Source: an optimization exercise on an open RTL-to-GDS flow (aim: small area, a short achievable clock period and few clock cycles). Production flows keep margins and buffers that such runs may drop.
At most, simulation tests tie the RTL to the original design; equivalence was not proved.
Not every run is shown, and edits may drop behaviour that the tests do not exercise.
Function not checked in runs 2 to 4 and 8 to 11: the RTL went through the layout flow alone.

File: design.v
module gcd2(
    input clk,
    input rst,
    input start,
    input [15:0] a_in,
    input [15:0] b_in,
    output reg valid,
    output reg [15:0] out
);
    localparam IDLE    = 3'd0;
    localparam COMPARE = 3'd1;
    localparam A_GT_B  = 3'd2;
    localparam B_GT_A  = 3'd3;
    localparam EQUAL   = 3'd4;
    reg [2:0] state, nxt_state;
    reg [15:0] a, b;
    reg signed [16:0] y;
    always @(posedge clk) begin
        if (rst) begin
            state <= IDLE;
            a <= 0;
            b <= 0;
            valid <= 0;
            out <= 0;
        end else begin
            state <= nxt_state;
            case (state)
                IDLE: begin
                    valid <= 0;
                    if (start) begin
                        a <= a_in;
                        b <= b_in;
                    end
                end
                A_GT_B: begin
                    a <= a - b;
                end
                B_GT_A: begin
                    b <= b - a;
                end
                EQUAL: begin
                    valid <= 1;
                    valid <= 1;
                    if (a == 0 || b == 0)
                        out <= 0;
                    else
                        out <= a;
                end
                default: ;
            endcase
        end
    end
    always @(*) begin
        nxt_state = state;
        y = $signed({1'b0, a}) - $signed({1'b0, b});
        case (state)
            IDLE: begin
                if (start)
                    nxt_state = COMPARE;
            end
            COMPARE: begin
                if(a == 0 || b == 0) 
                    nxt_state = EQUAL;
                else if (y > 0)
                    nxt_state = A_GT_B;
                else if (y < 0)
                    nxt_state = B_GT_A;
                else
                    nxt_state = EQUAL;
            end
            A_GT_B,
            B_GT_A: begin
                nxt_state = COMPARE;
            end
            EQUAL: begin
                nxt_state = IDLE;
            end
            default: nxt_state = IDLE;
        endcase
    end
endmodule
module gcd3_top (
    input  wire clk,
    input  wire reset,
    input  wire start,
    input  wire [15:0] A,
    input  wire [15:0] B,
    input  wire [15:0] C,
    output reg valid,
    output reg [15:0] D
);
    reg s;
    reg start_gcd;
    wire valid_gcd;
    wire [15:0] gcd_out;
    reg [15:0] in1, in2;
    reg [15:0] result_ab;
    always @(*) begin
        if (s == 0) begin
            in1 = A;
            in2 = B;
        end else begin
            in1 = result_ab;
            in2 = C;
        end
    end
    localparam IDLE = 2'd0,
               FIRST_PASS = 2'd1,
               SECOND_PASS = 2'd2,
               DONE = 2'd3;
    reg [1:0] state, next_state;
    always @(posedge clk) begin
        if (reset) begin
            state <= IDLE;
            start_gcd <= 0;
            s <= 0;
            result_ab <= 0;
            valid <= 0;
            D <= 0;
        end else begin
            state <= next_state;
            case (state)
                IDLE: begin
                    valid <= 0;
                    if (start) begin
                        start_gcd <= 1;
                        s <= 0;
                    end
                end
                FIRST_PASS: begin
                    start_gcd <= 0;
                    if (valid_gcd) begin
                        result_ab <= gcd_out;
                        start_gcd <= 1;
                        s <= 1;
                    end
                end
                SECOND_PASS: begin
                    start_gcd <= 0;
                    if (valid_gcd) begin
                        D <= gcd_out;
                        valid <= 1;
                    end
                end
                DONE: begin
                    start_gcd <= 0;
                    s <= 0;
                end
            endcase
        end
    end
    always @(*) begin
        next_state = state;
        case (state)
            IDLE: if (start) next_state = FIRST_PASS;
            FIRST_PASS: if (valid_gcd) next_state = SECOND_PASS;
            SECOND_PASS: if (valid_gcd) next_state = DONE;
            DONE: next_state = IDLE;
        endcase
    end
    gcd2 cal(
        .clk(clk),
        .rst(reset),
        .start(start_gcd),
        .a_in(in1),
        .b_in(in2),
        .valid(valid_gcd),
        .out(gcd_out)
    );
endmodule
File: run.sh
#!/bin/bash
# synth_recipe.tcl (not shown) runs the flow's synth.tcl, then flattens the netlist and writes it again
# the make line also repeats each setting of config.mk as NAME=value (left out here)
make -C /OpenROAD-flow-scripts/flow DESIGN_CONFIG=/design/flow/config.mk WORK_HOME=/design/flow/orfs CLKGATE_MAP_FILE= SYNTH_SCRIPT=/design/flow/synth_recipe.tcl finish
File: config.mk
export PLATFORM = sky130hd
export DESIGN_NAME = gcd3_top
export DESIGN_NICKNAME = gcd3_top
export VERILOG_FILES = /design/flow/design.v
export SDC_FILE = /design/flow/constraint.sdc
export NUM_CORES = 4
export LEC_CHECK = 0
export CAP_MARGIN = 20
export CORE_MARGIN = 2
export CORE_UTILIZATION = 40
export SLEW_MARGIN = 20
File: constraint.sdc
create_clock -name core_clock -period 3.5 [get_ports {clk}]
set_input_delay 0.7000 -clock core_clock [delete_from_list [all_inputs] [get_ports {clk}]]
set_output_delay 0.7000 -clock core_clock [all_outputs]
set_load 0.01 [all_outputs]
run_1/port_trees.png
Scale bar: 20 um.
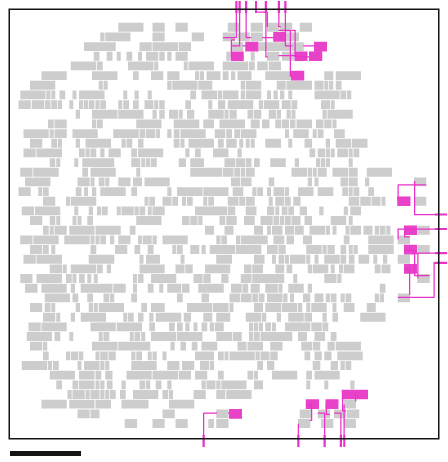
- `B`: magenta (bits 16; direction input; edge 7 top, 5 bottom, 4 right; end cells 16; buffers 16; wire 274 um)

run_1/m2.png
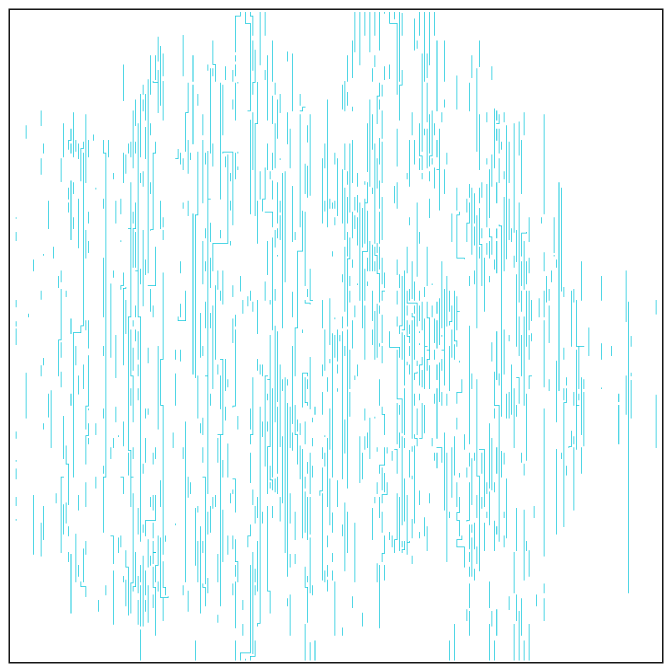
- main direction: vertical
- share of all routed wire: 45%
- wire length on this layer: 6150 um
- longest straight run: 63.2 um

==> impl_metrics.env, run 1 <==
export IMPL_grt_pass1_wl_mm=23.2
export IMPL_antenna_found_initial=0
export IMPL_dr_first_iter_drc_count=313
export IMPL_r2r_start="cal.b[0]"
export IMPL_synth_most_common_cell="nand2_1"
export IMPL_drt_antenna_violating_nets=0
export IMPL_area_growth_pct=19.5
export IMPL_die_area_sq_um=14500
export IMPL_dp_hpwl_mm=10.4
export IMPL_grtUsageTotal=0.197
export IMPL_cts_hold_buf=0
export IMPL_crit_path_max_fanout=5
export IMPL_r2r_end="cal.state[1]"
export IMPL_die_w_um=120
export IMPL_ys_flop_type="dfxtp_1"
export IMPL_synth_top_area_frac=0.328
export IMPL_async_flop_share=0
export IMPL_synthesis_area_sq_um=5430
export IMPL_slew_viol_final=0
export IMPL_worst_pin_slew_ns=0.740
export IMPL_hold_viol_final=0
export IMPL_yosys_area_top_type="dfxtp_1"
export IMPL_netlist_instances=712
export IMPL_layout_min_cycle_time_ns=3.13
export IMPL_drtPass1Iterations=4
export IMPL_vias=4906
export IMPL_cts_tree="done"
export IMPL_die_h_um=120
export IMPL_io_pins=68
export IMPL_status="timing/DRC/antenna clean"
export IMPL_worstPathRequired_ns=3.74
export IMPL_row_count=42
export IMPL_critPathKind="register to register"
export IMPL_hp_class="register to register"
export IMPL_setup_viol=0
export IMPL_drt_total_wl_mm=13.7
export IMPL_post_cts_resized=0
export IMPL_critical_path_arrival_ns=3.37
export IMPL_fin_nets=841
export IMPL_ys_types=56
export IMPL_worstSetupStartpointType="register"
export IMPL_min_to="result_ab[0]"
export IMPL_synth_common_cells="nand2_1, dfxtp_1, a21oi_1"
export IMPL_post_cts_buffers=0
export IMPL_synth_area_leaders="dfxtp_1, ha_1, a21oi_1"
export IMPL_ff2ff_setup_slack_ns=0.37
export IMPL_post_drt_wl_per_cell_um=14.7
export IMPL_htree_levels=3
export IMPL_critPathCaptureType="register"
export IMPL_ys_warn_count=2
export IMPL_dp_cells=917
export IMPL_stdcell_count=932
export IMPL_setup_slack_ns=0.370
export IMPL_cap_violations=0
Testbench counts for the RTL of run 1, summed over its fixed seeds: cycles 5,339,654.
run_1/class_map.png
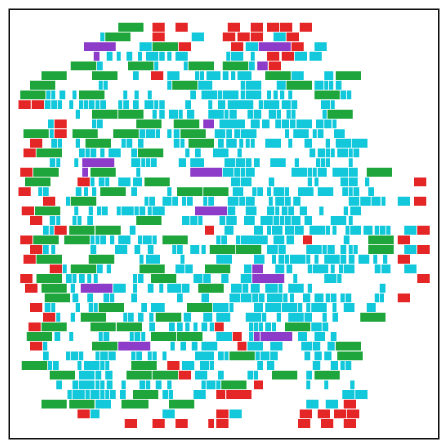
- remaining logic cells: cyan (cells 577; share of their area 55%)
- clock drivers and dummy loads: purple (cells 15; share of their area 4.3%)
- remaining buffers and delay cells: red (cells 75; share of their area 12%)
- registers: green (cells 89; share of their area 28%)

run_1/clock_nets.png
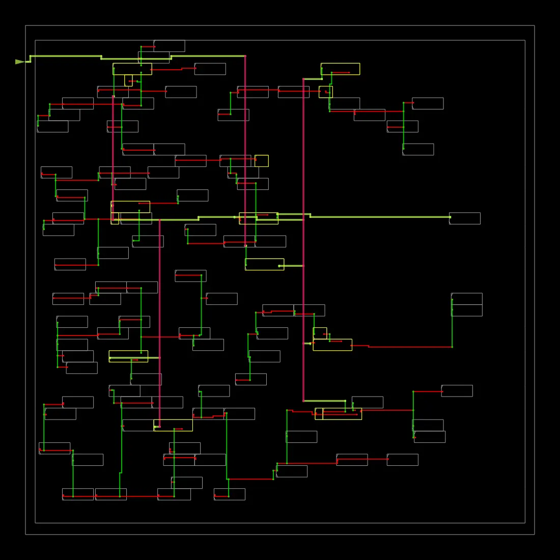
Setup Skew: 0.00994 ns
clk_buf instances: 9
clock buffer count from CTS: 9
clk latency of the worst-skew pair: 0.35 ns

run 1: worst max-delay path by stage:
stage               startpoint           end  slack, ns  depth (start not counted)
floorplan             cal.a[0]  cal.state[1]       0.66                         13
global placement      cal.b[0]  cal.state[1]       0.47                         12
detailed placement    cal.b[0]  cal.state[1]       0.39                         12
CTS                   cal.b[0]  cal.state[1]       0.36                         12
global route          cal.b[0]  cal.state[1]       0.17                         12
finish                cal.b[0]  cal.state[1]       0.37                         12
run 1: routing by layer:
metal,track usage,share of wire,vias up,routed length (um)
met2,0.303,0.45,90,6150
met3,0.0325,0.040,17,556
met1,0.279,0.49,2266,6770
li1,-,-,2533,-
met4,0.0719,0.018,0,251
met5,0,0,-,0
run 1: flip-flops by register name (all words and copies together), names as in the netlist, 2 cells and up:
signal	flops
D	16
cal.a	16
cal.b	16
cal.out	16
result_ab	16
cal.state	3
state	2
run 1: cell families after synthesis:
group / Yosys count / synth area share
and+or+nand+nor: 253 / 0.204
AOI/OAI and AO/OA: 180 / 0.202
buffers and inverters: 91 / 0.0653
DFF: 89 / 0.328
muxes: 40 / 0.0754
adders and majority gates: 38 / 0.0904
xor gates and xnor gates: 21 / 0.0339
run 1: stage by stage:
step / utilization / hold slack (ns) / area [sq um]
2_1_floorplan: - / 0.436 / 5430
6_report: 0.490 / 0.454 / 6480
3_5_place_dp: 0.469 / 0.446 / 6220
5_1_grt: 0.490 / 0.468 / 6480
4_1_cts: 0.490 / 0.456 / 6480
3_3_place_gp: 0.469 / 0.441 / 6220
run 1: final cells by class:
type | instances | area, sq um
Fill cell | 1344 | 6760
Multi-Input combinational cell | 532 | 3310
Sequential cell | 89 | 1780
Timing Repair Buffer | 75 | 738
Clock buffer | 9 | 225
Tap cell | 176 | 220
Inverter | 45 | 169
Clock inverter | 6 | 41.3
run 1: cell usage in the layout, fill, tap and decap left out, types with 2 or more instances in the layout:
cell type,count
nand2_1,111
dfxtp_1,88
a21oi_1,87
nor2_1,73
clkdlybuf4s50_1,66
inv_1,45
ha_1,36
mux2i_1,33
a211oi_1,25
o21ai_0,22
nand3_1,17
xnor2_1,12
nor3_1,11
nor4_1,10
xor2_1,9
clkbuf_16,9
mux2_2,7
buf_4,7
a21o_1,6
a31oi_1,6
and2_1,5
o22ai_1,5
nand2b_1,4
o21a_1,4
and3_1,4
or3_1,4
nand4_1,3
o21ai_1,3
o21bai_1,3
clkinv_2,3
inv_6,3
nor2b_1,2
o31a_1,2
o211ai_1,2
a221oi_1,2
nor3b_2,2
fa_1,2
run 1: worst max-delay path: stages (launching register included):
cell      delay (ns)
dfxtp_1         0.42
ha_1            0.18
inv_1           0.05
fa_1            0.43
a211oi_2        0.26
o21ai_1         0.15
a31oi_4         0.21
xnor2_1         0.10
or3_1           0.31
or4_1           0.42
nor4_2          0.16
nand4_1         0.14
and3_1          0.20
run_1/clock_wires.png
Scale bar: 20 um.
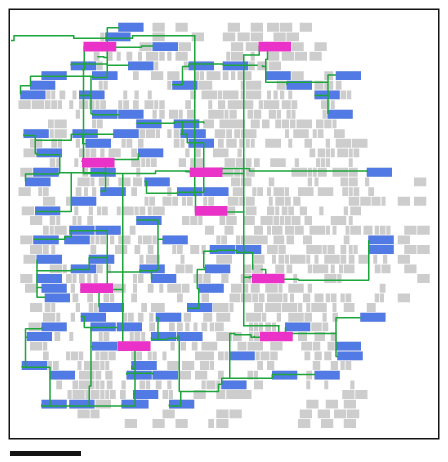

==> run 2: changes to the inputs <==
==> design.v (replaced) <==
module gcd3_top #(parameter N = 2) (
    input  wire        clk,
    input  wire        reset,
    input  wire        start,
    input  wire [15:0] A,
    input  wire [15:0] B,
    input  wire [15:0] C,
    output wire        valid,
    output wire [15:0] D
);
    localparam IDLE = 3'd0, P0 = 3'd1, P1 = 3'd2, P2 = 3'd3, SHL = 3'd4;
    reg [2:0]  state;
    reg [16:0] a, b;
    reg [4:0]  al, bl;
    reg [3:0]  cnt;
    wire [15:0] x    = A | B | C;
    wire        zero = ~|A | ~|B | ~|C;
    reg  [3:0]  kx;
    integer i;
    always @(*) begin
        kx = 4'd0;
        for (i = 15; i >= 0; i = i - 1)
            if (x[i]) kx = i;
    end
    wire [16:0] axb  = a ^ b;
    wire        odd2 = a[0] & b[0];
    wire        tz   = odd2 & ((~|axb[16:1]) | (&axb[16:1]));     
    wire        a1   = a[0] & ((~|a[16:1]) | (&a[16:1]));         
    wire        b1   = b[0] & ((~|b[16:1]) | (&b[16:1]));         
    wire        c0   = (cnt == 4'd0);
    wire        run  = (state == P1) | (state == P2);
    wire        sub  = ~(a[1] ^ b[1]);
    wire [17:0] t    = {a[16], a} + ({b[16], b} ^ {18{sub}}) + {17'd0, sub};
    wire        swap = (al >= bl);
    wire [4:0]  mx   = swap ? al : bl;
    reg  [16:0] u;
    reg  [1:0]  usel;    
    always @(*) begin
        if (state == IDLE)                        usel = 2'd2;
        else if (state == P0 & b[0])              usel = 2'd2;
        else if (state == P1 & tz & ~a1 & ~b1)    usel = 2'd2;
        else if (~b[0])                           usel = 2'd1;
        else                                      usel = 2'd0;
        case (usel)
            2'd0:    u = {t[17], t[17:2]};
            2'd1:    u = b;
            default: u = {1'b0, (state == IDLE) ? A : (state == P0) ? B : C};
        endcase
    end
    reg [16:0] su;
    reg [3:0]  ss;
    reg        stop;
    integer j;
    always @(*) begin
        su = u; ss = 4'd0; stop = 1'b0;
        for (j = 0; j < N; j = j + 1)
            if (!stop && !su[0]) begin su = {su[16], su[16:1]}; ss = ss + 4'd1; end
            else stop = 1'b1;
    end
    wire [16:0] abs_a = {a[16:1] ^ {16{a[16]}}, a[0]};
    assign valid = c0 & ((state == SHL) | ((state == P2) & (tz | a1)) | ((state == P1) & a1));
    assign D     = abs_a[15:0];
    always @(posedge clk) begin
        if (reset) begin
            state <= IDLE;
        end else begin
            case (state)
                IDLE: if (start) begin
                    if (zero) begin
                        a     <= 17'd0;
                        cnt   <= 4'd0;
                        state <= SHL;
                    end else begin
                        b     <= su;
                        bl    <= 5'd16 - {1'b0, ss};
                        cnt   <= kx;
                        state <= P0;
                    end
                end
                P0: begin
                    if (b[0]) begin
                        a     <= b;
                        al    <= bl;
                        bl    <= 5'd16 - {1'b0, ss};
                        state <= P1;
                    end else begin
                        bl    <= bl - {1'b0, ss};
                    end
                    b <= su;
                end
                SHL: begin
                    if (c0) state <= IDLE;
                    else begin
                        a   <= {a[15:0], 1'b0};
                        cnt <= cnt - 4'd1;
                    end
                end
                default: begin  
                    if ((state == P1) & tz & ~a1 & ~b1) begin
                        b     <= su;
                        bl    <= 5'd16 - {1'b0, ss};
                        state <= P2;
                    end else if (a1 | b1 | tz) begin
                        if (c0 & ~(b1 & ~a1)) state <= IDLE;
                        else begin
                            state <= SHL;
                            if (c0) a <= 17'd1;
                            else begin
                                a   <= (b1 & ~a1) ? 17'd2 : {abs_a[15:0], 1'b0};
                                cnt <= cnt - 4'd1;
                            end
                        end
                    end else if (!b[0]) begin
                        b  <= su;
                        bl <= bl - {1'b0, ss};
                    end else begin
                        if (swap) begin
                            a  <= b;
                            al <= bl;
                        end
                        b  <= su;
                        bl <= mx - 5'd1 - {1'b0, ss};
                    end
                end
            endcase
        end
    end
endmodule
run_2/clock_wires.png
Scale bar: 20 um.
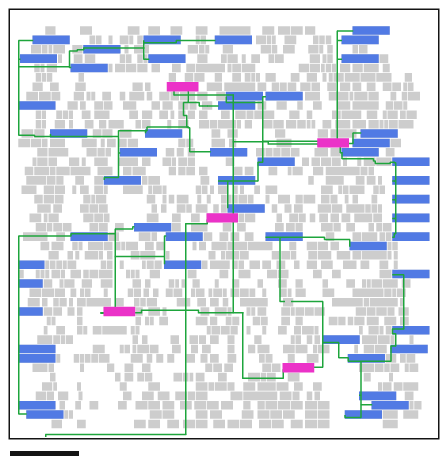
- clock-net drivers: magenta (count 5)
- clock wires: green (length 983 um)
- flip-flops: blue (count 51)
- routed clock nets: 6

run_2/m2.png
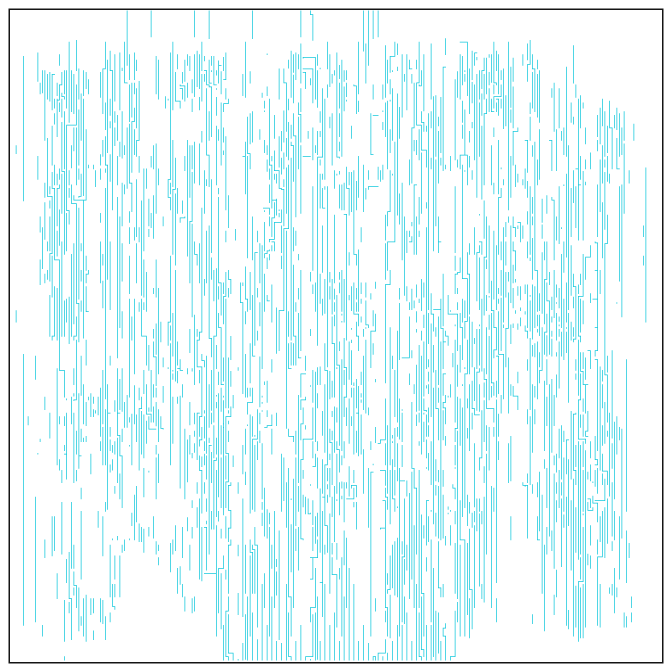
- longest straight run: 51.7 um
- share of all routed wire: 45%
- nets with wire on the layer: 884
- main direction: vertical

==> run 2 against run 1 <==
Compared with the run above:
- sequential cell count is 38 lower
- area after synthesis is 6.7% higher
- final area is 29% higher
- highest routed layer unchanged
- the layout now fails its checks (negative setup slack)
- largest cell class unchanged
==> impl_metrics.env, run 2 <==
export IMPL_status="failed layout checks"
export IMPL_violatedChecks="negative setup slack"
export IMPL_clk_path_buf_depth=2
export IMPL_most_common_layout_cells="buf_4, nand2_1, clkdlybuf4s50_1, a21oi_1, edfxtp_1"
export IMPL_grt_pass1_vias=6849
export IMPL_min_to="al[4]"
export IMPL_worstPathRequired_ns=3.57
export IMPL_setup_viol=7
export IMPL_grtUsageTotal=0.312
export IMPL_whs_path_depth=0
export IMPL_top_regs="a: 17 flops, b: 17 flops"
export IMPL_grt_pass1_wl_mm=38.3
export IMPL_synthesis_area_sq_um=5790
export IMPL_critPathCaptureType="register"
export IMPL_cp_cell_sequence="xor2_2 -> xnor2_2 -> ha_1 -> nand2_1 -> o21a_1 -> xor2_1 -> buf_4 -> a21oi_2 -> nor2_2 -> or3_4 -> nor2_4 -> inv_2 -> ha_4 -> fa_2 -> nor3_2 -> xnor2_1 -> nand2_1 -> o21ai_1 -> o22ai_1 -> a21o_1"
export IMPL_area_growth_pct=44.2
export IMPL_worst_path_buf_inv=2
export IMPL_ys_flop_type="edfxtp_1"
export IMPL_dpl_cell_area_sq_um=7730
export IMPL_rsz0062_at_grt="yes"
export IMPL_drc=0
export IMPL_skew_ns=0.0163
export IMPL_synth_area_leaders="edfxtp_1, ha_1, xor2_1"
export IMPL_layout_commonest_cell="buf_4"
export IMPL_setup_slack_ns=-0.437
export IMPL_cts_tree="done"
export IMPL_worst_pin_slew_ns=1.01
export IMPL_row_count=43
export IMPL_n_antenna_cell=0
export IMPL_yosys_area_top_type="edfxtp_1"
export IMPL_synth_seq_cells=51
export IMPL_port_buffers=67
export IMPL_dp_hpwl_mm=18.9
export IMPL_vias=6860
export IMPL_layout_min_cycle_time_ns=3.94
export IMPL_drt_total_wl_mm=24.5
export IMPL_antenna_found_initial=0
export IMPL_dp_cells=1075
export IMPL_grt_max_degree=36
export IMPL_netlist_instances=725
export IMPL_crit_path_max_fanout=4
export IMPL_worstRegToRegCells=20
export IMPL_clock_latency_ns=0.32
export IMPL_cap_violations=0
export IMPL_drtPass1Iterations=7
export IMPL_cts_root_buffer="clkbuf_16"
export IMPL_htree_levels=2
export IMPL_drt_antenna_violating_nets=0
export IMPL_period_share=1.12
export IMPL_synth_edf_count=48
export IMPL_core_sq_um=14000
export IMPL_ys_types=68
export IMPL_hold_viol_final=0
export IMPL_cts_made_buffers=5
export IMPL_die_h_um=124
export IMPL_path_common_cell="nand2_1"
export IMPL_r2r_start="b[1]"
export IMPL_syn_avg_cell_area_sq_um=7.98
export IMPL_dr_first_iter_drc_count=607
export IMPL_ys_seq_area_frac=0.259
export IMPL_io_pins=68
export IMPL_critPathTopFamily="adder cells"
export IMPL_async_flop_share=0
export IMPL_worstSetupStartpointType="register"
export IMPL_drive_gt1_frac=0.272
export IMPL_post_drt_wl_per_cell_um=22.3
export IMPL_r2r_end="bl[4]"
export IMPL_finalSetupTns_ns=-1.68
export IMPL_fmax_mhz=254
export IMPL_ff2ff_setup_slack_ns=-0.44
export IMPL_start_util=0.414
export IMPL_slowest_delay_ns=0.44
export IMPL_hp_class="register to register"
export IMPL_fin_util=0.596
export IMPL_die_area_sq_um=15400
export IMPL_synth_common_cells="nand2_1, a21oi_1, edfxtp_1"
export IMPL_viasPerCell=6.24
export IMPL_die_w_um=124
export IMPL_clk_pin_slew_ns=0.08
export IMPL_synth_most_common_cell="nand2_1"
export IMPL_slew_viol_final=0
export IMPL_holdCritStartpoint="bl[4]"
export IMPL_gp_congestion=0.965
export IMPL_grt_overflow_total=0
export IMPL_fin_area_sq_um=8340
export IMPL_crit_slowest_cell="edfxtp_1"
export IMPL_critical_path_arrival_ns=4.01
export IMPL_stdcell_count=1100
export IMPL_fin_nets=1001
export IMPL_ys_warn_count=1
export IMPL_synth_top_area_frac=0.249
export IMPL_cts_sinks=51
export IMPL_n_fill_cell=1285
export IMPL_slew_headroom=0.323
export IMPL_critPathKind="register to register"
run_2/class_map.png
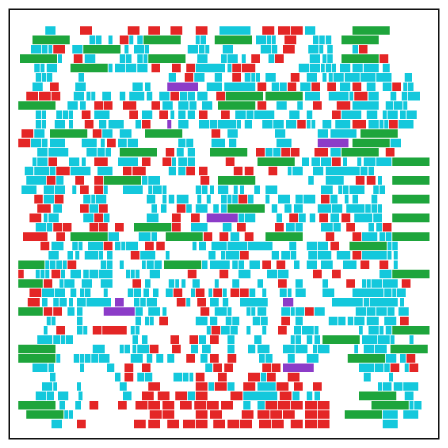
- remaining logic cells: cyan (cells 621; share of their area 55%)
- registers: green (cells 51; share of their area 19%)
- clock drivers and dummy loads: purple (cells 8; share of their area 1.8%)
- remaining buffers and delay cells: red (cells 240; share of their area 25%)

==> run 2: per-layer routing <==
metal / routed length, um / track usage / share of wire
met1: 11100 / 0.449 / 0.45
met2: 11000 / 0.480 / 0.45
met3: 1870 / 0.0528 / 0.076
met4: 460 / 0.0892 / 0.019
met5: 0 / 0 / 0
==> run 2: stage by stage <==
step | hold slack (ns) | setup slack (ns)
global route | 0.468 | -0.609
detailed placement | 0.437 | -0.604
global placement | 0.450 | -0.726
finish | 0.453 | -0.437
floorplan | 0.426 | -0.691
CTS | 0.455 | -0.382
==> run 2: area by class of cell <==
class,count,area [sq um],share of cell area
sequential,51,1500,0.180
inverter,25,93.8,0.0112
timing repair buffer,240,2030,0.243
tap,180,225,0.0270
clock inverter,3,20.0,0.00240
multi-input combinational,596,4350,0.521
clock buffer,5,125,0.0150
==> run 2: worst register-to-register path: stages, from the launching register on <==
cell and delay (ns):
edfxtp_1 0.44, xor2_2 0.22, xnor2_2 0.15, ha_1 0.34
nand2_1 0.07, o21a_1 0.19, xor2_1 0.15, buf_4 0.16
a21oi_2 0.15, nor2_2 0.06, or3_4 0.39, nor2_4 0.11
inv_2 0.05, ha_4 0.16, fa_2 0.39, nor3_2 0.14
xnor2_1 0.14, nand2_1 0.07, o21ai_1 0.07, o22ai_1 0.07
a21o_1 0.17
==> run 2: worst max path at each step <==
stage | startpoint | to | cells past startpoint
3_3_place_gp | A[15] | cnt[0] | 11
4_1_cts | a[16] | bl[4] | 19
2_1_floorplan | a[16] | bl[4] | 22
5_1_grt | b[1] | bl[4] | 20
6_report | b[1] | bl[4] | 20
3_5_place_dp | A[1] | bl[3] | 17
==> run 2: timing repair <==
item / in CTS / in global routing
hold buffers: 0 / 0
resized for setup: 32 / 43
setup endpoints to repair: 12 / 17
setup buffers: 8 / 11
pin swaps: 12 / 29
==> run 2: kinds of logic after synthesis <==
| logic type | after synthesis | share of synthesized area |
|---|---|---|
| fa+ha+maj | 31 | 0.0696 |
| mux | 24 | 0.0422 |
| buf+inv | 78 | 0.0547 |
| compound gates | 222 | 0.252 |
| flops | 51 | 0.259 |
| simple gates | 251 | 0.218 |
| xor+xnor | 68 | 0.104 |
run_2/clock_nets.png
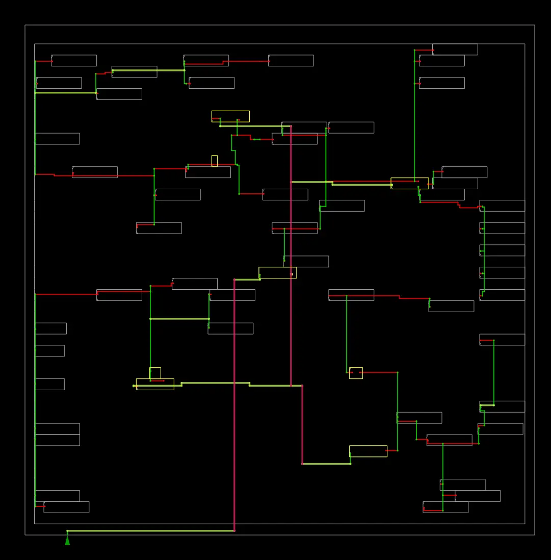

==> run 3: changes to the inputs <==
--- a/design.v
+++ b/design.v
@@ -1,3 +1,3 @@
-module gcd3_top #(parameter N = 2) (
+module gcd3_top #(parameter N = 3) (
     input  wire        clk,
     input  wire        reset,
run_3/clock_nets.png
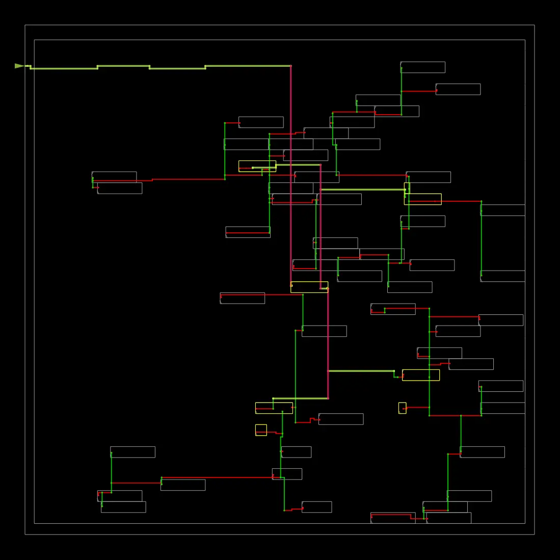
clk_buf instances: 6
Setup Skew: 0.00467 ns
clk latency of the worst-skew pair: 0.31 ns
CTS Sinks: 51
seq_cells: 51

run_3/m2.png
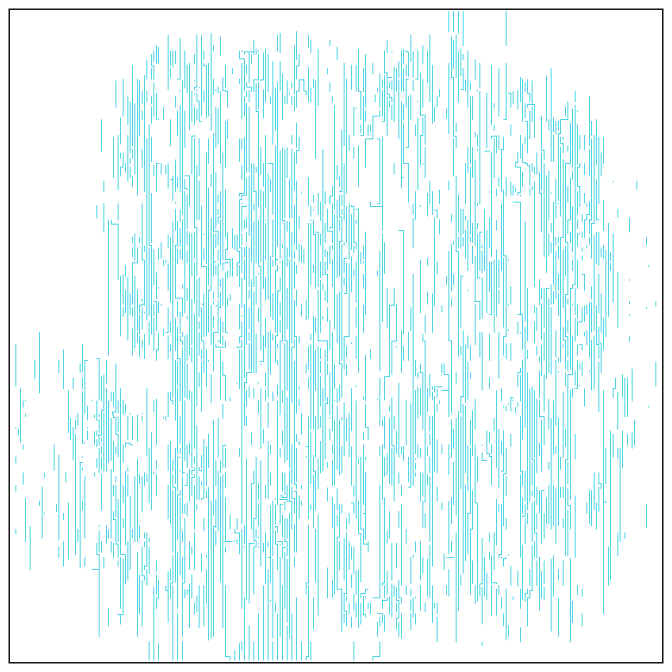
- main direction: vertical
- wire length on this layer: 10600 um
- nets with wire on the layer: 887
- share of all routed wire: 45%

==> run 3 against run 2 <==
Compared with the run above:
- sequential share of layout area shrank 0.23 points
- fmax about the same
- core utilization is 1.5 points lower
- area after synthesis grew 3.0%
- via count is 1.2% higher
- global-route usage down 2.4 points
- highest routed layer unchanged
- routed wire length is 4.8% lower
- count of clock-buffer cells in the layout grew 1
- first-iteration DRC count up 14%
- sequential cell count unchanged
- clock skew fell by 0.012 ns
- the layout still fails its checks (negative setup slack)
==> impl_metrics.env, run 3 <==
export IMPL_critPathTopFamily="compound AO/OA/AOI/OAI gates"
export IMPL_setup_viol=18
export IMPL_die_w_um=126
export IMPL_hp_class="register to register"
export IMPL_grt_pass1_wl_mm=36.5
export IMPL_grt_pass1_vias=6809
export IMPL_stdcell_count=1114
export IMPL_dr_first_iter_drc_count=689
export IMPL_dp_cells=1079
export IMPL_synth_common_cells="nand2_1, a21oi_1, edfxtp_1"
export IMPL_n_antenna_cell=0
export IMPL_netlist_instances=752
export IMPL_io_pins=68
export IMPL_synthesis_area_sq_um=5960
export IMPL_whs_path_depth=0
export IMPL_critPathKind="register to register"
export IMPL_drc=0
export IMPL_grt_max_degree=23
export IMPL_r2r_end="bl[4]"
export IMPL_synth_top_area_frac=0.242
export IMPL_port_buffers=67
export IMPL_r2r_start="a[1]"
export IMPL_ys_flop_type="edfxtp_1"
export IMPL_worst_path_buf_inv=3
export IMPL_worst_pin_slew_ns=0.687
export IMPL_ys_seq_area_frac=0.252
export IMPL_multi_input_area_sq_um=4590
export IMPL_min_to="al[4]"
export IMPL_die_area_sq_um=15900
export IMPL_cap_violations=0
export IMPL_slew_viol_final=0
export IMPL_register_area_sq_um=1500
export IMPL_viasPerCell=6.23
export IMPL_holdCritStartpoint="bl[4]"
export IMPL_async_flop_share=0
export IMPL_cts_tree="done"
export IMPL_die_h_um=126
export IMPL_ys_types=74
export IMPL_n_fill_cell=1305
export IMPL_worstSetupStartpointType="register"
export IMPL_yosys_area_top_type="edfxtp_1"
export IMPL_status="failed layout checks"
export IMPL_worstPathRequired_ns=3.55
export IMPL_clk_path_buf_depth=2
export IMPL_rsz0062_at_grt="yes"
export IMPL_crit_slowest_cell="edfxtp_1"
export IMPL_ff2ff_setup_slack_ns=-0.43
export IMPL_fin_area_sq_um=8440
export IMPL_synth_area_leaders="edfxtp_1, ha_1, nand2_1"
export IMPL_grt_overflow_total=0
export IMPL_cts_root_buffer="clkbuf_16"
export IMPL_slew_headroom=0.538
export IMPL_hold_viol_final=0
export IMPL_layout_min_cycle_time_ns=3.93
export IMPL_syn_avg_cell_area_sq_um=7.93
export IMPL_fmax_mhz=254
export IMPL_core_sq_um=14500
export IMPL_clk_pin_slew_ns=0.07
export IMPL_area_growth_pct=41.7
export IMPL_fin_nets=1015
export IMPL_most_common_layout_cells="buf_4, nand2_1, clkdlybuf4s50_1, edfxtp_1, nor2_1"
export IMPL_period_share=1.12
export IMPL_layout_commonest_cell="buf_4"
export IMPL_setup_slack_ns=-0.434
export IMPL_cts_hold_buf=0
export IMPL_path_common_cell="inv_2"
export IMPL_drtPass1Iterations=5
export IMPL_dpl_cell_area_sq_um=7710
export IMPL_dp_hpwl_mm=17.7
export IMPL_critical_path_arrival_ns=3.99
export IMPL_synth_most_common_cell="nand2_1"
export IMPL_violatedChecks="negative setup slack"
export IMPL_critPathCaptureType="register"
export IMPL_drt_antenna_violating_nets=0
export IMPL_start_util=0.410
export IMPL_gp_congestion=1.00
export IMPL_synth_seq_cells=51
export IMPL_synth_edf_count=48
export IMPL_vias=6945
export IMPL_row_count=44
export IMPL_drt_total_wl_mm=23.3
export IMPL_slowest_delay_ns=0.48
export IMPL_grtUsageTotal=0.287
export IMPL_htree_levels=2
export IMPL_cp_cell_sequence="xor2_4 -> buf_4 -> nor4_1 -> nand2_1 -> o21a_2 -> o22a_2 -> o221a_4 -> and2_4 -> or2_4 -> inv_2 -> ha_4 -> inv_2 -> fa_2 -> nor3_4 -> xnor2_1 -> a22oi_1 -> o21ai_1"
export IMPL_crit_path_max_fanout=5
run_3/port_trees.png
Scale bar: 50 um.
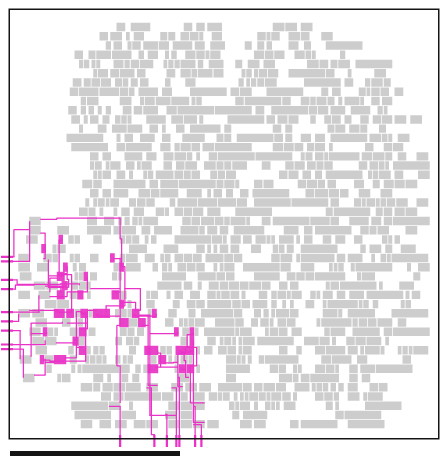
- `B`: magenta (bits 16; direction input; edge 9 left, 7 bottom; end cells 40; buffers 19; wire 741 um)

run 3: cell count changes in the layout (fill, tap and decap cells not counted), moves of 8 or more:
cell | before | now
a21oi_1 | 53 | 37
a221o_1 | 4 | 15
a221oi_1 | 15 | 0
a22oi_1 | 3 | 27
a31oi_1 | 3 | 13
buf_4 | 161 | 145
mux2i_1 | 20 | 5
nand2_1 | 80 | 95
nor2_1 | 39 | 47
nor2b_1 | 5 | 17
o21ai_0 | 38 | 30
xnor2_1 | 27 | 18
run 3: routing by layer:
| layer | wire [um] | global-route usage | vias up |
|---|---|---|---|
| met3 | 2000 | 0.0680 | 51 |
| li1 | - | - | 3194 |
| met1 | 10100 | 0.389 | 3327 |
| met5 | 0 | 0 | - |
| met4 | 650 | 0.102 | 0 |
| met2 | 10600 | 0.449 | 373 |
run 3: logic make-up (layout without fill, tap and decap cells):
kind of cell | after synthesis | after routing | synth area share
muxes | 8 | 8 | 0.0141
xor gates and xnor gates | 63 | 63 | 0.0957
AOI/OAI and AO/OA | 240 | 240 | 0.281
and+or+nand+nor | 272 | 272 | 0.223
buffers and inverters | 82 | 258 | 0.0571
other | 1 | 3 | 0.000629
DFF | 51 | 51 | 0.252
adders and majority gates | 35 | 35 | 0.0760
run 3: final cells by class:
cell class              instances  share of cell area
well taps                     184              0.0273
clock inverters                 2             0.00148
inverters                      29              0.0129
multi-input cells             621               0.544
repair buffers                221               0.222
clock buffers                   6              0.0153
flip-flops and latches         51               0.178
run 3: timing repair:
| item | 4_1_cts | 5_1_grt |
|---|---|---|
| endpoints found under the setup margin | 20 | 20 |
| resized for setup | 51 | 38 |
| pin swaps | 27 | 23 |
| setup buffers | 17 | 11 |
run 3: worst register-to-register path, stage by stage (launching register included):
cell and delay (ns):
edfxtp_1 0.48, xor2_4 0.24, buf_4 0.16, nor4_1 0.34
nand2_1 0.10, o21a_2 0.25, o22a_2 0.29, o221a_4 0.31
and2_4 0.14, or2_4 0.26, inv_2 0.07, ha_4 0.13
inv_2 0.04, fa_2 0.36, nor3_4 0.18, xnor2_1 0.09
a22oi_1 0.16, o21ai_1 0.10
run 3: worst max path at each step:
stage	from	to	cells after the start	slack, ns
after floorplan	a[1]	bl[4]	23	-0.63
after global placement	b[1]	b[8]	15	-0.38
after detailed placement	b[1]	bl[4]	17	-0.46
after CTS	a[1]	bl[4]	19	-0.36
after global routing	a[1]	bl[4]	20	-0.59
final	a[1]	bl[4]	17	-0.43
run 3: stage by stage:
| stage | utilization | setup TNS, ns | hold slack, ns | setup WS, ns |
|---|---|---|---|---|
| after floorplan | - | -2.13 | 0.426 | -0.626 |
| after global placement | 0.531 | -4.26 | 0.430 | -0.380 |
| after detailed placement | 0.531 | -5.15 | 0.455 | -0.460 |
| after CTS | 0.564 | -1.86 | 0.466 | -0.362 |
| after global routing | 0.581 | -5.61 | 0.470 | -0.589 |
| final | 0.581 | -3.67 | 0.463 | -0.434 |
run_3/class_map.png
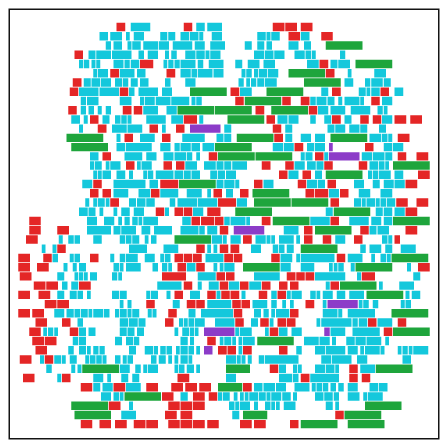

==> run 4: changes to the inputs <==
==> design.v (replaced) <==
module gcd3_top #(parameter N = 2) (
    input  wire        clk,
    input  wire        reset,
    input  wire        start,
    input  wire [15:0] A,
    input  wire [15:0] B,
    input  wire [15:0] C,
    output wire        valid,
    output wire [15:0] D
);
    localparam IDLE = 3'd0, P0 = 3'd1, P1 = 3'd2, P2 = 3'd3, SHL = 3'd4;
    reg [2:0]  state;
    reg [16:0] a, b;
    reg [3:0]  cnt;
    wire [15:0] x    = A | B | C;
    wire        zero = ~|A | ~|B | ~|C;
    reg  [3:0]  kx;
    integer i;
    always @(*) begin
        kx = 4'd0;
        for (i = 15; i >= 0; i = i - 1)
            if (x[i]) kx = i;
    end
    wire [16:0] axb  = a ^ b;
    wire        odd2 = a[0] & b[0];
    wire        tz   = odd2 & ((~|axb[16:1]) | (&axb[16:1]));     
    wire        a1   = a[0] & ((~|a[16:1]) | (&a[16:1]));         
    wire        b1   = b[0] & ((~|b[16:1]) | (&b[16:1]));         
    wire        c0   = (cnt == 4'd0);
    wire        sub  = ~(a[1] ^ b[1]);
    wire [17:0] t    = {a[16], a} + ({b[16], b} ^ {18{sub}}) + {17'd0, sub};
    wire [14:0] ma   = a[15:1] ^ {15{a[16]}};
    wire [14:0] mb   = b[15:1] ^ {15{b[16]}};
    wire        swap = (ma >= mb);
    wire load_p1 = (state == P0) & b[0];
    wire load_p2 = (state == P1) & tz & ~a1 & ~b1;
    reg  [16:0] u;
    always @(*) begin
        if (state == IDLE)  u = {1'b0, A};
        else if (load_p1)   u = {1'b0, B};
        else if (load_p2)   u = {1'b0, C};
        else if (~b[0])     u = b;
        else                u = {t[17], t[17:2]};
    end
    reg [16:0] su;
    reg        stop;
    integer j;
    always @(*) begin
        su = u; stop = 1'b0;
        for (j = 0; j < N; j = j + 1)
            if (!stop && !su[0]) su = {su[16], su[16:1]};
            else stop = 1'b1;
    end
    wire [16:0] abs_a = {a[16:1] ^ {16{a[16]}}, a[0]};
    assign valid = c0 & ((state == SHL) | ((state == P2) & (tz | a1)) | ((state == P1) & a1));
    assign D     = abs_a[15:0];
    always @(posedge clk) b <= su;
    always @(posedge clk) begin
        if (reset) begin
            state <= IDLE;
        end else begin
            case (state)
                IDLE: if (start) begin
                    if (zero) begin
                        a     <= 17'd0;
                        cnt   <= 4'd0;
                        state <= SHL;
                    end else begin
                        cnt   <= kx;
                        state <= P0;
                    end
                end
                P0: if (b[0]) begin
                    a     <= b;
                    state <= P1;
                end
                SHL: begin
                    if (c0) state <= IDLE;
                    else begin
                        a   <= {a[15:0], 1'b0};
                        cnt <= cnt - 4'd1;
                    end
                end
                default: begin  
                    if (load_p2) begin
                        state <= P2;
                    end else if (a1 | b1 | tz) begin
                        if (c0 & ~(b1 & ~a1)) state <= IDLE;
                        else begin
                            state <= SHL;
                            if (c0) a <= 17'd1;
                            else begin
                                a   <= (b1 & ~a1) ? 17'd2 : {abs_a[15:0], 1'b0};
                                cnt <= cnt - 4'd1;
                            end
                        end
                    end else if (b[0] & swap) begin
                        a <= b;
                    end
                end
            endcase
        end
    end
endmodule
run_4/class_map.png
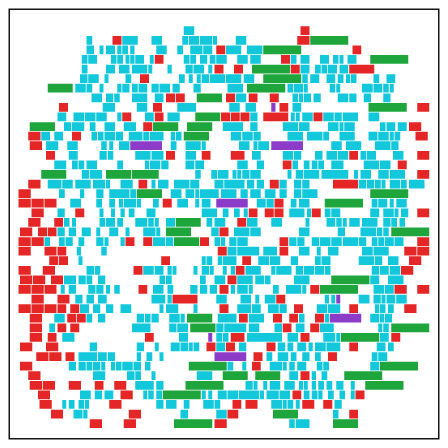
- remaining buffers and delay cells: red (cells 171; share of their area 21%)
- registers: green (cells 41; share of their area 15%)
- clock drivers and dummy loads: purple (cells 8; share of their area 1.9%)
- remaining logic cells: cyan (cells 629; share of their area 62%)

run_4/port_trees.png
Scale bar: 20 um.
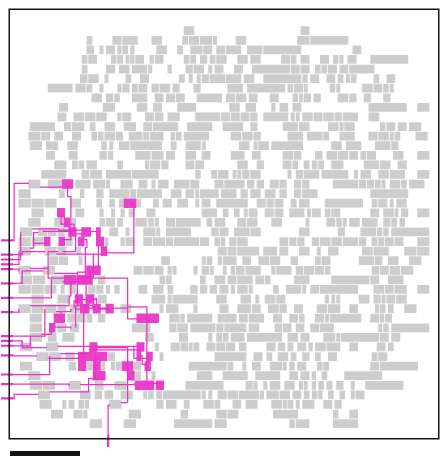
- `B`: magenta (bits 16; direction input; edge 15 left, 1 bottom; end cells 41; buffers 20; wire 710 um)

run_4/clock_wires.png
Scale bar: 20 um.
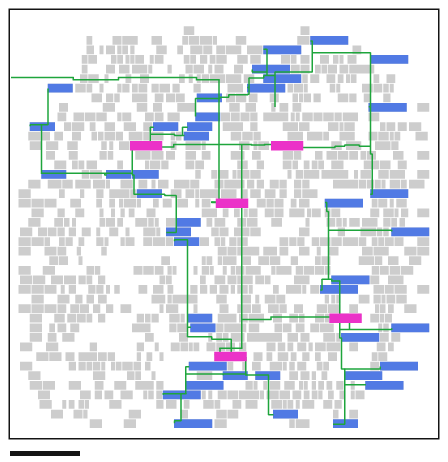
- flip-flops: blue (count 41)
- clock wires: green (length 766 um)
- clock-net drivers: magenta (count 5)
- routed clock nets: 6

==> run 4 against run 3 <==
Compared with the run above:
- now clean on timing, DRC and antenna
- critical endpoint is now b[7]
- via count decreased by 7.6%
- non-clock buffer count decreased by 50
- register-to-register slack improved by 0.53 ns
- sequential cell count decreased by 10
- final cell count decreased by 8.0%
- global-route usage increased by 1.4 points
- clock skew increased by 0.0035 ns
- die area decreased by 7.2%
==> impl_metrics.env, run 4 <==
export IMPL_status="timing/DRC/antenna clean"
export IMPL_worst_path_buf_inv=4
export IMPL_synth_seq_cells=41
export IMPL_drt_antenna_violating_nets=0
export IMPL_n_antenna_cell=0
export IMPL_die_h_um=121
export IMPL_fmax_mhz=294
export IMPL_layout_min_cycle_time_ns=3.40
export IMPL_crit_path_max_fanout=5
export IMPL_synthesis_area_sq_um=5520
export IMPL_cts_tree="done"
export IMPL_worst_pin_slew_ns=1.09
export IMPL_slew_headroom=0.269
export IMPL_ys_flop_type="edfxtp_1"
export IMPL_n_fill_cell=1299
export IMPL_setup_viol=0
export IMPL_vias=6416
export IMPL_cts_root_buffer="clkbuf_16"
export IMPL_synth_edf_count=21
export IMPL_grt_overflow_total=0
export IMPL_fin_nets=935
export IMPL_drtPass1Iterations=5
export IMPL_core_sq_um=13300
export IMPL_grt_pass1_vias=6359
export IMPL_ff2ff_setup_slack_ns=0.1
export IMPL_gp_congestion=1.01
export IMPL_synth_common_cells="nand2_1, o21ai_0, a21oi_1"
export IMPL_r2r_start="a[1]"
export IMPL_die_area_sq_um=14800
export IMPL_area_growth_pct=32.1
export IMPL_async_flop_share=0
export IMPL_setup_slack_ns=0.0979
export IMPL_grtUsageTotal=0.301
export IMPL_synth_most_common_cell="nand2_1"
export IMPL_layout_commonest_cell="buf_4"
export IMPL_critPathCaptureType="register"
export IMPL_row_count=42
export IMPL_most_common_layout_cells="buf_4, clkdlybuf4s50_1, nand2_1, o21ai_0, nor2_1"
export IMPL_cts_sinks=41
export IMPL_crit_slowest_cell="edfxtp_1"
export IMPL_yosys_area_top_type="edfxtp_1"
export IMPL_htree_levels=2
export IMPL_clk_pin_slew_ns=0.06
export IMPL_grt_max_degree=30
export IMPL_rsz0062_at_grt="yes"
export IMPL_ys_types=74
export IMPL_hp_class="register to register"
export IMPL_cap_violations=0
export IMPL_worstSetupStartpointType="register"
export IMPL_synth_area_leaders="edfxtp_1, ha_1, dfxtp_1"
export IMPL_die_w_um=121
export IMPL_clock_latency_ns=0.30
export IMPL_syn_avg_cell_area_sq_um=7.57
export IMPL_slowest_delay_ns=0.50
export IMPL_dp_slack_ns=-0.262
export IMPL_ys_seq_area_frac=0.187
export IMPL_slew_viol_final=0
export IMPL_dp_cells=1005
export IMPL_skew_ns=0.00814
export IMPL_period_share=0.972
export IMPL_path_common_cell="buf_4"
export IMPL_min_to="b[16]"
export IMPL_critPathKind="register to register"
[run 4: cell count changes after synthesis, sizes merged, moves of 8 or more]
cell,delta
mux2i,+8
nand2,-41
nand2b,+16
nand3,+10
dfxtp,+17
nor2b,-13
edfxtp,-27
a221o,-12
xnor2,+9
o21ai,+15
[run 4: timing repair]
action / CTS / global route
hold buffers: 0 / 0
gates cloned: 0 / 0
resized for setup: 4 / 33
setup buffers: 8 / 4
pin swaps: 2 / 19
setup endpoints to repair: 4 / 28
[run 4: cells by family after synthesis]
logic type	Yosys count	share of synthesized area
xor+xnor	68	0.111
mux	20	0.0385
fa+ha+maj	36	0.0816
simple gates	255	0.247
compound gates	228	0.272
buf+inv	81	0.0623
flops	41	0.187
[run 4: worst max path at each step]
stage	from	end	slack [ns]	depth (start not counted)
6_report	a[1]	b[7]	0.1	15
5_1_grt	a[1]	b[9]	-0.03	15
4_1_cts	C[13]	cnt[0]	0.01	10
3_5_place_dp	C[13]	cnt[0]	-0.26	10
3_3_place_gp	C[13]	cnt[0]	-0.25	10
2_1_floorplan	b[16]	a[0]	0.03	13
[run 4: area by class of cell]
cell class,count,area (sq um),area share
clock buffers,8,136,0.0187
inverters,22,82.6,0.0113
multi-input cells,607,4320,0.592
flip-flops and latches,41,1030,0.142
well taps,176,220,0.0302
repair buffers,171,1510,0.207
[run 4: per-layer routing]
layer  up-vias  wire length (um)  track usage
met5         -                 0            0
met4         0               651        0.102
met3        47              1450       0.0428
met2       320             10200        0.499
met1      3051              9630        0.402
li1       2998                 -            -
[run 4: through the flow]
stage                     instance area, sq um  hold slack [ns]
after CTS                                 7120            0.586
after detailed placement                  6910            0.576
final                                     7290            0.593
after floorplan                           5540            0.597
after global routing                      7290            0.642
after global placement                    6910            0.566
[run 4: worst register-to-register path: cells and delay by family (launching register included)]
family          cells  cell delay (ns)
compound gates      6             1.27
buf+inv             4             0.58
xor+xnor            3             0.51
flops               1             0.50
fa+ha+maj           1             0.32
simple gates        1             0.10
run_4/clock_nets.png
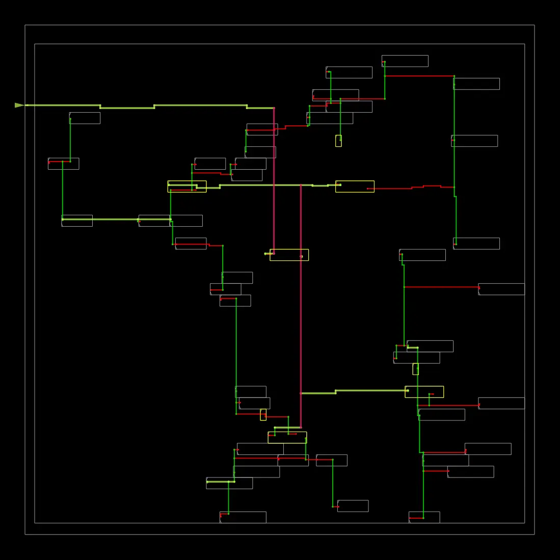

==> run 5: changes to the inputs <==
--- a/design.v
+++ b/design.v
@@ -1,3 +1,3 @@
-module gcd3_top #(parameter N = 2) (
+module gcd3_top #(parameter N = 3) (
     input  wire        clk,
     input  wire        reset,
run_5/clock_nets.png
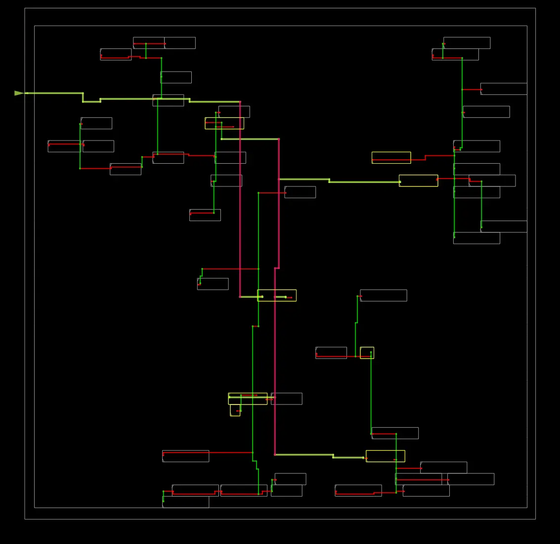
seq_cells: 41

run_5/class_map.png
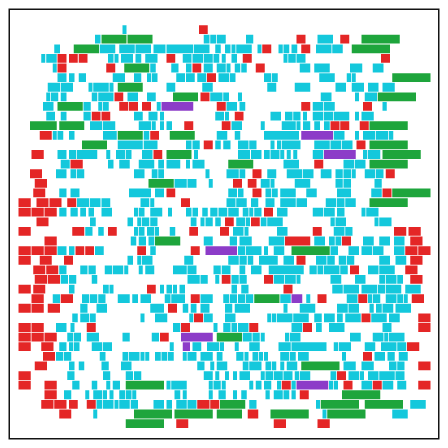
- remaining buffers and delay cells: red (cells 153; share of their area 20%)
- remaining logic cells: cyan (cells 606; share of their area 63%)
- clock drivers and dummy loads: purple (cells 8; share of their area 2.4%)
- registers: green (cells 41; share of their area 15%)

==> run 5 against run 4 <==
Compared with the run above:
- die area fell by 0.54%
- critical path type unchanged
- hold slack improved by 0.047 ns
- non-clock buffer count fell by 18
- critical path depth fell by 5
- global-route usage rose by 1.2 points
- routed wire length rose by 3.5%
- via count fell by 2.9%
==> impl_metrics.env, run 5 <==
export IMPL_most_common_layout_cells="buf_4, clkdlybuf4s50_1, nand2_1, nor2_1"
export IMPL_status="timing/DRC/antenna clean"
export IMPL_cts_root_buffer="clkbuf_16"
export IMPL_layout_min_cycle_time_ns=3.41
export IMPL_synth_compound_area_frac=0.271
export IMPL_ys_flop_type="edfxtp_1"
export IMPL_clk_pin_slew_ns=0.07
export IMPL_min_to="cnt[0]"
export IMPL_worstSetupStartpointType="register"
export IMPL_crit_slowest_cell="or3_1"
export IMPL_synth_xor_area_frac=0.110
export IMPL_ff2ff_setup_slack_ns=0.09
export IMPL_synthMuxAreaShare=0.0356
export IMPL_grtUsageTotal=0.313
export IMPL_fmax_mhz=293
export IMPL_crit_path_max_fanout=14
export IMPL_worst_path_buf_inv=1
export IMPL_worst_pin_slew_ns=1.00
export IMPL_skew_ns=0.00827
export IMPL_core_sq_um=13300
export IMPL_drtPass1Iterations=5
export IMPL_async_flop_share=0
export IMPL_period_share=0.974
export IMPL_fin_area_sq_um=7020
export IMPL_grt_max_degree=34
export IMPL_area_growth_pct=27.9
export IMPL_synth_simple_gate_area_frac=0.243
export IMPL_gp_congestion=1.03
export IMPL_syn_avg_cell_area_sq_um=7.76
export IMPL_grt_pass1_vias=6005
export IMPL_synth_seq_cells=41
export IMPL_drt_antenna_violating_nets=0
export IMPL_fin_nets=894
export IMPL_setup_viol=0
export IMPL_synth_common_cells="nand2_1, nor2_1, o21ai_0"
export IMPL_synthAdderAreaFrac=0.0821
export IMPL_synthesis_area_sq_um=5490
export IMPL_die_w_um=121
export IMPL_synth_edf_count=21
export IMPL_ys_seq_area_frac=0.188
export IMPL_slew_viol_final=0
export IMPL_critPathCaptureType="register"
export IMPL_setup_slack_ns=0.0903
export IMPL_dp_slack_ns=-0.0617
export IMPL_yosys_area_top_type="edfxtp_1"
export IMPL_die_h_um=121
export IMPL_synth_area_leaders="edfxtp_1, ha_1, dfxtp_1"
export IMPL_slowest_delay_ns=0.54
Testbench counts for the RTL of run 5, summed over its fixed seeds: cycles 2,517.
run_5/clock_wires.png
Scale bar: 20 um.
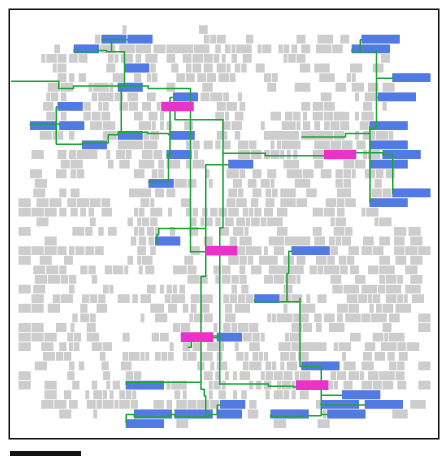
- clock-net drivers: magenta (count 5)
- clock wires: green (length 789 um)
- flip-flops: blue (count 41)
- routed clock nets: 6
- flops lie: spread over the die

run 5: changes by cell type after synthesis, moves of 6 or more:
| cell | change |
|---|---|
| o21ai_0 | -11 |
| clkbuf_1 | -13 |
| nand2b_1 | -16 |
| o21ai_1 | -10 |
| clkbuf_2 | +12 |
| a221o_1 | +12 |
| a22oi_1 | -32 |
| nor2_1 | +8 |
| a21oi_1 | -9 |
| nor3_1 | +6 |
run 5: what timing repair did:
action,4_1_cts,5_1_grt
gates resized for setup,6,18
setup buffers,0,1
gates cloned,0,0
pin swaps,1,8
hold buffers,0,0
endpoints found under the setup margin,3,10
run 5: per-layer routing:
layer,track usage,share of wire,up-vias
li1,-,-,2890
met1,0.412,0.44,2969
met2,0.522,0.46,314
met3,0.0437,0.064,58
met4,0.114,0.036,0
met5,0,0,-
run 5: logic make-up after synthesis:
| group | count (synthesis) |
|---|---|
| AO/OA/AOI/OAI | 207 |
| buffers and inverters | 83 |
| flip-flops | 41 |
| multiplexers | 19 |
| adder cells (fa/ha/maj) | 36 |
| AND/OR/NAND/NOR | 254 |
| XOR/XNOR | 67 |
run 5: worst max-delay path by stage:
stage / start / end / slack [ns] / depth (start not counted)
after detailed placement: a[1] / b[7] / -0.06 / 13
after global routing: a[15] / b[6] / -0.004 / 13
after floorplan: a[1] / b[12] / 0.08 / 13
after global placement: a[1] / b[7] / -0.004 / 14
final: a[1] / b[12] / 0.09 / 10
after CTS: a[1] / b[12] / 0.01 / 13
run 5: metrics by stage:
step                      utilization  std cells  hold slack, ns
after global routing            0.526        984           0.674
after floorplan                     -        707           0.597
after CTS                       0.519        983           0.643
after global placement          0.507        975           0.629
after detailed placement        0.507        975           0.634
final                           0.526        984           0.640
run 5: layout make-up:
class	instances	area, sq um
clock buffers	6	150
clock inverters	2	15.0
fillers	1271	6330
inverters	23	86.3
multi-input cells	583	4190
flip-flops and latches	41	1030
well taps	176	220
repair buffers	153	1330
run_5/m2.png
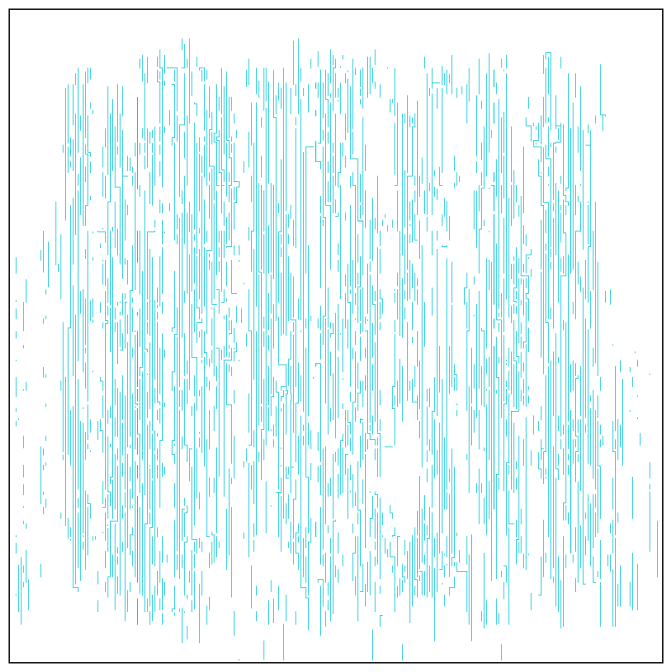

==> run 6: changes to the inputs <==
--- a/config.mk
+++ b/config.mk
@@ -6,6 +6,7 @@
 export NUM_CORES = 4
 export LEC_CHECK = 0
-export CAP_MARGIN = 20
+export ABC_AREA = 1
+export CAP_MARGIN = 0
 export CORE_MARGIN = 2
-export CORE_UTILIZATION = 40
-export SLEW_MARGIN = 20
+export CORE_UTILIZATION = 65
+export SLEW_MARGIN = 0
run_6/m2.png
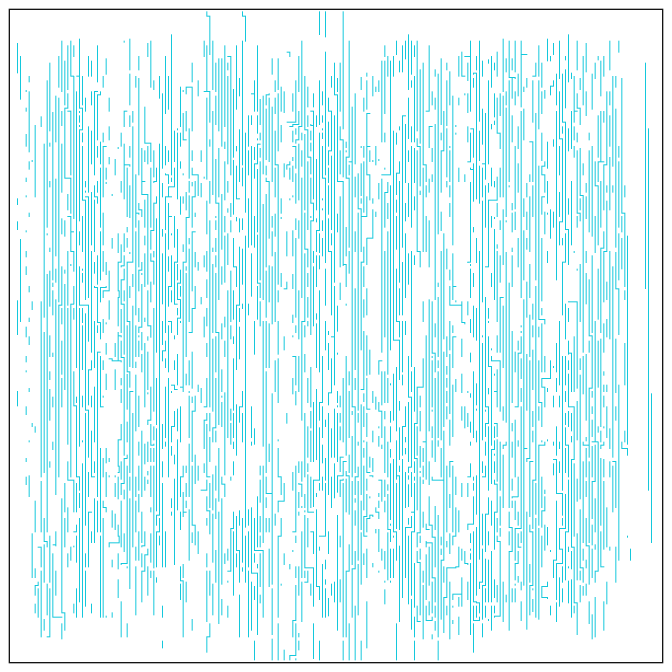
- main direction: vertical
- wire length on this layer: 9950 um
- longest straight run: 57.6 um
- nets with wire on the layer: 938
- share of all routed wire: 46%

run_6/class_map.png
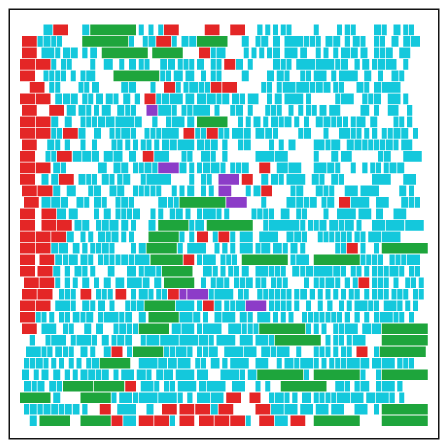
- remaining logic cells: cyan (cells 976; share of their area 71%)
- clock drivers and dummy loads: purple (cells 8; share of their area 1.3%)
- registers: green (cells 41; share of their area 15%)
- remaining buffers and delay cells: red (cells 94; share of their area 13%)

==> run 6 against run 5 <==
Compared with the run above:
- via count rose by 23%
- register-to-register slack improved by 0.31 ns
- clock skew is 0.0090 ns higher
- non-clock buffer count fell by 59
- sequential cell count is the same
- sequential share of layout area about the same
- worst setup slack got worse by 0.0047 ns
- count of clock-buffer cells in the layout fell by 1
- final area grew 0.18%
==> impl_metrics.env, run 6 <==
export IMPL_grt_pass1_vias=6843
export IMPL_gp_congestion=1.03
export IMPL_cts_root_buffer="clkbuf_8"
export IMPL_drt_antenna_violating_nets=0
export IMPL_critPathKind="register to output port"
export IMPL_cp_startpoint="b[10]"
export IMPL_ys_flop_type="edfxtp_1"
export IMPL_ys_seq_area_frac=0.168
export IMPL_clk_pin_slew_ns=0.09
export IMPL_worstSetupEndpoint="valid"
export IMPL_layout_min_cycle_time_ns=3.41
export IMPL_ff2ff_setup_slack_ns=0.40
export IMPL_synth_compound_area_frac=0.123
export IMPL_synth_edf_count=21
export IMPL_worstPathRequired_ns=2.80
export IMPL_post_drt_wl_per_cell_um=17.7
export IMPL_skew_ns=0.0172
export IMPL_synthMuxAreaShare=0
export IMPL_dp_slack_ns=0.359
export IMPL_yosys_area_top_type="nand2_1"
export IMPL_fin_util=0.765
export IMPL_slew_viol_final=0
export IMPL_cap_violations=0
export IMPL_crit_path_max_fanout=6
export IMPL_most_common_layout_cells="nand2_1, inv_1, nand3_1, nor2_1, clkdlybuf4s50_1"
export IMPL_status="timing/DRC/antenna clean"
export IMPL_dpl_cell_area_sq_um=6900
export IMPL_synth_common_cells="nand2_1, inv_1, nand3_1"
export IMPL_core_sq_um=9200
export IMPL_antenna_found_initial=0
export IMPL_synthesis_area_sq_um=6150
export IMPL_period_share=0.976
export IMPL_synth_xor_area_frac=0.0627
export IMPL_die_area_sq_um=10300
export IMPL_whs_path_depth=2
export IMPL_slowest_delay_ns=0.57
export IMPL_grt_max_degree=28
export IMPL_synth_area_leaders="nand2_1, edfxtp_1, nand3_1"
export IMPL_async_flop_share=0
export IMPL_whs_ns=0.587
export IMPL_grtUsageTotal=0.420
export IMPL_crit_slowest_cell="clkdlybuf4s50_1"
export IMPL_fin_area_sq_um=7030
export IMPL_start_util=0.668
export IMPL_syn_avg_cell_area_sq_um=5.78
export IMPL_setup_slack_ns=0.0856
export IMPL_drc=0
export IMPL_critPathCaptureType="output port"
export IMPL_area_growth_pct=14.4
export IMPL_dp_hpwl_mm=17.2
export IMPL_htree_levels=2
export IMPL_fmax_mhz=293
export IMPL_fin_nets=1205
export IMPL_drtPass1Iterations=14
export IMPL_worstSetupStartpointType="register"
export IMPL_die_h_um=101
export IMPL_synth_simple_gate_area_frac=0.457
export IMPL_cp_depth=13
export IMPL_synthAdderAreaFrac=0.0733
export IMPL_setup_viol=0
export IMPL_worst_path_buf_inv=3
export IMPL_worst_pin_slew_ns=0.671
export IMPL_vias=7679
export IMPL_n_antenna_cell=0
export IMPL_n_fill_cell=783
export IMPL_grt_overflow_total=0
export IMPL_cts_hold_buf=0
export IMPL_die_w_um=101
export IMPL_synth_seq_cells=41
run_6/clock_wires.png
Scale bar: 20 um.
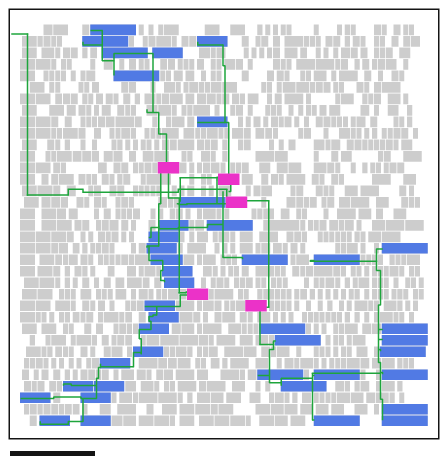
- flip-flops: blue (count 41)
- clock wires: green (length 638 um)
- clock-net drivers: magenta (count 5)
- flops lie: spread over the die

-- run 6: cell count changes in the layout (fill, tap and decap cells not counted), moves of 13 or more --
cell,previous run,this run
a221o_1,15,0
nand4_1,20,38
xnor2_1,35,15
mux2i_1,15,0
nor2_1,49,82
nand2_1,52,363
inv_1,23,113
nand3_1,21,97
inv_2,0,13
buf_4,85,27
-- run 6: worst min-delay path, cell delays in order (launching register included) --
cell	delay, ns
dfxtp_1	0.34
o21ai_0	0.16
a21oi_1	0.04
-- run 6: cell families (layout without fill, tap and decap cells) --
| kind of cell | after synthesis | in the layout |
|---|---|---|
| AND/OR/NAND/NOR | 643 | 643 |
| adder cells (fa/ha/maj) | 36 | 36 |
| flip-flops | 41 | 41 |
| XOR/XNOR | 44 | 44 |
| buffers and inverters | 175 | 230 |
| AO/OA/AOI/OAI | 125 | 125 |
-- run 6: worst min-delay path by stage --
| stage | endpoint | startpoint | slack (ns) |
|---|---|---|---|
| after global placement | state[2] | state[2] | 0.56 |
| after global routing | state[2] | state[2] | 0.63 |
| after floorplan | state[2] | state[2] | 0.54 |
| after CTS | state[2] | state[2] | 0.58 |
| final | state[2] | state[2] | 0.59 |
| after detailed placement | state[2] | state[2] | 0.56 |
-- run 6: repair_timing --
action | in CTS | in global routing
gates resized for setup | 0 | 4
setup buffers | 0 | 4
endpoints found under the setup margin | 0 | 14
endpoints found under the hold margin | 0 | 0
-- run 6: metal layers --
| metal | global-route usage | part of all wire | vias to the layer above |
|---|---|---|---|
| li1 | - | - | 3628 |
| met1 | 0.524 | 0.36 | 3359 |
| met2 | 0.713 | 0.46 | 570 |
| met3 | 0.0669 | 0.12 | 122 |
| met4 | 0.188 | 0.056 | 0 |
| met5 | 0 | 0 | - |
-- run 6: cell type report --
class | instances | area [sq um] | share of cell area
Clock buffer | 5 | 68.8 | 0.00979
Sequential cell | 41 | 1030 | 0.147
Tap cell | 111 | 139 | 0.0198
Inverter | 128 | 483 | 0.0687
Timing Repair Buffer | 94 | 873 | 0.124
Clock inverter | 3 | 21.3 | 0.00302
Multi-Input combinational cell | 848 | 4410 | 0.628
-- run 6: stage by stage --
stage	instances
floorplan	1064
detailed placement	1218
finish	1230
global route	1230
CTS	1226
global placement	1218
run_6/port_trees.png
Scale bar: 20 um.
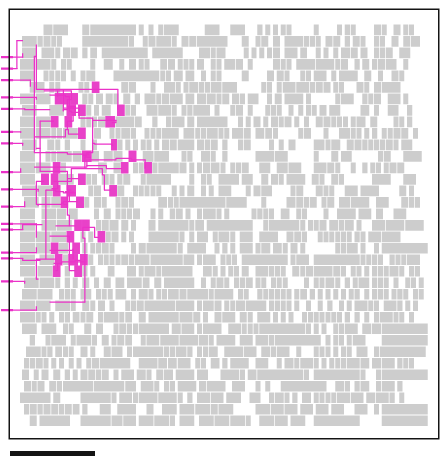

==> run 7: changes to the inputs <==
--- a/config.mk
+++ b/config.mk
@@ -6,5 +6,4 @@
 export NUM_CORES = 4
 export LEC_CHECK = 0
-export ABC_AREA = 1
 export CAP_MARGIN = 0
 export CORE_MARGIN = 2
run_7/port_trees.png
Scale bar: 20 um.
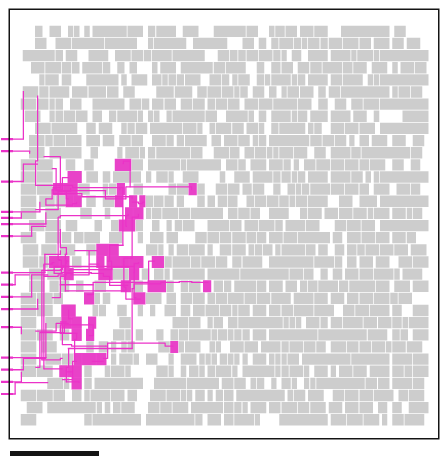
- `B`: magenta (bits 16; direction input; edge left; end cells 44; buffers 17; wire 755 um)

run_7/clock_wires.png
Scale bar: 20 um.
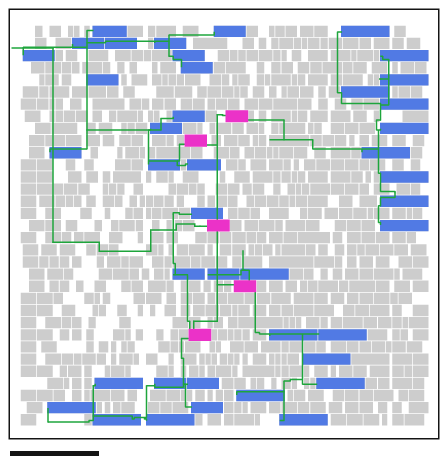
- flip-flops: blue (count 41)
- clock wires: green (length 638 um)
- clock-net drivers: magenta (count 5)
- flops lie: spread over the die
- routed clock nets: 6

==> run 7 against run 6 <==
Compared with the run above:
- core utilization grew 7.2 points
- critical path depth shrank 1
- register-to-register slack lost 0.31 ns
- critical endpoint is now b[12]
==> impl_metrics.env, run 7 <==
export IMPL_netlist_instances=707
export IMPL_drt_met1_wl_mm=7.42
export IMPL_clk_pin_slew_ns=0.10
export IMPL_grt_pass1_wl_mm=32.0
export IMPL_synth_edf_count=21
export IMPL_slew_viol_final=0
export IMPL_top_layer="met4"
export IMPL_rsz0062_at_grt="yes"
export IMPL_core_sq_um=8220
export IMPL_worstPathRequired_ns=3.71
export IMPL_hold_viol_final=0
export IMPL_die_area_sq_um=9200
export IMPL_synth_area_leaders="edfxtp_1, ha_1, dfxtp_1"
export IMPL_htree_levels=2
export IMPL_row_count=33
export IMPL_worst_pin_slew_ns=0.635
export IMPL_vias=6571
export IMPL_top_regs="a: 17 flops, b: 17 flops, cnt: 4 flops"
export IMPL_fin_nets=887
export IMPL_cts_sinks=41
export IMPL_ys_types=80
export IMPL_synthesis_area_sq_um=5490
export IMPL_die_h_um=95.9
export IMPL_ys_flop_type="edfxtp_1"
export IMPL_critical_path_arrival_ns=3.63
export IMPL_status="timing/DRC/antenna clean"
export IMPL_dr_first_iter_drc_count=819
export IMPL_io_pins=68
export IMPL_most_common_layout_cells="buf_4, clkdlybuf4s50_1, nand2_1, nor2_1"
export IMPL_ff2ff_setup_slack_ns=0.09
export IMPL_synth_common_cells="nand2_1, nor2_1, o21ai_0"
export IMPL_async_flop_share=0
export IMPL_fmax_mhz=293
export IMPL_drive_gt1_frac=0.161
export IMPL_ys_seq_area_frac=0.188
export IMPL_area_growth_pct=25.2
export IMPL_cts_hold_buf=0
export IMPL_cts_made_buffers=5
export IMPL_fin_util=0.836
export IMPL_synth_top_area_frac=0.115
export IMPL_viasPerCell=7.25
export IMPL_cap_violations=0
export IMPL_critPathCaptureType="register"
export IMPL_grt_pass1_vias=6236
export IMPL_grt_max_degree=32
export IMPL_drt_antenna_violating_nets=0
export IMPL_crit_path_max_fanout=9
export IMPL_port_buffers=67
export IMPL_skew_ns=0.0172
export IMPL_synth_most_common_cell="nand2_1"
export IMPL_drtPass1Iterations=9
export IMPL_slew_headroom=0.573
export IMPL_critPathKind="register to register"
export IMPL_gp_congestion=1.14
export IMPL_drc=0
export IMPL_cts_tree="done"
export IMPL_clk_path_buf_depth=2
export IMPL_syn_avg_cell_area_sq_um=7.76
export IMPL_whs_ns=0.638
export IMPL_n_antenna_cell=0
export IMPL_worstSetupStartpointType="register"
export IMPL_grt_overflow_total=0
export IMPL_antenna_found_initial=0
export IMPL_ys_warn_count=1
export IMPL_layout_commonest_cell="buf_4"
export IMPL_clock_latency_ns=0.31
export IMPL_drt_total_wl_mm=20.7
export IMPL_layout_min_cycle_time_ns=3.41
export IMPL_synth_seq_cells=41
export IMPL_hp_class="register to register"
export IMPL_period_share=0.975
export IMPL_cts_root_buffer="clkbuf_8"
export IMPL_post_drt_wl_per_cell_um=22.9
export IMPL_wl_met3_mm=2.56
export IMPL_setup_viol=0
export IMPL_start_util=0.668
export IMPL_dp_hpwl_mm=15.9
export IMPL_route_met2_wl_mm=9.00
export IMPL_die_w_um=95.9
export IMPL_grtUsageTotal=0.452
export IMPL_yosys_area_top_type="edfxtp_1"
run_7/m2.png
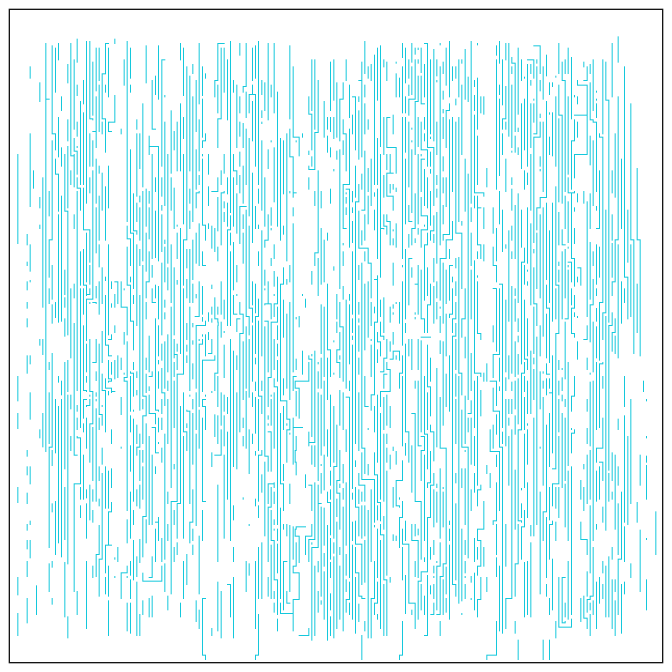
- nets with wire on the layer: 795
- wire length on this layer: 9000 um
- main direction: vertical
- longest straight run: 60.0 um
- share of all routed wire: 43%

## run 7: critical path, cell delays in order (launching register included)
cell and delay, ns:
edfxtp_1 0.47, buf_4 0.22, xnor2_1 0.32, xnor2_1 0.24
ha_1 0.34, inv_1 0.16, nor2_1 0.11, a311oi_2 0.27
o41ai_2 0.13, mux2i_1 0.14, o31a_1 0.34, mux2_2 0.28
a221o_1 0.31
## run 7: cells by family after synthesis
logic type | Yosys count | share of synthesized area
AOI/OAI and AO/OA | 207 | 0.271
xor gates and xnor gates | 67 | 0.110
adders and majority gates | 36 | 0.0821
buffers and inverters | 83 | 0.0698
DFF | 41 | 0.188
muxes | 19 | 0.0356
and+or+nand+nor | 254 | 0.243
## run 7: area by class of cell
class | instances | area (sq um)
repair buffers | 146 | 1290
fillers | 517 | 1350
well taps | 105 | 131
inverters | 23 | 86.3
flip-flops and latches | 41 | 1030
clock buffers | 6 | 93.8
multi-input cells | 583 | 4220
clock inverters | 2 | 15.0
## run 7: routing by layer
metal  up-vias  GRT usage
li1       2863          -
met1      2973      0.534
met2       555      0.718
met3       180      0.123
met4         0      0.295
met5         -          0
## run 7: path summary, 6_finish.rpt
| path | start | endpoint | cells after the start |
|---|---|---|---|
| worst max-delay path | a[1] | b[12] | 12 |
| worst max register to register | a[1] | b[12] | 12 |
| worst min register to register | cnt[0] | cnt[0] | 1 |
| worst min-delay path | cnt[0] | cnt[0] | 1 |
## run 7: what timing repair did
action	in CTS	in global routing
setup buffers	3	4
pin swaps	2	4
resized for setup	9	22
endpoints found under the setup margin	3	42
## run 7: per-stage QoR
step / setup slack (ns) / setup TNS, ns / instance area, sq um / std cells
2_1_floorplan: 0.0774 / 0 / 5510 / 707
3_3_place_gp: 0.0982 / 0 / 6580 / 891
3_5_place_dp: 0.0179 / 0 / 6580 / 891
4_1_cts: 0.00161 / 0 / 6740 / 902
5_1_grt: -0.0704 / -0.124 / 6870 / 906
6_report: 0.0873 / 0 / 6870 / 906
run_7/class_map.png
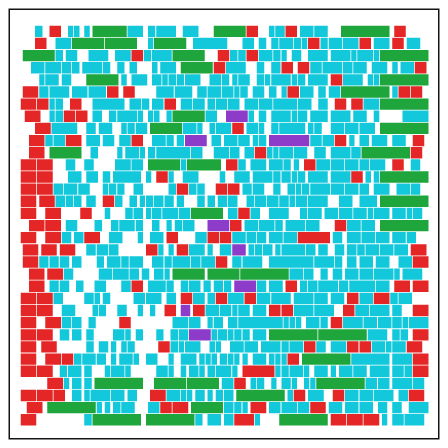

==> run 8: changes to the inputs <==
==> design.v (replaced) <==
module gcd3_top #(parameter S = 4) (
    input  wire        clk,
    input  wire        reset,
    input  wire        start,
    input  wire [15:0] A,
    input  wire [15:0] B,
    input  wire [15:0] C,
    output wire        valid,
    output wire [15:0] D
);
    localparam IDLE = 2'd0, P1 = 2'd1, P2 = 2'd2, SHL = 2'd3;
    reg [1:0]  state;
    reg [15:0] a, b;
    reg [3:0]  cnt;
    function [15:0] strip(input [15:0] v);
        integer j;
        reg stop;
        begin
            strip = v;
            stop = 1'b0;
            for (j = 0; j < S; j = j + 1)
                if (!stop && !strip[0]) strip = strip >> 1;
                else stop = 1'b1;
        end
    endfunction
    wire [15:0] x    = A | B | C;
    wire        zero = ~|A | ~|B | ~|C;
    reg  [3:0]  kx;
    integer i;
    always @(*) begin
        kx = 4'd0;
        for (i = 15; i >= 0; i = i - 1)
            if (x[i]) kx = i;
    end
    wire        a_ev = ~a[0];
    wire        b_ev = ~b[0];
    wire [16:0] dab  = {1'b0, a} - {1'b0, b};
    wire [15:0] dba  = b - a;
    wire        a_gt = ~dab[16];
    wire        eq   = (a == b);
    wire        a1   = (a == 16'd1);
    wire        b1   = (b == 16'd1);
    wire        c0   = (cnt == 4'd0);
    wire fin_p1 = (state == P1) & (a1 | b1);    
    wire fin_p2 = (state == P2) & (eq | a1 | b1);
    wire fin    = fin_p1 | fin_p2;
    assign valid = c0 & ((state == SHL) | ((state == P2) & (eq | a1)) | ((state == P1) & a1));
    assign D     = a;
    always @(posedge clk) begin
        if (reset) begin
            state <= IDLE;
        end else begin
            case (state)
                IDLE: if (start) begin
                    a     <= zero ? 16'd0 : strip(A);
                    b     <= zero ? 16'd0 : strip(B);
                    cnt   <= zero ? 4'd0 : kx;
                    state <= zero ? P2 : P1;
                end
                SHL: begin
                    if (c0) state <= IDLE;
                    else begin
                        a   <= a << 1;
                        cnt <= cnt - 4'd1;
                    end
                end
                default: begin  
                    if (fin) begin
                        if (c0 & (eq | a1)) state <= IDLE;
                        else if (c0) begin
                            a     <= 16'd1;
                            state <= SHL;
                        end else begin
                            a     <= (a1 | b1) ? 16'd2 : {a[14:0], 1'b0};
                            cnt   <= cnt - 4'd1;
                            state <= SHL;
                        end
                    end else if (state == P1 && eq) begin
                        b     <= strip(C);
                        state <= P2;
                    end else if (a_ev | b_ev) begin
                        if (a_ev) a <= strip(a);
                        if (b_ev) b <= strip(b);
                    end else if (a_gt) begin
                        a <= strip(dab[15:0]);
                    end else begin
                        b <= strip(dba);
                    end
                end
            endcase
        end
    end
endmodule
--- a/config.mk
+++ b/config.mk
@@ -6,6 +6,6 @@
 export NUM_CORES = 4
 export LEC_CHECK = 0
-export CAP_MARGIN = 0
+export CAP_MARGIN = 20
 export CORE_MARGIN = 2
-export CORE_UTILIZATION = 65
-export SLEW_MARGIN = 0
+export CORE_UTILIZATION = 40
+export SLEW_MARGIN = 20
run_8/class_map.png
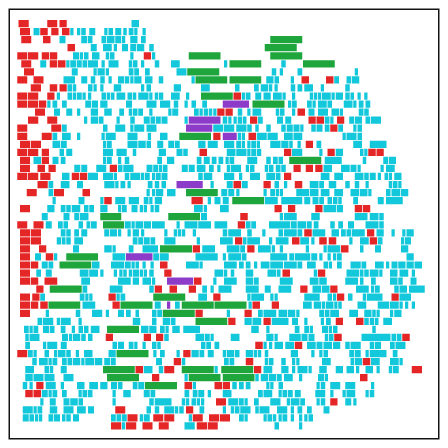
- remaining buffers and delay cells: red (cells 189; share of their area 17%)
- registers: green (cells 38; share of their area 12%)
- clock drivers and dummy loads: purple (cells 8; share of their area 1.8%)
- remaining logic cells: cyan (cells 1054; share of their area 69%)

run_8/clock_nets.png
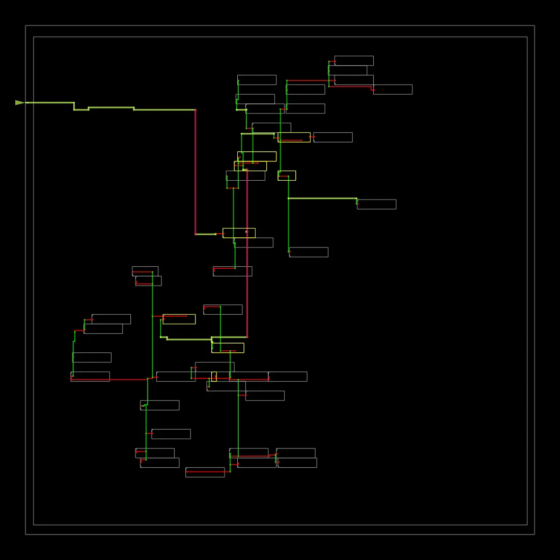
clock buffer count from CTS: 5
seq_cells: 38
clk_buf instances: 7
clk latency of the worst-skew pair: 0.29 ns

==> run 8 against run 7 <==
Compared with the run above:
- still clean on timing, DRC and antenna
- synthesized cell count is 67% higher
- critical path depth is the same
- core utilization is 34 points lower
- routed wire length rose by 64%
- clock skew shrank 0.0089 ns
- sequential cell count down 3
- die area increased by 130%
- area after synthesis up 44%
- critical path type unchanged
- highest routed layer unchanged
==> impl_metrics.env, run 8 <==
export IMPL_status="timing/DRC/antenna clean"
export IMPL_drt_total_wl_mm=33.9
export IMPL_drc=0
export IMPL_syn_avg_cell_area_sq_um=6.70
export IMPL_drt_antenna_violating_nets=0
export IMPL_fmax_mhz=300
export IMPL_io_pins=68
export IMPL_async_flop_share=0
export IMPL_crit_slowest_cell="a21oi_2"
export IMPL_most_common_layout_cells="nor2_1, a21oi_1, buf_4, nand2_1, o21ai_0"
export IMPL_gp_congestion=1.05
export IMPL_synth_area_leaders="edfxtp_1, a21oi_1, nor2_1"
export IMPL_grt_overflow_total=0
export IMPL_ys_flop_type="edfxtp_1"
export IMPL_cap_violations=0
export IMPL_vias=9834
export IMPL_grt_max_degree=34
export IMPL_post_drt_wl_per_cell_um=21.8
export IMPL_grt_pass1_vias=8744
export IMPL_synth_most_common_cell="nor2_1"
export IMPL_critPathTopFamily="compound AO/OA/AOI/OAI gates"
export IMPL_critical_path_arrival_ns=3.48
export IMPL_slew_viol_final=0
export IMPL_rsz0062_at_grt="no"
export IMPL_synth_edf_count=36
export IMPL_worst_pin_slew_ns=0.804
export IMPL_core_sq_um=19500
export IMPL_cp_startpoint="a[4]"
export IMPL_row_count=51
export IMPL_whs_ns=0.554
export IMPL_fin_nets=1378
export IMPL_critPathCaptureType="register"
export IMPL_stdcell_count=1554
export IMPL_htree_levels=2
export IMPL_setup_viol=0
export IMPL_cts_sinks=38
export IMPL_worstSetupStartpointType="register"
export IMPL_period_share=0.951
export IMPL_hp_class="register to register"
export IMPL_synthesis_area_sq_um=7920
export IMPL_synth_seq_cells=38
export IMPL_ys_types=85
export IMPL_dr_first_iter_drc_count=1197
export IMPL_crit_path_max_fanout=9
export IMPL_worst_path_buf_inv=3
export IMPL_viasPerCell=6.33
export IMPL_start_util=0.407
export IMPL_grtUsageTotal=0.323
export IMPL_area_growth_pct=22.3
export IMPL_drtPass1Iterations=6
export IMPL_slew_headroom=0.464
export IMPL_yosys_area_top_type="edfxtp_1"
export IMPL_grt_pass1_wl_mm=51.7
export IMPL_top_regs="a: 16 flops, b: 16 flops, cnt: 4 flops"
export IMPL_cp_cell_sequence="inv_1 -> ha_1 -> and4_1 -> nand2_1 -> nor4_4 -> buf_4 -> a21oi_2 -> nand2_2 -> a21oi_2 -> a311oi_1 -> buf_4 -> nand2_1"
export IMPL_worstPathRequired_ns=3.65
export IMPL_holdCritStartpoint="state[0]"
export IMPL_layout_min_cycle_time_ns=3.33
export IMPL_finalSetupTns_ns=0
export IMPL_netlist_instances=1181
export IMPL_fin_area_sq_um=9680
export IMPL_die_h_um=145
export IMPL_r2r_start="a[4]"
export IMPL_clk_path_buf_depth=2
export IMPL_dp_hpwl_mm=26.8
export IMPL_slowest_delay_ns=0.47
run_8/m2.png
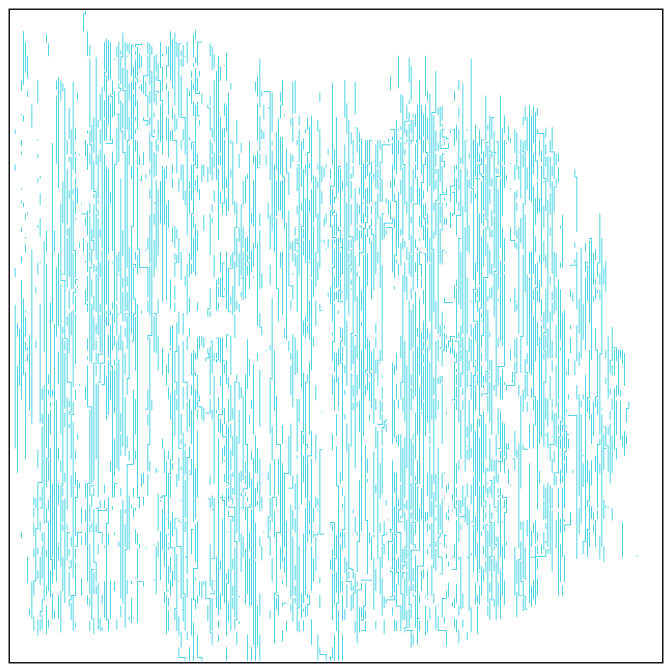
- share of all routed wire: 45%
- nets with wire on the layer: 1100

## run 8: cell types whose count changed after synthesis, moves of 37 or more
cell      change
nor2_1      +101
clkbuf_1     +40
a21oi_1     +102
mux2i_1      +37
inv_1        +37
nand2_1      +57
o21ai_0      +50
## run 8: layout make-up
cell class | instances | area (sq um) | area share
repair buffers | 189 | 1590 | 0.164
well taps | 265 | 332 | 0.0342
clock inverters | 1 | 30.0 | 0.00310
clock buffers | 7 | 143 | 0.0147
inverters | 61 | 229 | 0.0236
flip-flops and latches | 38 | 1120 | 0.116
multi-input cells | 993 | 6240 | 0.644
## run 8: worst register-to-register path, stage by stage (launching register included)
cell and delay (ns):
edfxtp_1 0.39, inv_1 0.22, ha_1 0.29, and4_1 0.22, nand2_1 0.16, nor4_4 0.08
buf_4 0.16, a21oi_2 0.46, nand2_2 0.29, a21oi_2 0.47, a311oi_1 0.20, buf_4 0.18
nand2_1 0.06
## run 8: final timing paths
kind | endpoint | slack [ns] | cells after the start
worst max-delay path | b[12] | 0.17 | 12
worst min-delay path | state[0] | 0.55 | 2
worst max register to register | b[12] | 0.17 | 12
worst min register to register | state[0] | 0.55 | 2
## run 8: cells by family (layout without fill, tap and decap cells)
family                     after synthesis  after routing  share of synthesized area
buffers and inverters                  150            258                     0.0778
adders and majority gates               39             39                     0.0635
xor gates and xnor gates                29             29                     0.0321
DFF                                     38             38                      0.142
AOI/OAI and AO/OA                      437            437                      0.358
and+or+nand+nor                        435            435                      0.259
muxes                                   53             53                     0.0672
## run 8: routing by layer
| metal | track usage | wire [um] | vias up |
|---|---|---|---|
| li1 | - | - | 4604 |
| met1 | 0.456 | 14400 | 4569 |
| met2 | 0.508 | 15200 | 576 |
| met3 | 0.0457 | 3070 | 85 |
| met4 | 0.102 | 1230 | 0 |
| met5 | 0 | 0 | - |
## run 8: what timing repair did
item | 4_1_cts | 5_1_grt
hold endpoints to repair | 0 | 0
endpoints found under the setup margin | 1 | 37
buffers inserted | 3 | 0
resized for setup | 0 | 12
pin swaps | 0 | 1
## run 8: stage by stage
step | utilization | worst slack (ns)
finish | 0.498 | 0.172
detailed placement | 0.485 | 0.0754
CTS | 0.495 | 0.0112
global placement | 0.485 | 0.128
global route | 0.498 | 0.0157
floorplan | - | 0.111
run_8/port_trees.png
Scale bar: 50 um.
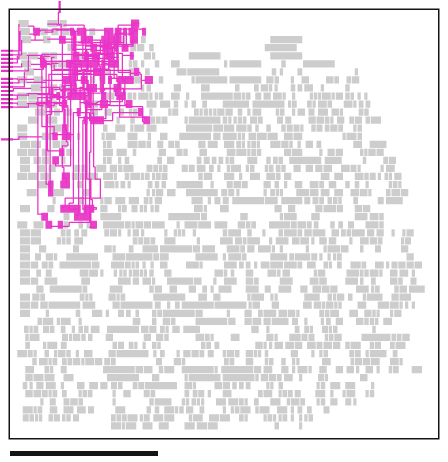

==> run 9: changes to the inputs <==
--- a/design.v
+++ b/design.v
@@ -1,3 +1,3 @@
-module gcd3_top #(parameter S = 4) (
+module gcd3_top #(parameter S = 2) (
     input  wire        clk,
     input  wire        reset,
run_9/port_trees.png
Scale bar: 50 um.
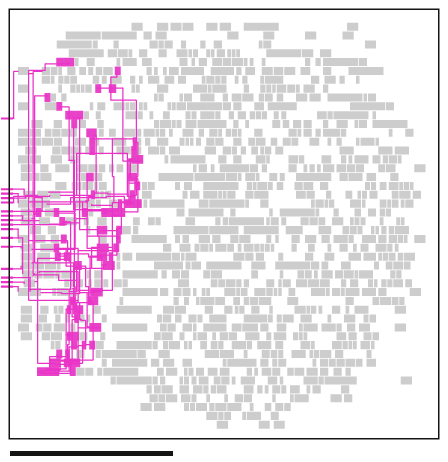
- `B`: magenta (bits 16; direction input; edge left; end cells 67; buffers 21; wire 1610 um)

run_9/clock_nets.png
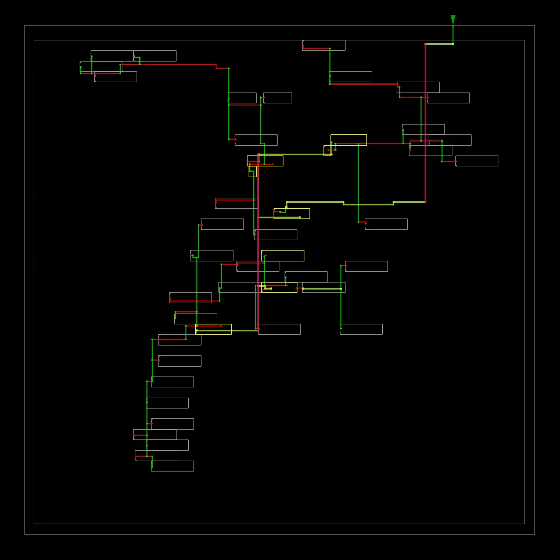
CTS Sinks: 38
Setup Skew: 0.00862 ns
clk_buf instances: 5

==> run 9 against run 8 <==
Compared with the run above:
- routed wire length is 21% lower
- non-clock buffer count down 33
- die area is 17% lower
==> impl_metrics.env, run 9 <==
export IMPL_synth_common_cells="o21ai_0, nand2_1, mux2i_1"
export IMPL_crit_slowest_cell="clkdlybuf4s50_1"
export IMPL_grt_pass1_wl_mm=40.8
export IMPL_synth_simple_gate_area_frac=0.213
export IMPL_worstSetupStartpointType="register"
export IMPL_synth_top_family_by_area="compound AO/OA/AOI/OAI gates"
export IMPL_die_w_um=132
export IMPL_rsz0062_at_grt="no"
export IMPL_n_fill_cell=1606
export IMPL_dpl_cell_area_sq_um=7870
export IMPL_synthAdderAreaFrac=0.0772
export IMPL_synth_edf_count=36
export IMPL_synthesis_area_sq_um=6510
export IMPL_async_flop_share=0
export IMPL_critPathKind="register to output port"
export IMPL_critical_path_arrival_ns=2.70
export IMPL_ys_types=83
export IMPL_dp_hpwl_mm=21.7
export IMPL_netlist_instances=870
export IMPL_core_sq_um=15900
export IMPL_antenna_found_initial=0
export IMPL_clock_latency_ns=0.29
export IMPL_grt_max_degree=32
export IMPL_synthMuxAreaShare=0.113
export IMPL_area_growth_pct=23.8
export IMPL_critPathTopFamily="buffers and inverters"
export IMPL_ys_flop_type="edfxtp_1"
export IMPL_crit_path_max_fanout=6
export IMPL_synth_xor_area_frac=0.0242
export IMPL_grt_pass1_vias=6993
export IMPL_ys_seq_area_frac=0.172
export IMPL_cp_cell_sequence="inv_1 -> ha_2 -> nand2_2 -> nor4_1 -> buf_4 -> nand2_1 -> a21oi_1 -> nor2_1 -> nor2_1 -> clkdlybuf4s50_1"
export IMPL_drtPass1Iterations=6
export IMPL_vias=7601
export IMPL_whs_path_depth=2
export IMPL_worstRegToRegCells=8
export IMPL_post_drt_wl_per_cell_um=22.4
export IMPL_io_pins=68
export IMPL_hold_viol_final=0
export IMPL_grt_overflow_total=0
export IMPL_layout_min_cycle_time_ns=3.40
export IMPL_yosys_area_top_type="edfxtp_1"
export IMPL_fin_area_sq_um=8060
export IMPL_cap_violations=0
export IMPL_n_antenna_cell=0
export IMPL_drive_gt1_frac=0.129
export IMPL_fmax_mhz=294
export IMPL_die_area_sq_um=17300
export IMPL_htree_levels=2
export IMPL_stdcell_count=1196
export IMPL_synth_top_area_frac=0.166
export IMPL_syn_avg_cell_area_sq_um=7.49
export IMPL_row_count=46
export IMPL_fin_nets=1069
export IMPL_slowest_delay_ns=0.54
export IMPL_worst_pin_slew_ns=1.00
export IMPL_cts_made_buffers=5
export IMPL_drt_antenna_violating_nets=0
export IMPL_port_buffers=67
export IMPL_hp_class="register to register"
export IMPL_die_h_um=132
export IMPL_period_share=0.972
export IMPL_setup_viol=0
export IMPL_slew_headroom=0.327
export IMPL_cts_root_buffer="clkbuf_16"
export IMPL_gp_congestion=1.04
export IMPL_worst_path_buf_inv=3
export IMPL_top_regs="a: 16 flops, b: 16 flops, cnt: 4 flops"
export IMPL_cp_depth=10
export IMPL_synth_compound_area_frac=0.333
export IMPL_layout_commonest_cell="buf_4"
export IMPL_viasPerCell=6.36
export IMPL_drc=0
export IMPL_grtUsageTotal=0.300
export IMPL_path_common_cell="nor2_1"
export IMPL_clk_pin_slew_ns=0.06
export IMPL_slew_viol_final=0
export IMPL_fin_util=0.508
export IMPL_dr_first_iter_drc_count=776
export IMPL_status="timing/DRC/antenna clean"
export IMPL_synth_area_leaders="edfxtp_1, mux2i_1, ha_1"
export IMPL_clk_path_buf_depth=2
export IMPL_cts_tree="done"
export IMPL_drt_total_wl_mm=26.7
export IMPL_start_util=0.410
export IMPL_synth_most_common_cell="o21ai_0"
export IMPL_worstPathRequired_ns=2.80
export IMPL_most_common_layout_cells="buf_4, o21ai_0, nand2_1, mux2i_1, clkdlybuf4s50_1"
export IMPL_dp_cells=1187
export IMPL_finalSetupTns_ns=0
export IMPL_critPathCaptureType="output port"
export IMPL_ys_warn_count=1
export IMPL_synth_seq_cells=38
run_9/m2.png
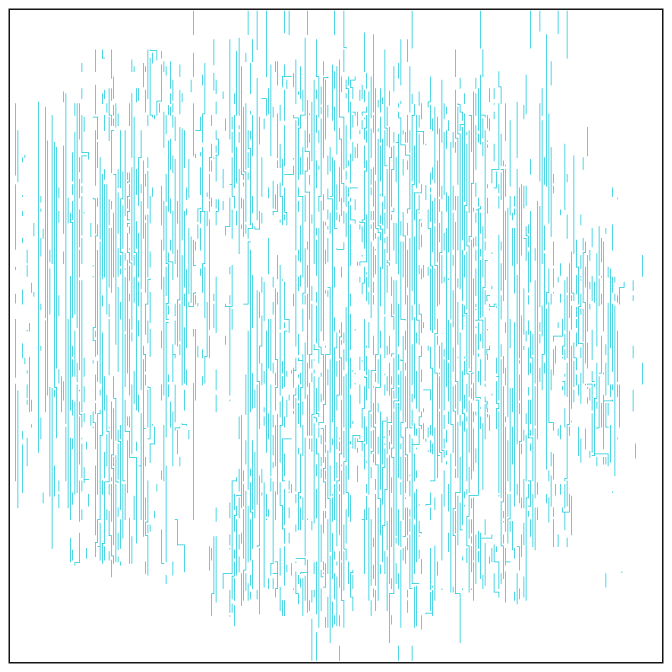
- share of all routed wire: 45%
- nets with wire on the layer: 878

-- run 9: path summary, 6_finish.rpt --
path / start / slack (ns) / endpoint
worst min register to register: state[1] / 0.56 / state[1]
worst max-delay path: a[1] / 0.1 / valid
worst max register to register: b[2] / 0.29 / a[14]
worst min-delay path: state[1] / 0.56 / state[1]
-- run 9: worst reg2reg max path, stage by stage, from the launching register on --
cell and delay (ns):
edfxtp_1 0.44, ha_1 0.50, nand3b_1 0.23, a2111o_1 0.48, a31oi_1 0.37, o21ai_0 0.26, xnor2_1 0.24, a221o_1 0.34
o311a_1 0.12
-- run 9: layout make-up --
| class | count | area, sq um | share of cell area |
|---|---|---|---|
| multi-input cells | 728 | 4980 | 0.618 |
| flip-flops and latches | 38 | 1120 | 0.139 |
| repair buffers | 156 | 1340 | 0.166 |
| clock buffers | 5 | 125 | 0.0155 |
| well taps | 216 | 270 | 0.0335 |
| clock inverters | 3 | 40.0 | 0.00497 |
| inverters | 50 | 188 | 0.0233 |
-- run 9: stage by stage --
| step | hold WS, ns | setup WS, ns |
|---|---|---|
| CTS | 0.552 | 0.00428 |
| finish | 0.562 | 0.0997 |
| global route | 0.593 | 0.0304 |
| global placement | 0.541 | 0.275 |
| floorplan | 0.493 | 0.0429 |
| detailed placement | 0.543 | 0.283 |
-- run 9: layer usage --
metal,track usage,share of wire,up-vias
li1,-,-,3560
met1,0.408,0.42,3558
met2,0.483,0.45,400
met3,0.0401,0.084,83
met4,0.111,0.045,0
met5,0,0,-
-- run 9: logic make-up (layout without fill, tap and decap cells) --
family / Yosys count / after routing
muxes: 73 / 73
buffers and inverters: 104 / 214
adders and majority gates: 39 / 39
AOI/OAI and AO/OA: 317 / 317
xor gates and xnor gates: 18 / 18
DFF: 38 / 38
and+or+nand+nor: 281 / 281
-- run 9: repair_timing --
action,in CTS,in global routing
gates resized for setup,1,3
endpoints found under the setup margin,1,1
setup buffers,0,1
hold buffers,0,0
run_9/clock_wires.png
Scale bar: 50 um.
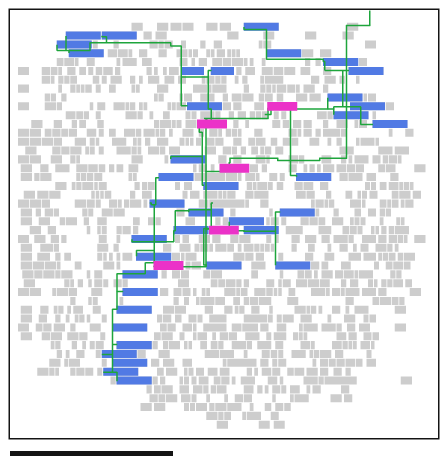

==> run 10: changes to the inputs <==
==> design.v (replaced) <==
module gcd3_top (
    input  wire        clk,
    input  wire        reset,
    input  wire        start,
    input  wire [15:0] A,
    input  wire [15:0] B,
    input  wire [15:0] C,
    output wire        valid,
    output wire [15:0] D
);
    localparam IDLE = 3'd0, P0 = 3'd1, P1 = 3'd2, P2 = 3'd3, SHL = 3'd4;
    reg [2:0]  state;
    reg [16:0] a, b;
    reg [3:0]  cnt;
    wire [15:0] x    = A | B | C;
    wire        zero = ~|A | ~|B | ~|C;
    reg  [3:0]  kx;
    integer i;
    always @(*) begin
        kx = 4'd0;
        for (i = 15; i >= 0; i = i - 1)
            if (x[i]) kx = i;
    end
    wire        idle = (state == IDLE);
    wire        p0   = (state == P0);
    wire        p1   = (state == P1);
    wire        p2   = (state == P2);
    wire        shl  = (state == SHL);
    wire [16:0] axb  = a ^ b;
    wire        tz   = a[0] & b[0] & ((~|axb[16:1]) | (&axb[16:1]));    
    wire        a1   = a[0] & ((~|a[16:1]) | (&a[16:1]));                
    wire        c0   = (cnt == 4'd0);
    wire        sub  = ~(a[1] ^ b[1]);
    wire [17:0] t    = {a[16], a} + ({b[16], b} ^ {18{sub}}) + {17'd0, sub};
    wire [15:0] t4   = t[17:2];
    wire [16:0] st   = t4[0] ? {t4[15], t4}
                     : t4[1] ? {{2{t4[15]}}, t4[15:1]}
                     : t4[2] ? {{3{t4[15]}}, t4[15:2]}
                     :         {{4{t4[15]}}, t4[15:3]};
    wire [14:0] ma   = a[15:1] ^ {15{a[16]}};
    wire [14:0] mb   = b[15:1] ^ {15{b[16]}};
    wire        swap = (ma >= mb);
    wire load_p1 = p0 & b[0];
    wire load_p2 = p1 & tz & ~a1;
    wire done    = (p1 & a1) | (p2 & (tz | a1));
    wire step    = (p1 | p2) & b[0] & ~tz & ~a1;
    wire [16:0] w    = ({17{idle}}    & {1'b0, A})
                     | ({17{load_p1}} & {1'b0, B})
                     | ({17{load_p2}} & {1'b0, C})
                     | ({17{~idle & ~load_p1 & ~load_p2}} & b);
    wire [16:0] sw   = w[0] ? w
                     : w[1] ? {w[16], w[16:1]}
                     : w[2] ? {{2{w[16]}}, w[16:2]}
                     :        {{3{w[16]}}, w[16:3]};
    always @(posedge clk) b <= step ? st : sw;
    wire [16:0] abs_a = {a[16:1] ^ {16{a[16]}}, a[0]};
    wire        a_b   = load_p1 | (step & swap);
    wire        a_shl = (done & ~c0) | (shl & ~c0);
    always @(posedge clk)
        a <= ({17{a_b}} & b) | ({17{a_shl}} & {abs_a[15:0], 1'b0})
           | ({17{~a_b & ~a_shl & ~(idle & start & zero)}} & a);
    assign valid = c0 & (shl | done);
    assign D     = abs_a[15:0];
    always @(posedge clk) begin
        if (reset) begin
            state <= IDLE;
        end else begin
            case (state)
                IDLE: if (start) begin
                    cnt   <= zero ? 4'd0 : kx;
                    state <= zero ? SHL : P0;
                end
                P0: if (b[0]) state <= P1;
                SHL: begin
                    if (c0) state <= IDLE;
                    else cnt <= cnt - 4'd1;
                end
                default: begin  
                    if (load_p2) state <= P2;
                    else if (done) begin
                        if (c0) state <= IDLE;
                        else begin
                            state <= SHL;
                            cnt   <= cnt - 4'd1;
                        end
                    end
                end
            endcase
        end
    end
endmodule
run_10/clock_wires.png
Scale bar: 20 um.
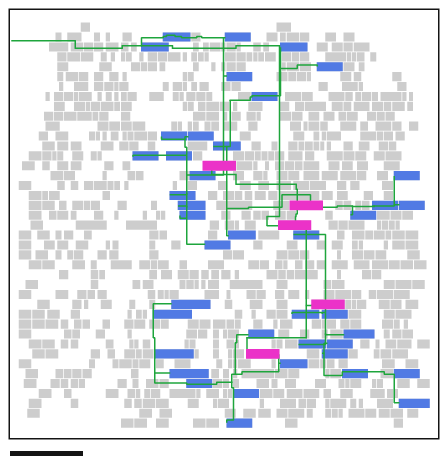
- clock wires: green (length 731 um)
- flip-flops: blue (count 41)
- clock-net drivers: magenta (count 5)
- routed clock nets: 6

run_10/clock_nets.png
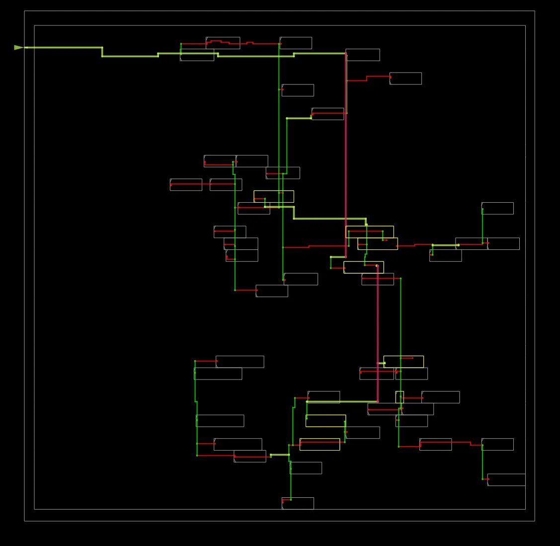
seq_cells: 41
Setup Skew: 0.00786 ns

==> run 10 against run 9 <==
Compared with the run above:
- sequential cell count rose by 3
- non-clock buffer count rose by 5
- highest routed layer unchanged
- still clean
- sequential share of layout area decreased by 1.1 points
- area after synthesis decreased by 21%
- worst setup slack improved by 0.058 ns
- critical path type unchanged
- core utilization grew 3.7 points
==> impl_metrics.env, run 10 <==
export IMPL_grt_pass1_vias=5674
export IMPL_port_buffers=67
export IMPL_viasPerCell=6.18
export IMPL_start_util=0.409
export IMPL_row_count=41
export IMPL_worstPathRequired_ns=2.80
export IMPL_ff2ff_setup_slack_ns=0.16
export IMPL_dp_slack_ns=-0.0203
export IMPL_worstRegToRegCells=12
export IMPL_critPathCaptureType="output port"
export IMPL_htree_levels=2
export IMPL_grt_pass1_wl_mm=31.6
export IMPL_whs_ns=0.629
export IMPL_r2r_end="b[4]"
export IMPL_top_regs="a: 17 flops, b: 17 flops, cnt: 4 flops"
export IMPL_fin_nets=871
export IMPL_n_antenna_cell=0
export IMPL_ys_flop_type="dfxtp_1"
export IMPL_cts_root_buffer="clkbuf_16"
export IMPL_dp_hpwl_mm=17.0
export IMPL_cap_violations=0
export IMPL_slew_viol_final=0
export IMPL_async_flop_share=0
export IMPL_most_common_layout_cells="buf_4, clkdlybuf4s50_1, nor2_1, xnor2_1, nand2_1"
export IMPL_synth_edf_count=4
export IMPL_clk_path_buf_depth=2
export IMPL_vias=5929
export IMPL_critical_path_arrival_ns=2.64
export IMPL_layout_commonest_cell="buf_4"
export IMPL_hold_viol_final=0
export IMPL_setup_slack_ns=0.158
export IMPL_drt_antenna_violating_nets=0
export IMPL_die_w_um=118
export IMPL_critPathKind="register to output port"
export IMPL_grtUsageTotal=0.291
export IMPL_syn_avg_cell_area_sq_um=7.78
export IMPL_synth_common_cells="nor2_1, xnor2_1, nand2_1"
export IMPL_setup_viol=0
export IMPL_status="timing/DRC/antenna clean"
export IMPL_die_area_sq_um=13800
export IMPL_dr_first_iter_drc_count=656
export IMPL_drive_gt1_frac=0.191
export IMPL_ys_warn_count=1
export IMPL_period_share=0.955
export IMPL_fin_area_sq_um=6870
run_10/class_map.png
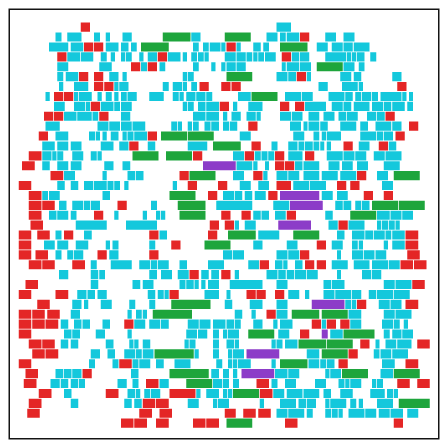
- remaining buffers and delay cells: red (cells 161; share of their area 21%)
- remaining logic cells: cyan (cells 577; share of their area 63%)
- clock drivers and dummy loads: purple (cells 8; share of their area 2.8%)
- registers: green (cells 41; share of their area 13%)

-- run 10: changes by cell type in the layout (fill, tap and decap cells not counted), sizes merged, moves of 32 or more --
cell / delta
dfxtp: +35
edfxtp: -32
mux2i: -55
nand2: -45
o21ai: -60
xor2: +33
-- run 10: per-stage QoR --
stage | util | instances
floorplan | - | 663
global placement | 0.519 | 946
detailed placement | 0.519 | 946
CTS | 0.538 | 955
global route | 0.545 | 959
finish | 0.545 | 959
-- run 10: worst min-delay path by stage --
stage | from | endpoint | slack [ns] | depth (start not counted)
after floorplan | a[0] | a[0] | 0.53 | 2
after global placement | state[0] | state[1] | 0.61 | 2
after detailed placement | a[0] | a[0] | 0.61 | 2
after CTS | a[0] | a[0] | 0.63 | 2
after global routing | a[0] | a[0] | 0.67 | 2
final | a[0] | a[0] | 0.63 | 2
-- run 10: final cells by class --
type / count / area [sq um]
inverters: 23 / 86.3
clock buffers: 6 / 150
well taps: 172 / 215
fillers: 1241 / 5750
repair buffers: 161 / 1390
clock inverters: 2 / 35.0
flip-flops and latches: 41 / 880
multi-input cells: 554 / 4120
-- run 10: logic make-up (layout without fill, tap and decap cells) --
family          after synthesis  count (layout)  synth area share
compound gates              192             192             0.275
xor+xnor                     79              79             0.138
fa+ha+maj                    34              34            0.0824
buf+inv                      68             192            0.0562
flops                        41              41             0.167
mux                          20              20            0.0412
simple gates                229             229             0.241
-- run 10: per-layer routing --
| metal | vias to the layer above | wire length [um] | share of wire | track usage |
|---|---|---|---|---|
| met5 | - | 0 | 0 | 0 |
| met4 | 0 | 463 | 0.022 | 0.0836 |
| met3 | 30 | 1290 | 0.062 | 0.0359 |
| met2 | 284 | 10100 | 0.49 | 0.511 |
| met1 | 2820 | 8900 | 0.43 | 0.375 |
| li1 | 2795 | - | - | - |
-- run 10: timing repair --
item,CTS,global route
resized for setup,17,13
setup endpoints to repair,2,16
pin swaps,1,5
buffers inserted,1,4
-- run 10: critical path, cell delays in order (launching register included) --
cell and delay [ns]:
dfxtp_2 0.38, xor2_4 0.23, buf_4 0.16, nand4_1 0.07, or4_1 0.53, o21a_1 0.16, o31ai_2 0.26, a21oi_2 0.13
nor2_1 0.16, dlygate4sd2_1 0.28
run_10/m2.png
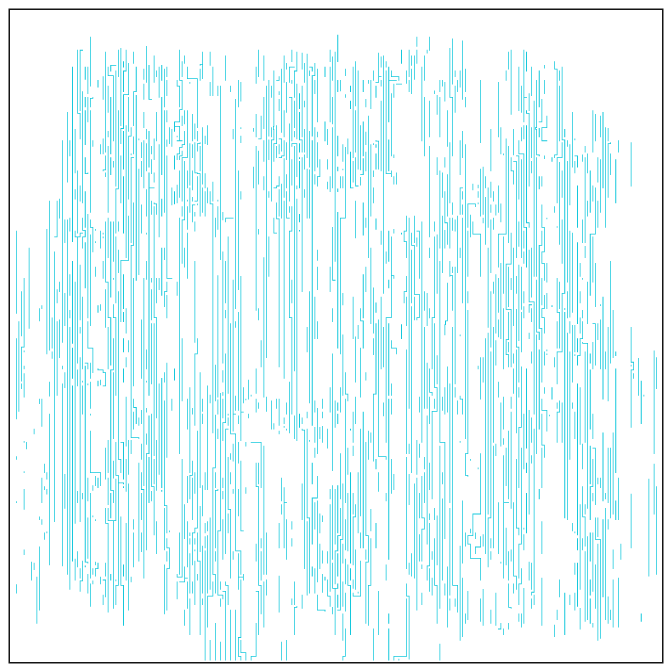

==> run 11: changes to the inputs <==
--- a/config.mk
+++ b/config.mk
@@ -9,3 +9,4 @@
 export CORE_MARGIN = 2
 export CORE_UTILIZATION = 40
+export SETUP_SLACK_MARGIN = 0.4
 export SLEW_MARGIN = 20
run_11/m2.png
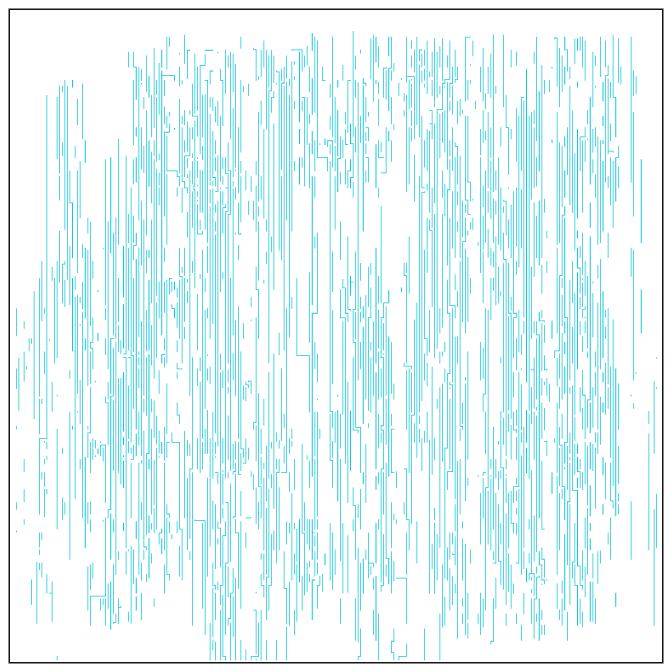
- main direction: vertical
- wire length on this layer: 11000 um
- share of all routed wire: 50%
- nets with wire on the layer: 783
- longest straight run: 61.9 um

run_11/class_map.png
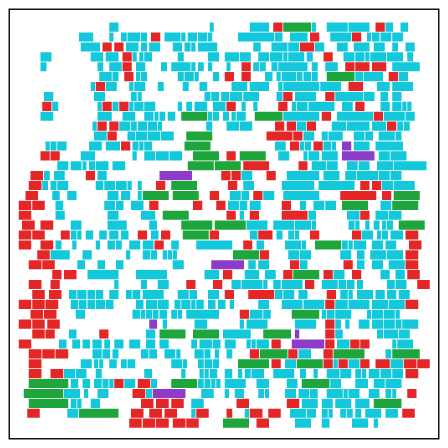
- remaining buffers and delay cells: red (cells 179; share of their area 22%)
- clock drivers and dummy loads: purple (cells 8; share of their area 2.0%)
- registers: green (cells 41; share of their area 12%)
- remaining logic cells: cyan (cells 578; share of their area 64%)

==> run 11 against run 10 <==
Compared with the run above:
- worst setup slack worse by 0.088 ns
- non-clock buffer count increased by 18
- routed wire length rose by 7.1%
- critical path type is now register to register
- largest cell class unchanged
==> impl_metrics.env, run 11 <==
export IMPL_port_buffers=67
export IMPL_hold_viol_final=0
export IMPL_drt_total_wl_mm=22.2
export IMPL_path_common_cell="buf_12"
export IMPL_setup_viol=0
export IMPL_critPathCaptureType="register"
export IMPL_drt_antenna_violating_nets=0
export IMPL_yosys_area_top_type="dfxtp_1"
export IMPL_async_flop_share=0
export IMPL_route_met2_wl_mm=11.0
export IMPL_cts_sinks=41
export IMPL_netlist_instances=663
export IMPL_row_count=41
export IMPL_die_h_um=118
export IMPL_drive_gt1_frac=0.277
export IMPL_slew_viol_final=0
export IMPL_cap_violations=0
export IMPL_die_w_um=118
export IMPL_start_util=0.409
export IMPL_ys_flop_type="dfxtp_1"
export IMPL_fin_util=0.596
export IMPL_dr_first_iter_drc_count=492
export IMPL_clk_path_buf_depth=2
export IMPL_synth_common_cells="nor2_1, xnor2_1, nand2_1"
export IMPL_synth_most_common_cell="nor2_1"
export IMPL_n_antenna_cell=0
export IMPL_gp_congestion=1.00
export IMPL_synth_area_leaders="dfxtp_1, ha_1, xnor2_1"
export IMPL_cp_cell_sequence="xor2_4 -> buf_12 -> buf_12 -> xnor2_4 -> ha_4 -> a211oi_4 -> o21ai_1 -> or3_4 -> a31o_4 -> a21o_1 -> xor2_2 -> buf_4 -> mux2i_1 -> a21oi_1 -> a221o_1"
export IMPL_top_layer="met4"
export IMPL_viasPerCell=6.20
export IMPL_grt_pass1_vias=6023
export IMPL_crit_slowest_cell="or3_4"
export IMPL_htree_levels=2
export IMPL_period_share=0.980
export IMPL_status="timing/DRC/antenna clean"
export IMPL_clk_pin_slew_ns=0.06
export IMPL_wl_met3_mm=1.18
export IMPL_ys_warn_count=1
export IMPL_setup_slack_ns=0.0701
export IMPL_fmax_mhz=292
export IMPL_most_common_layout_cells="buf_4, clkdlybuf4s50_1, nor2_1, nand2_1, ha_1"
export IMPL_dp_cells=937
export IMPL_hp_class="register to register"
export IMPL_stdcell_count=978
export IMPL_ys_types=82
export IMPL_synth_edf_count=4
export IMPL_dp_slack_ns=0.121
export IMPL_area_growth_pct=45.8
export IMPL_drc=0
export IMPL_grt_pass1_wl_mm=33.5
export IMPL_synthesis_area_sq_um=5160
export IMPL_syn_avg_cell_area_sq_um=7.78
export IMPL_worstPathRequired_ns=3.69
export IMPL_cts_root_buffer="clkbuf_16"
export IMPL_layout_min_cycle_time_ns=3.43
export IMPL_grtUsageTotal=0.312
export IMPL_slowest_delay_ns=0.40
export IMPL_top_regs="a: 17 flops, b: 17 flops, cnt: 4 flops"
export IMPL_fin_nets=890
export IMPL_vias=6061
export IMPL_clock_latency_ns=0.31
export IMPL_dp_hpwl_mm=17.3
export IMPL_critPathKind="register to register"
export IMPL_core_sq_um=12600
export IMPL_drt_met1_wl_mm=8.95
export IMPL_die_area_sq_um=13800
export IMPL_layout_commonest_cell="buf_4"
export IMPL_critical_path_arrival_ns=3.62
export IMPL_synth_seq_cells=41
run_11/clock_nets.png
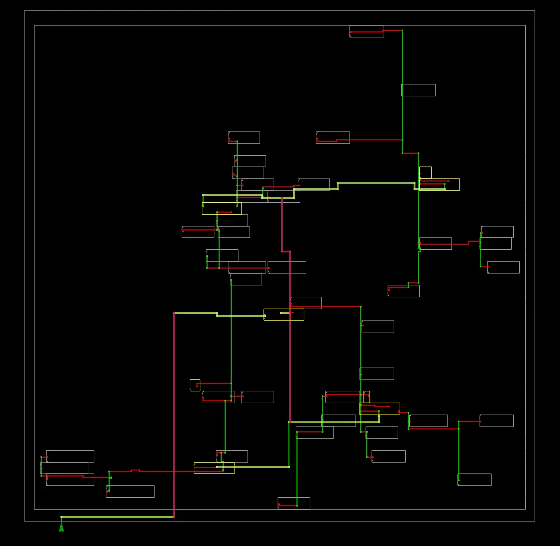
clk_buf instances: 6
Setup Skew: 0.00918 ns

## run 11: cell counts after synthesis
Identical to the previous run, type by type.
## run 11: final timing paths
| check | from | end | slack, ns | cells past startpoint |
|---|---|---|---|---|
| setup / recovery | a[1] | b[5] | 0.07 | 15 |
| hold / removal | state[0] | state[1] | 0.63 | 2 |
| hold reg to reg | state[0] | state[1] | 0.63 | 2 |
| setup reg to reg | a[1] | b[5] | 0.07 | 15 |
## run 11: stage by stage
stage	hold slack, ns	TNS (ns)	instance area, sq um
finish	0.627	0	7530
global route	0.664	-0.120	7530
CTS	0.621	0	7210
detailed placement	0.613	0	6640
global placement	0.612	0	6640
floorplan	0.531	0	5360
## run 11: final cells by class
class | count | area, sq um
fillers | 1162 | 5090
multi-input cells | 555 | 4600
repair buffers | 179 | 1600
flip-flops and latches | 41 | 887
well taps | 172 | 215
clock buffers | 6 | 129
inverters | 23 | 86.3
clock inverters | 2 | 13.8
## run 11: what timing repair did
| item | in CTS | in global routing |
|---|---|---|
| cloned | 2 | 0 |
| hold buffers | 0 | 0 |
| setup buffers | 19 | 12 |
| pin swaps | 32 | 24 |
| setup endpoints to repair | 24 | 39 |
| gates resized for setup | 56 | 46 |
## run 11: cell families after synthesis
family	Yosys count	share of synthesized area
XOR/XNOR	79	0.138
AO/OA/AOI/OAI	192	0.275
flip-flops	41	0.167
multiplexers	20	0.0412
buffers and inverters	68	0.0562
AND/OR/NAND/NOR	229	0.241
adder cells (fa/ha/maj)	34	0.0824
## run 11: per-layer routing
layer | vias to the layer above | GRT usage
met1 | 2897 | 0.372
met4 | 0 | 0.142
met5 | - | 0
li1 | 2821 | -
met2 | 279 | 0.558
met3 | 64 | 0.0407
## run 11: critical path, delay by kind of cell, from the launching register on
| family | cells | cell delay [ns] |
|---|---|---|
| DFF | 1 | 0.36 |
| xor gates and xnor gates | 3 | 0.55 |
| buffers and inverters | 3 | 0.42 |
| AOI/OAI and AO/OA | 6 | 1.21 |
| and+or+nand+nor | 1 | 0.40 |
| adders and majority gates | 1 | 0.24 |
| muxes | 1 | 0.13 |

## Gallery

I/O nets highlighted.
Scale bar: 20 um.
(a)
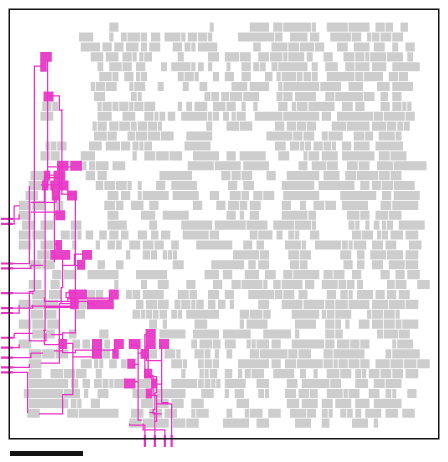
(b)
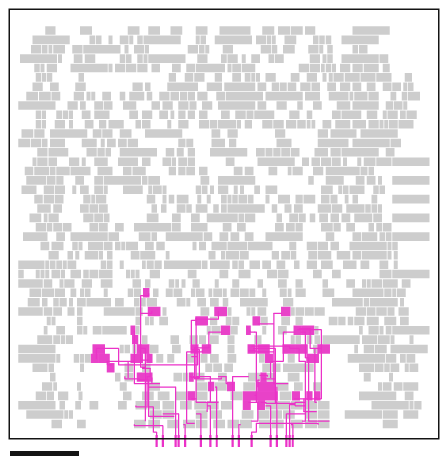
For run 11, see (a).
For run 2, see (b).


==> notes/layouts.md <==
Pictures saved along the way, in no particular order.

Clock wires, drivers and flops.
Plate I
Scale bar: 50 um.
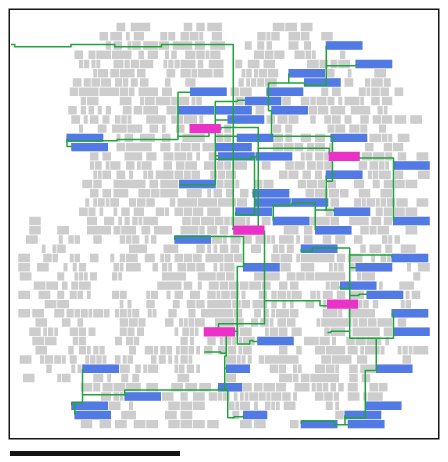
Plate II
Scale bar: 50 um.
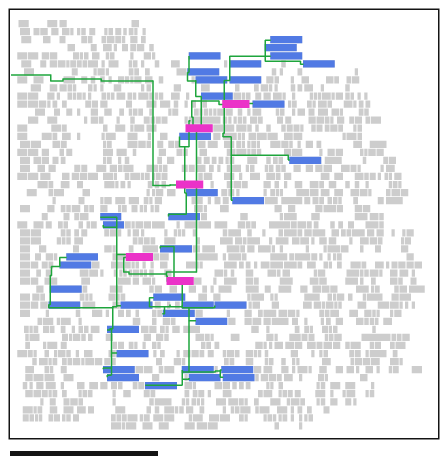
Plate III
Scale bar: 20 um.
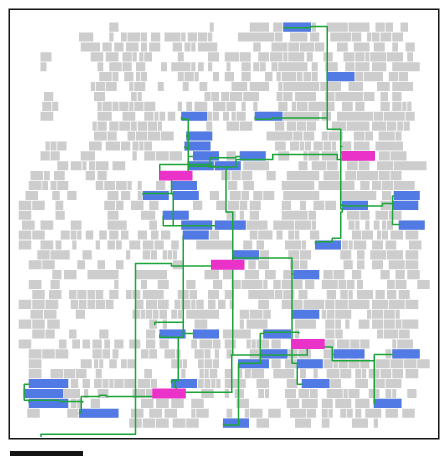
- most sequential cells: Plate I
For run 11, see Plate III.
For run 3, see Plate I.
For run 8, see Plate II.

==> re-timing with driven ports <==
Ports are ideal in the flow. The routed layouts listed here were re-timed in OpenROAD. Step 1 sets driving cells, clkbuf_16 on the clock port and buf_2 on the other inputs (assumed; they add their load-dependent delay and slew). Step 2 adds t to the input delays and takes it off the output delays; t is the mean of the earliest and latest rising clock arrival at the registers after step 1. Input paths then give back, and output paths get back, about the clock's delay inside the block. a / b / c = ideal ports / drivers / drivers and shift; a / b = the first two.
| run | t (ns) | setup slack, ns | hold WS [ns] | clock arrival spread, ns | worst data-port slew with drivers (ns) |
|---|---|---|---|---|---|
| run 1 | 0.386 | 0.370 / 0.370 / 0.370 | 0.454 / 0.454 / 0.454 | 0.010 / 0.010 | 0.04 |
| run 2 | 0.354 | -0.437 / -0.437 / -0.657 | 0.453 / 0.453 / 0.453 | 0.016 / 0.016 | 0.05 |
| run 3 | 0.347 | -0.434 / -0.434 / -0.434 | 0.463 / 0.463 / 0.463 | 0.005 / 0.005 | 0.04 |
| run 4 | 0.334 | 0.098 / 0.089 / -0.064 | 0.593 / 0.593 / 0.593 | 0.008 / 0.008 | 0.04 |
| run 5 | 0.344 | 0.090 / 0.090 / 0.039 | 0.640 / 0.640 / 0.640 | 0.008 / 0.008 | 0.04 |
| run 6 | 0.345 | 0.086 / 0.050 / 0.388 | 0.587 / 0.587 / 0.587 | 0.018 / 0.018 | 0.04 |
| run 7 | 0.343 | 0.087 / 0.087 / 0.017 | 0.638 / 0.638 / 0.638 | 0.017 / 0.017 | 0.05 |
| run 8 | 0.325 | 0.172 / 0.172 / 0.037 | 0.554 / 0.554 / 0.554 | 0.009 / 0.008 | 0.05 |
| run 9 | 0.327 | 0.100 / 0.060 / 0.204 | 0.562 / 0.562 / 0.562 | 0.008 / 0.009 | 0.04 |
| run 10 | 0.336 | 0.158 / 0.110 / 0.163 | 0.629 / 0.629 / 0.629 | 0.008 / 0.008 | 0.04 |
| run 11 | 0.341 | 0.070 / 0.070 / 0.070 | 0.627 / 0.627 / 0.627 | 0.009 / 0.009 | 0.04 |
Met with ideal ports but missed after step 2: setup timing in run 4. For run 2, which loses most, drivers alone change the setup slack by 0.000 ns; drivers and shift together by -0.220 ns.
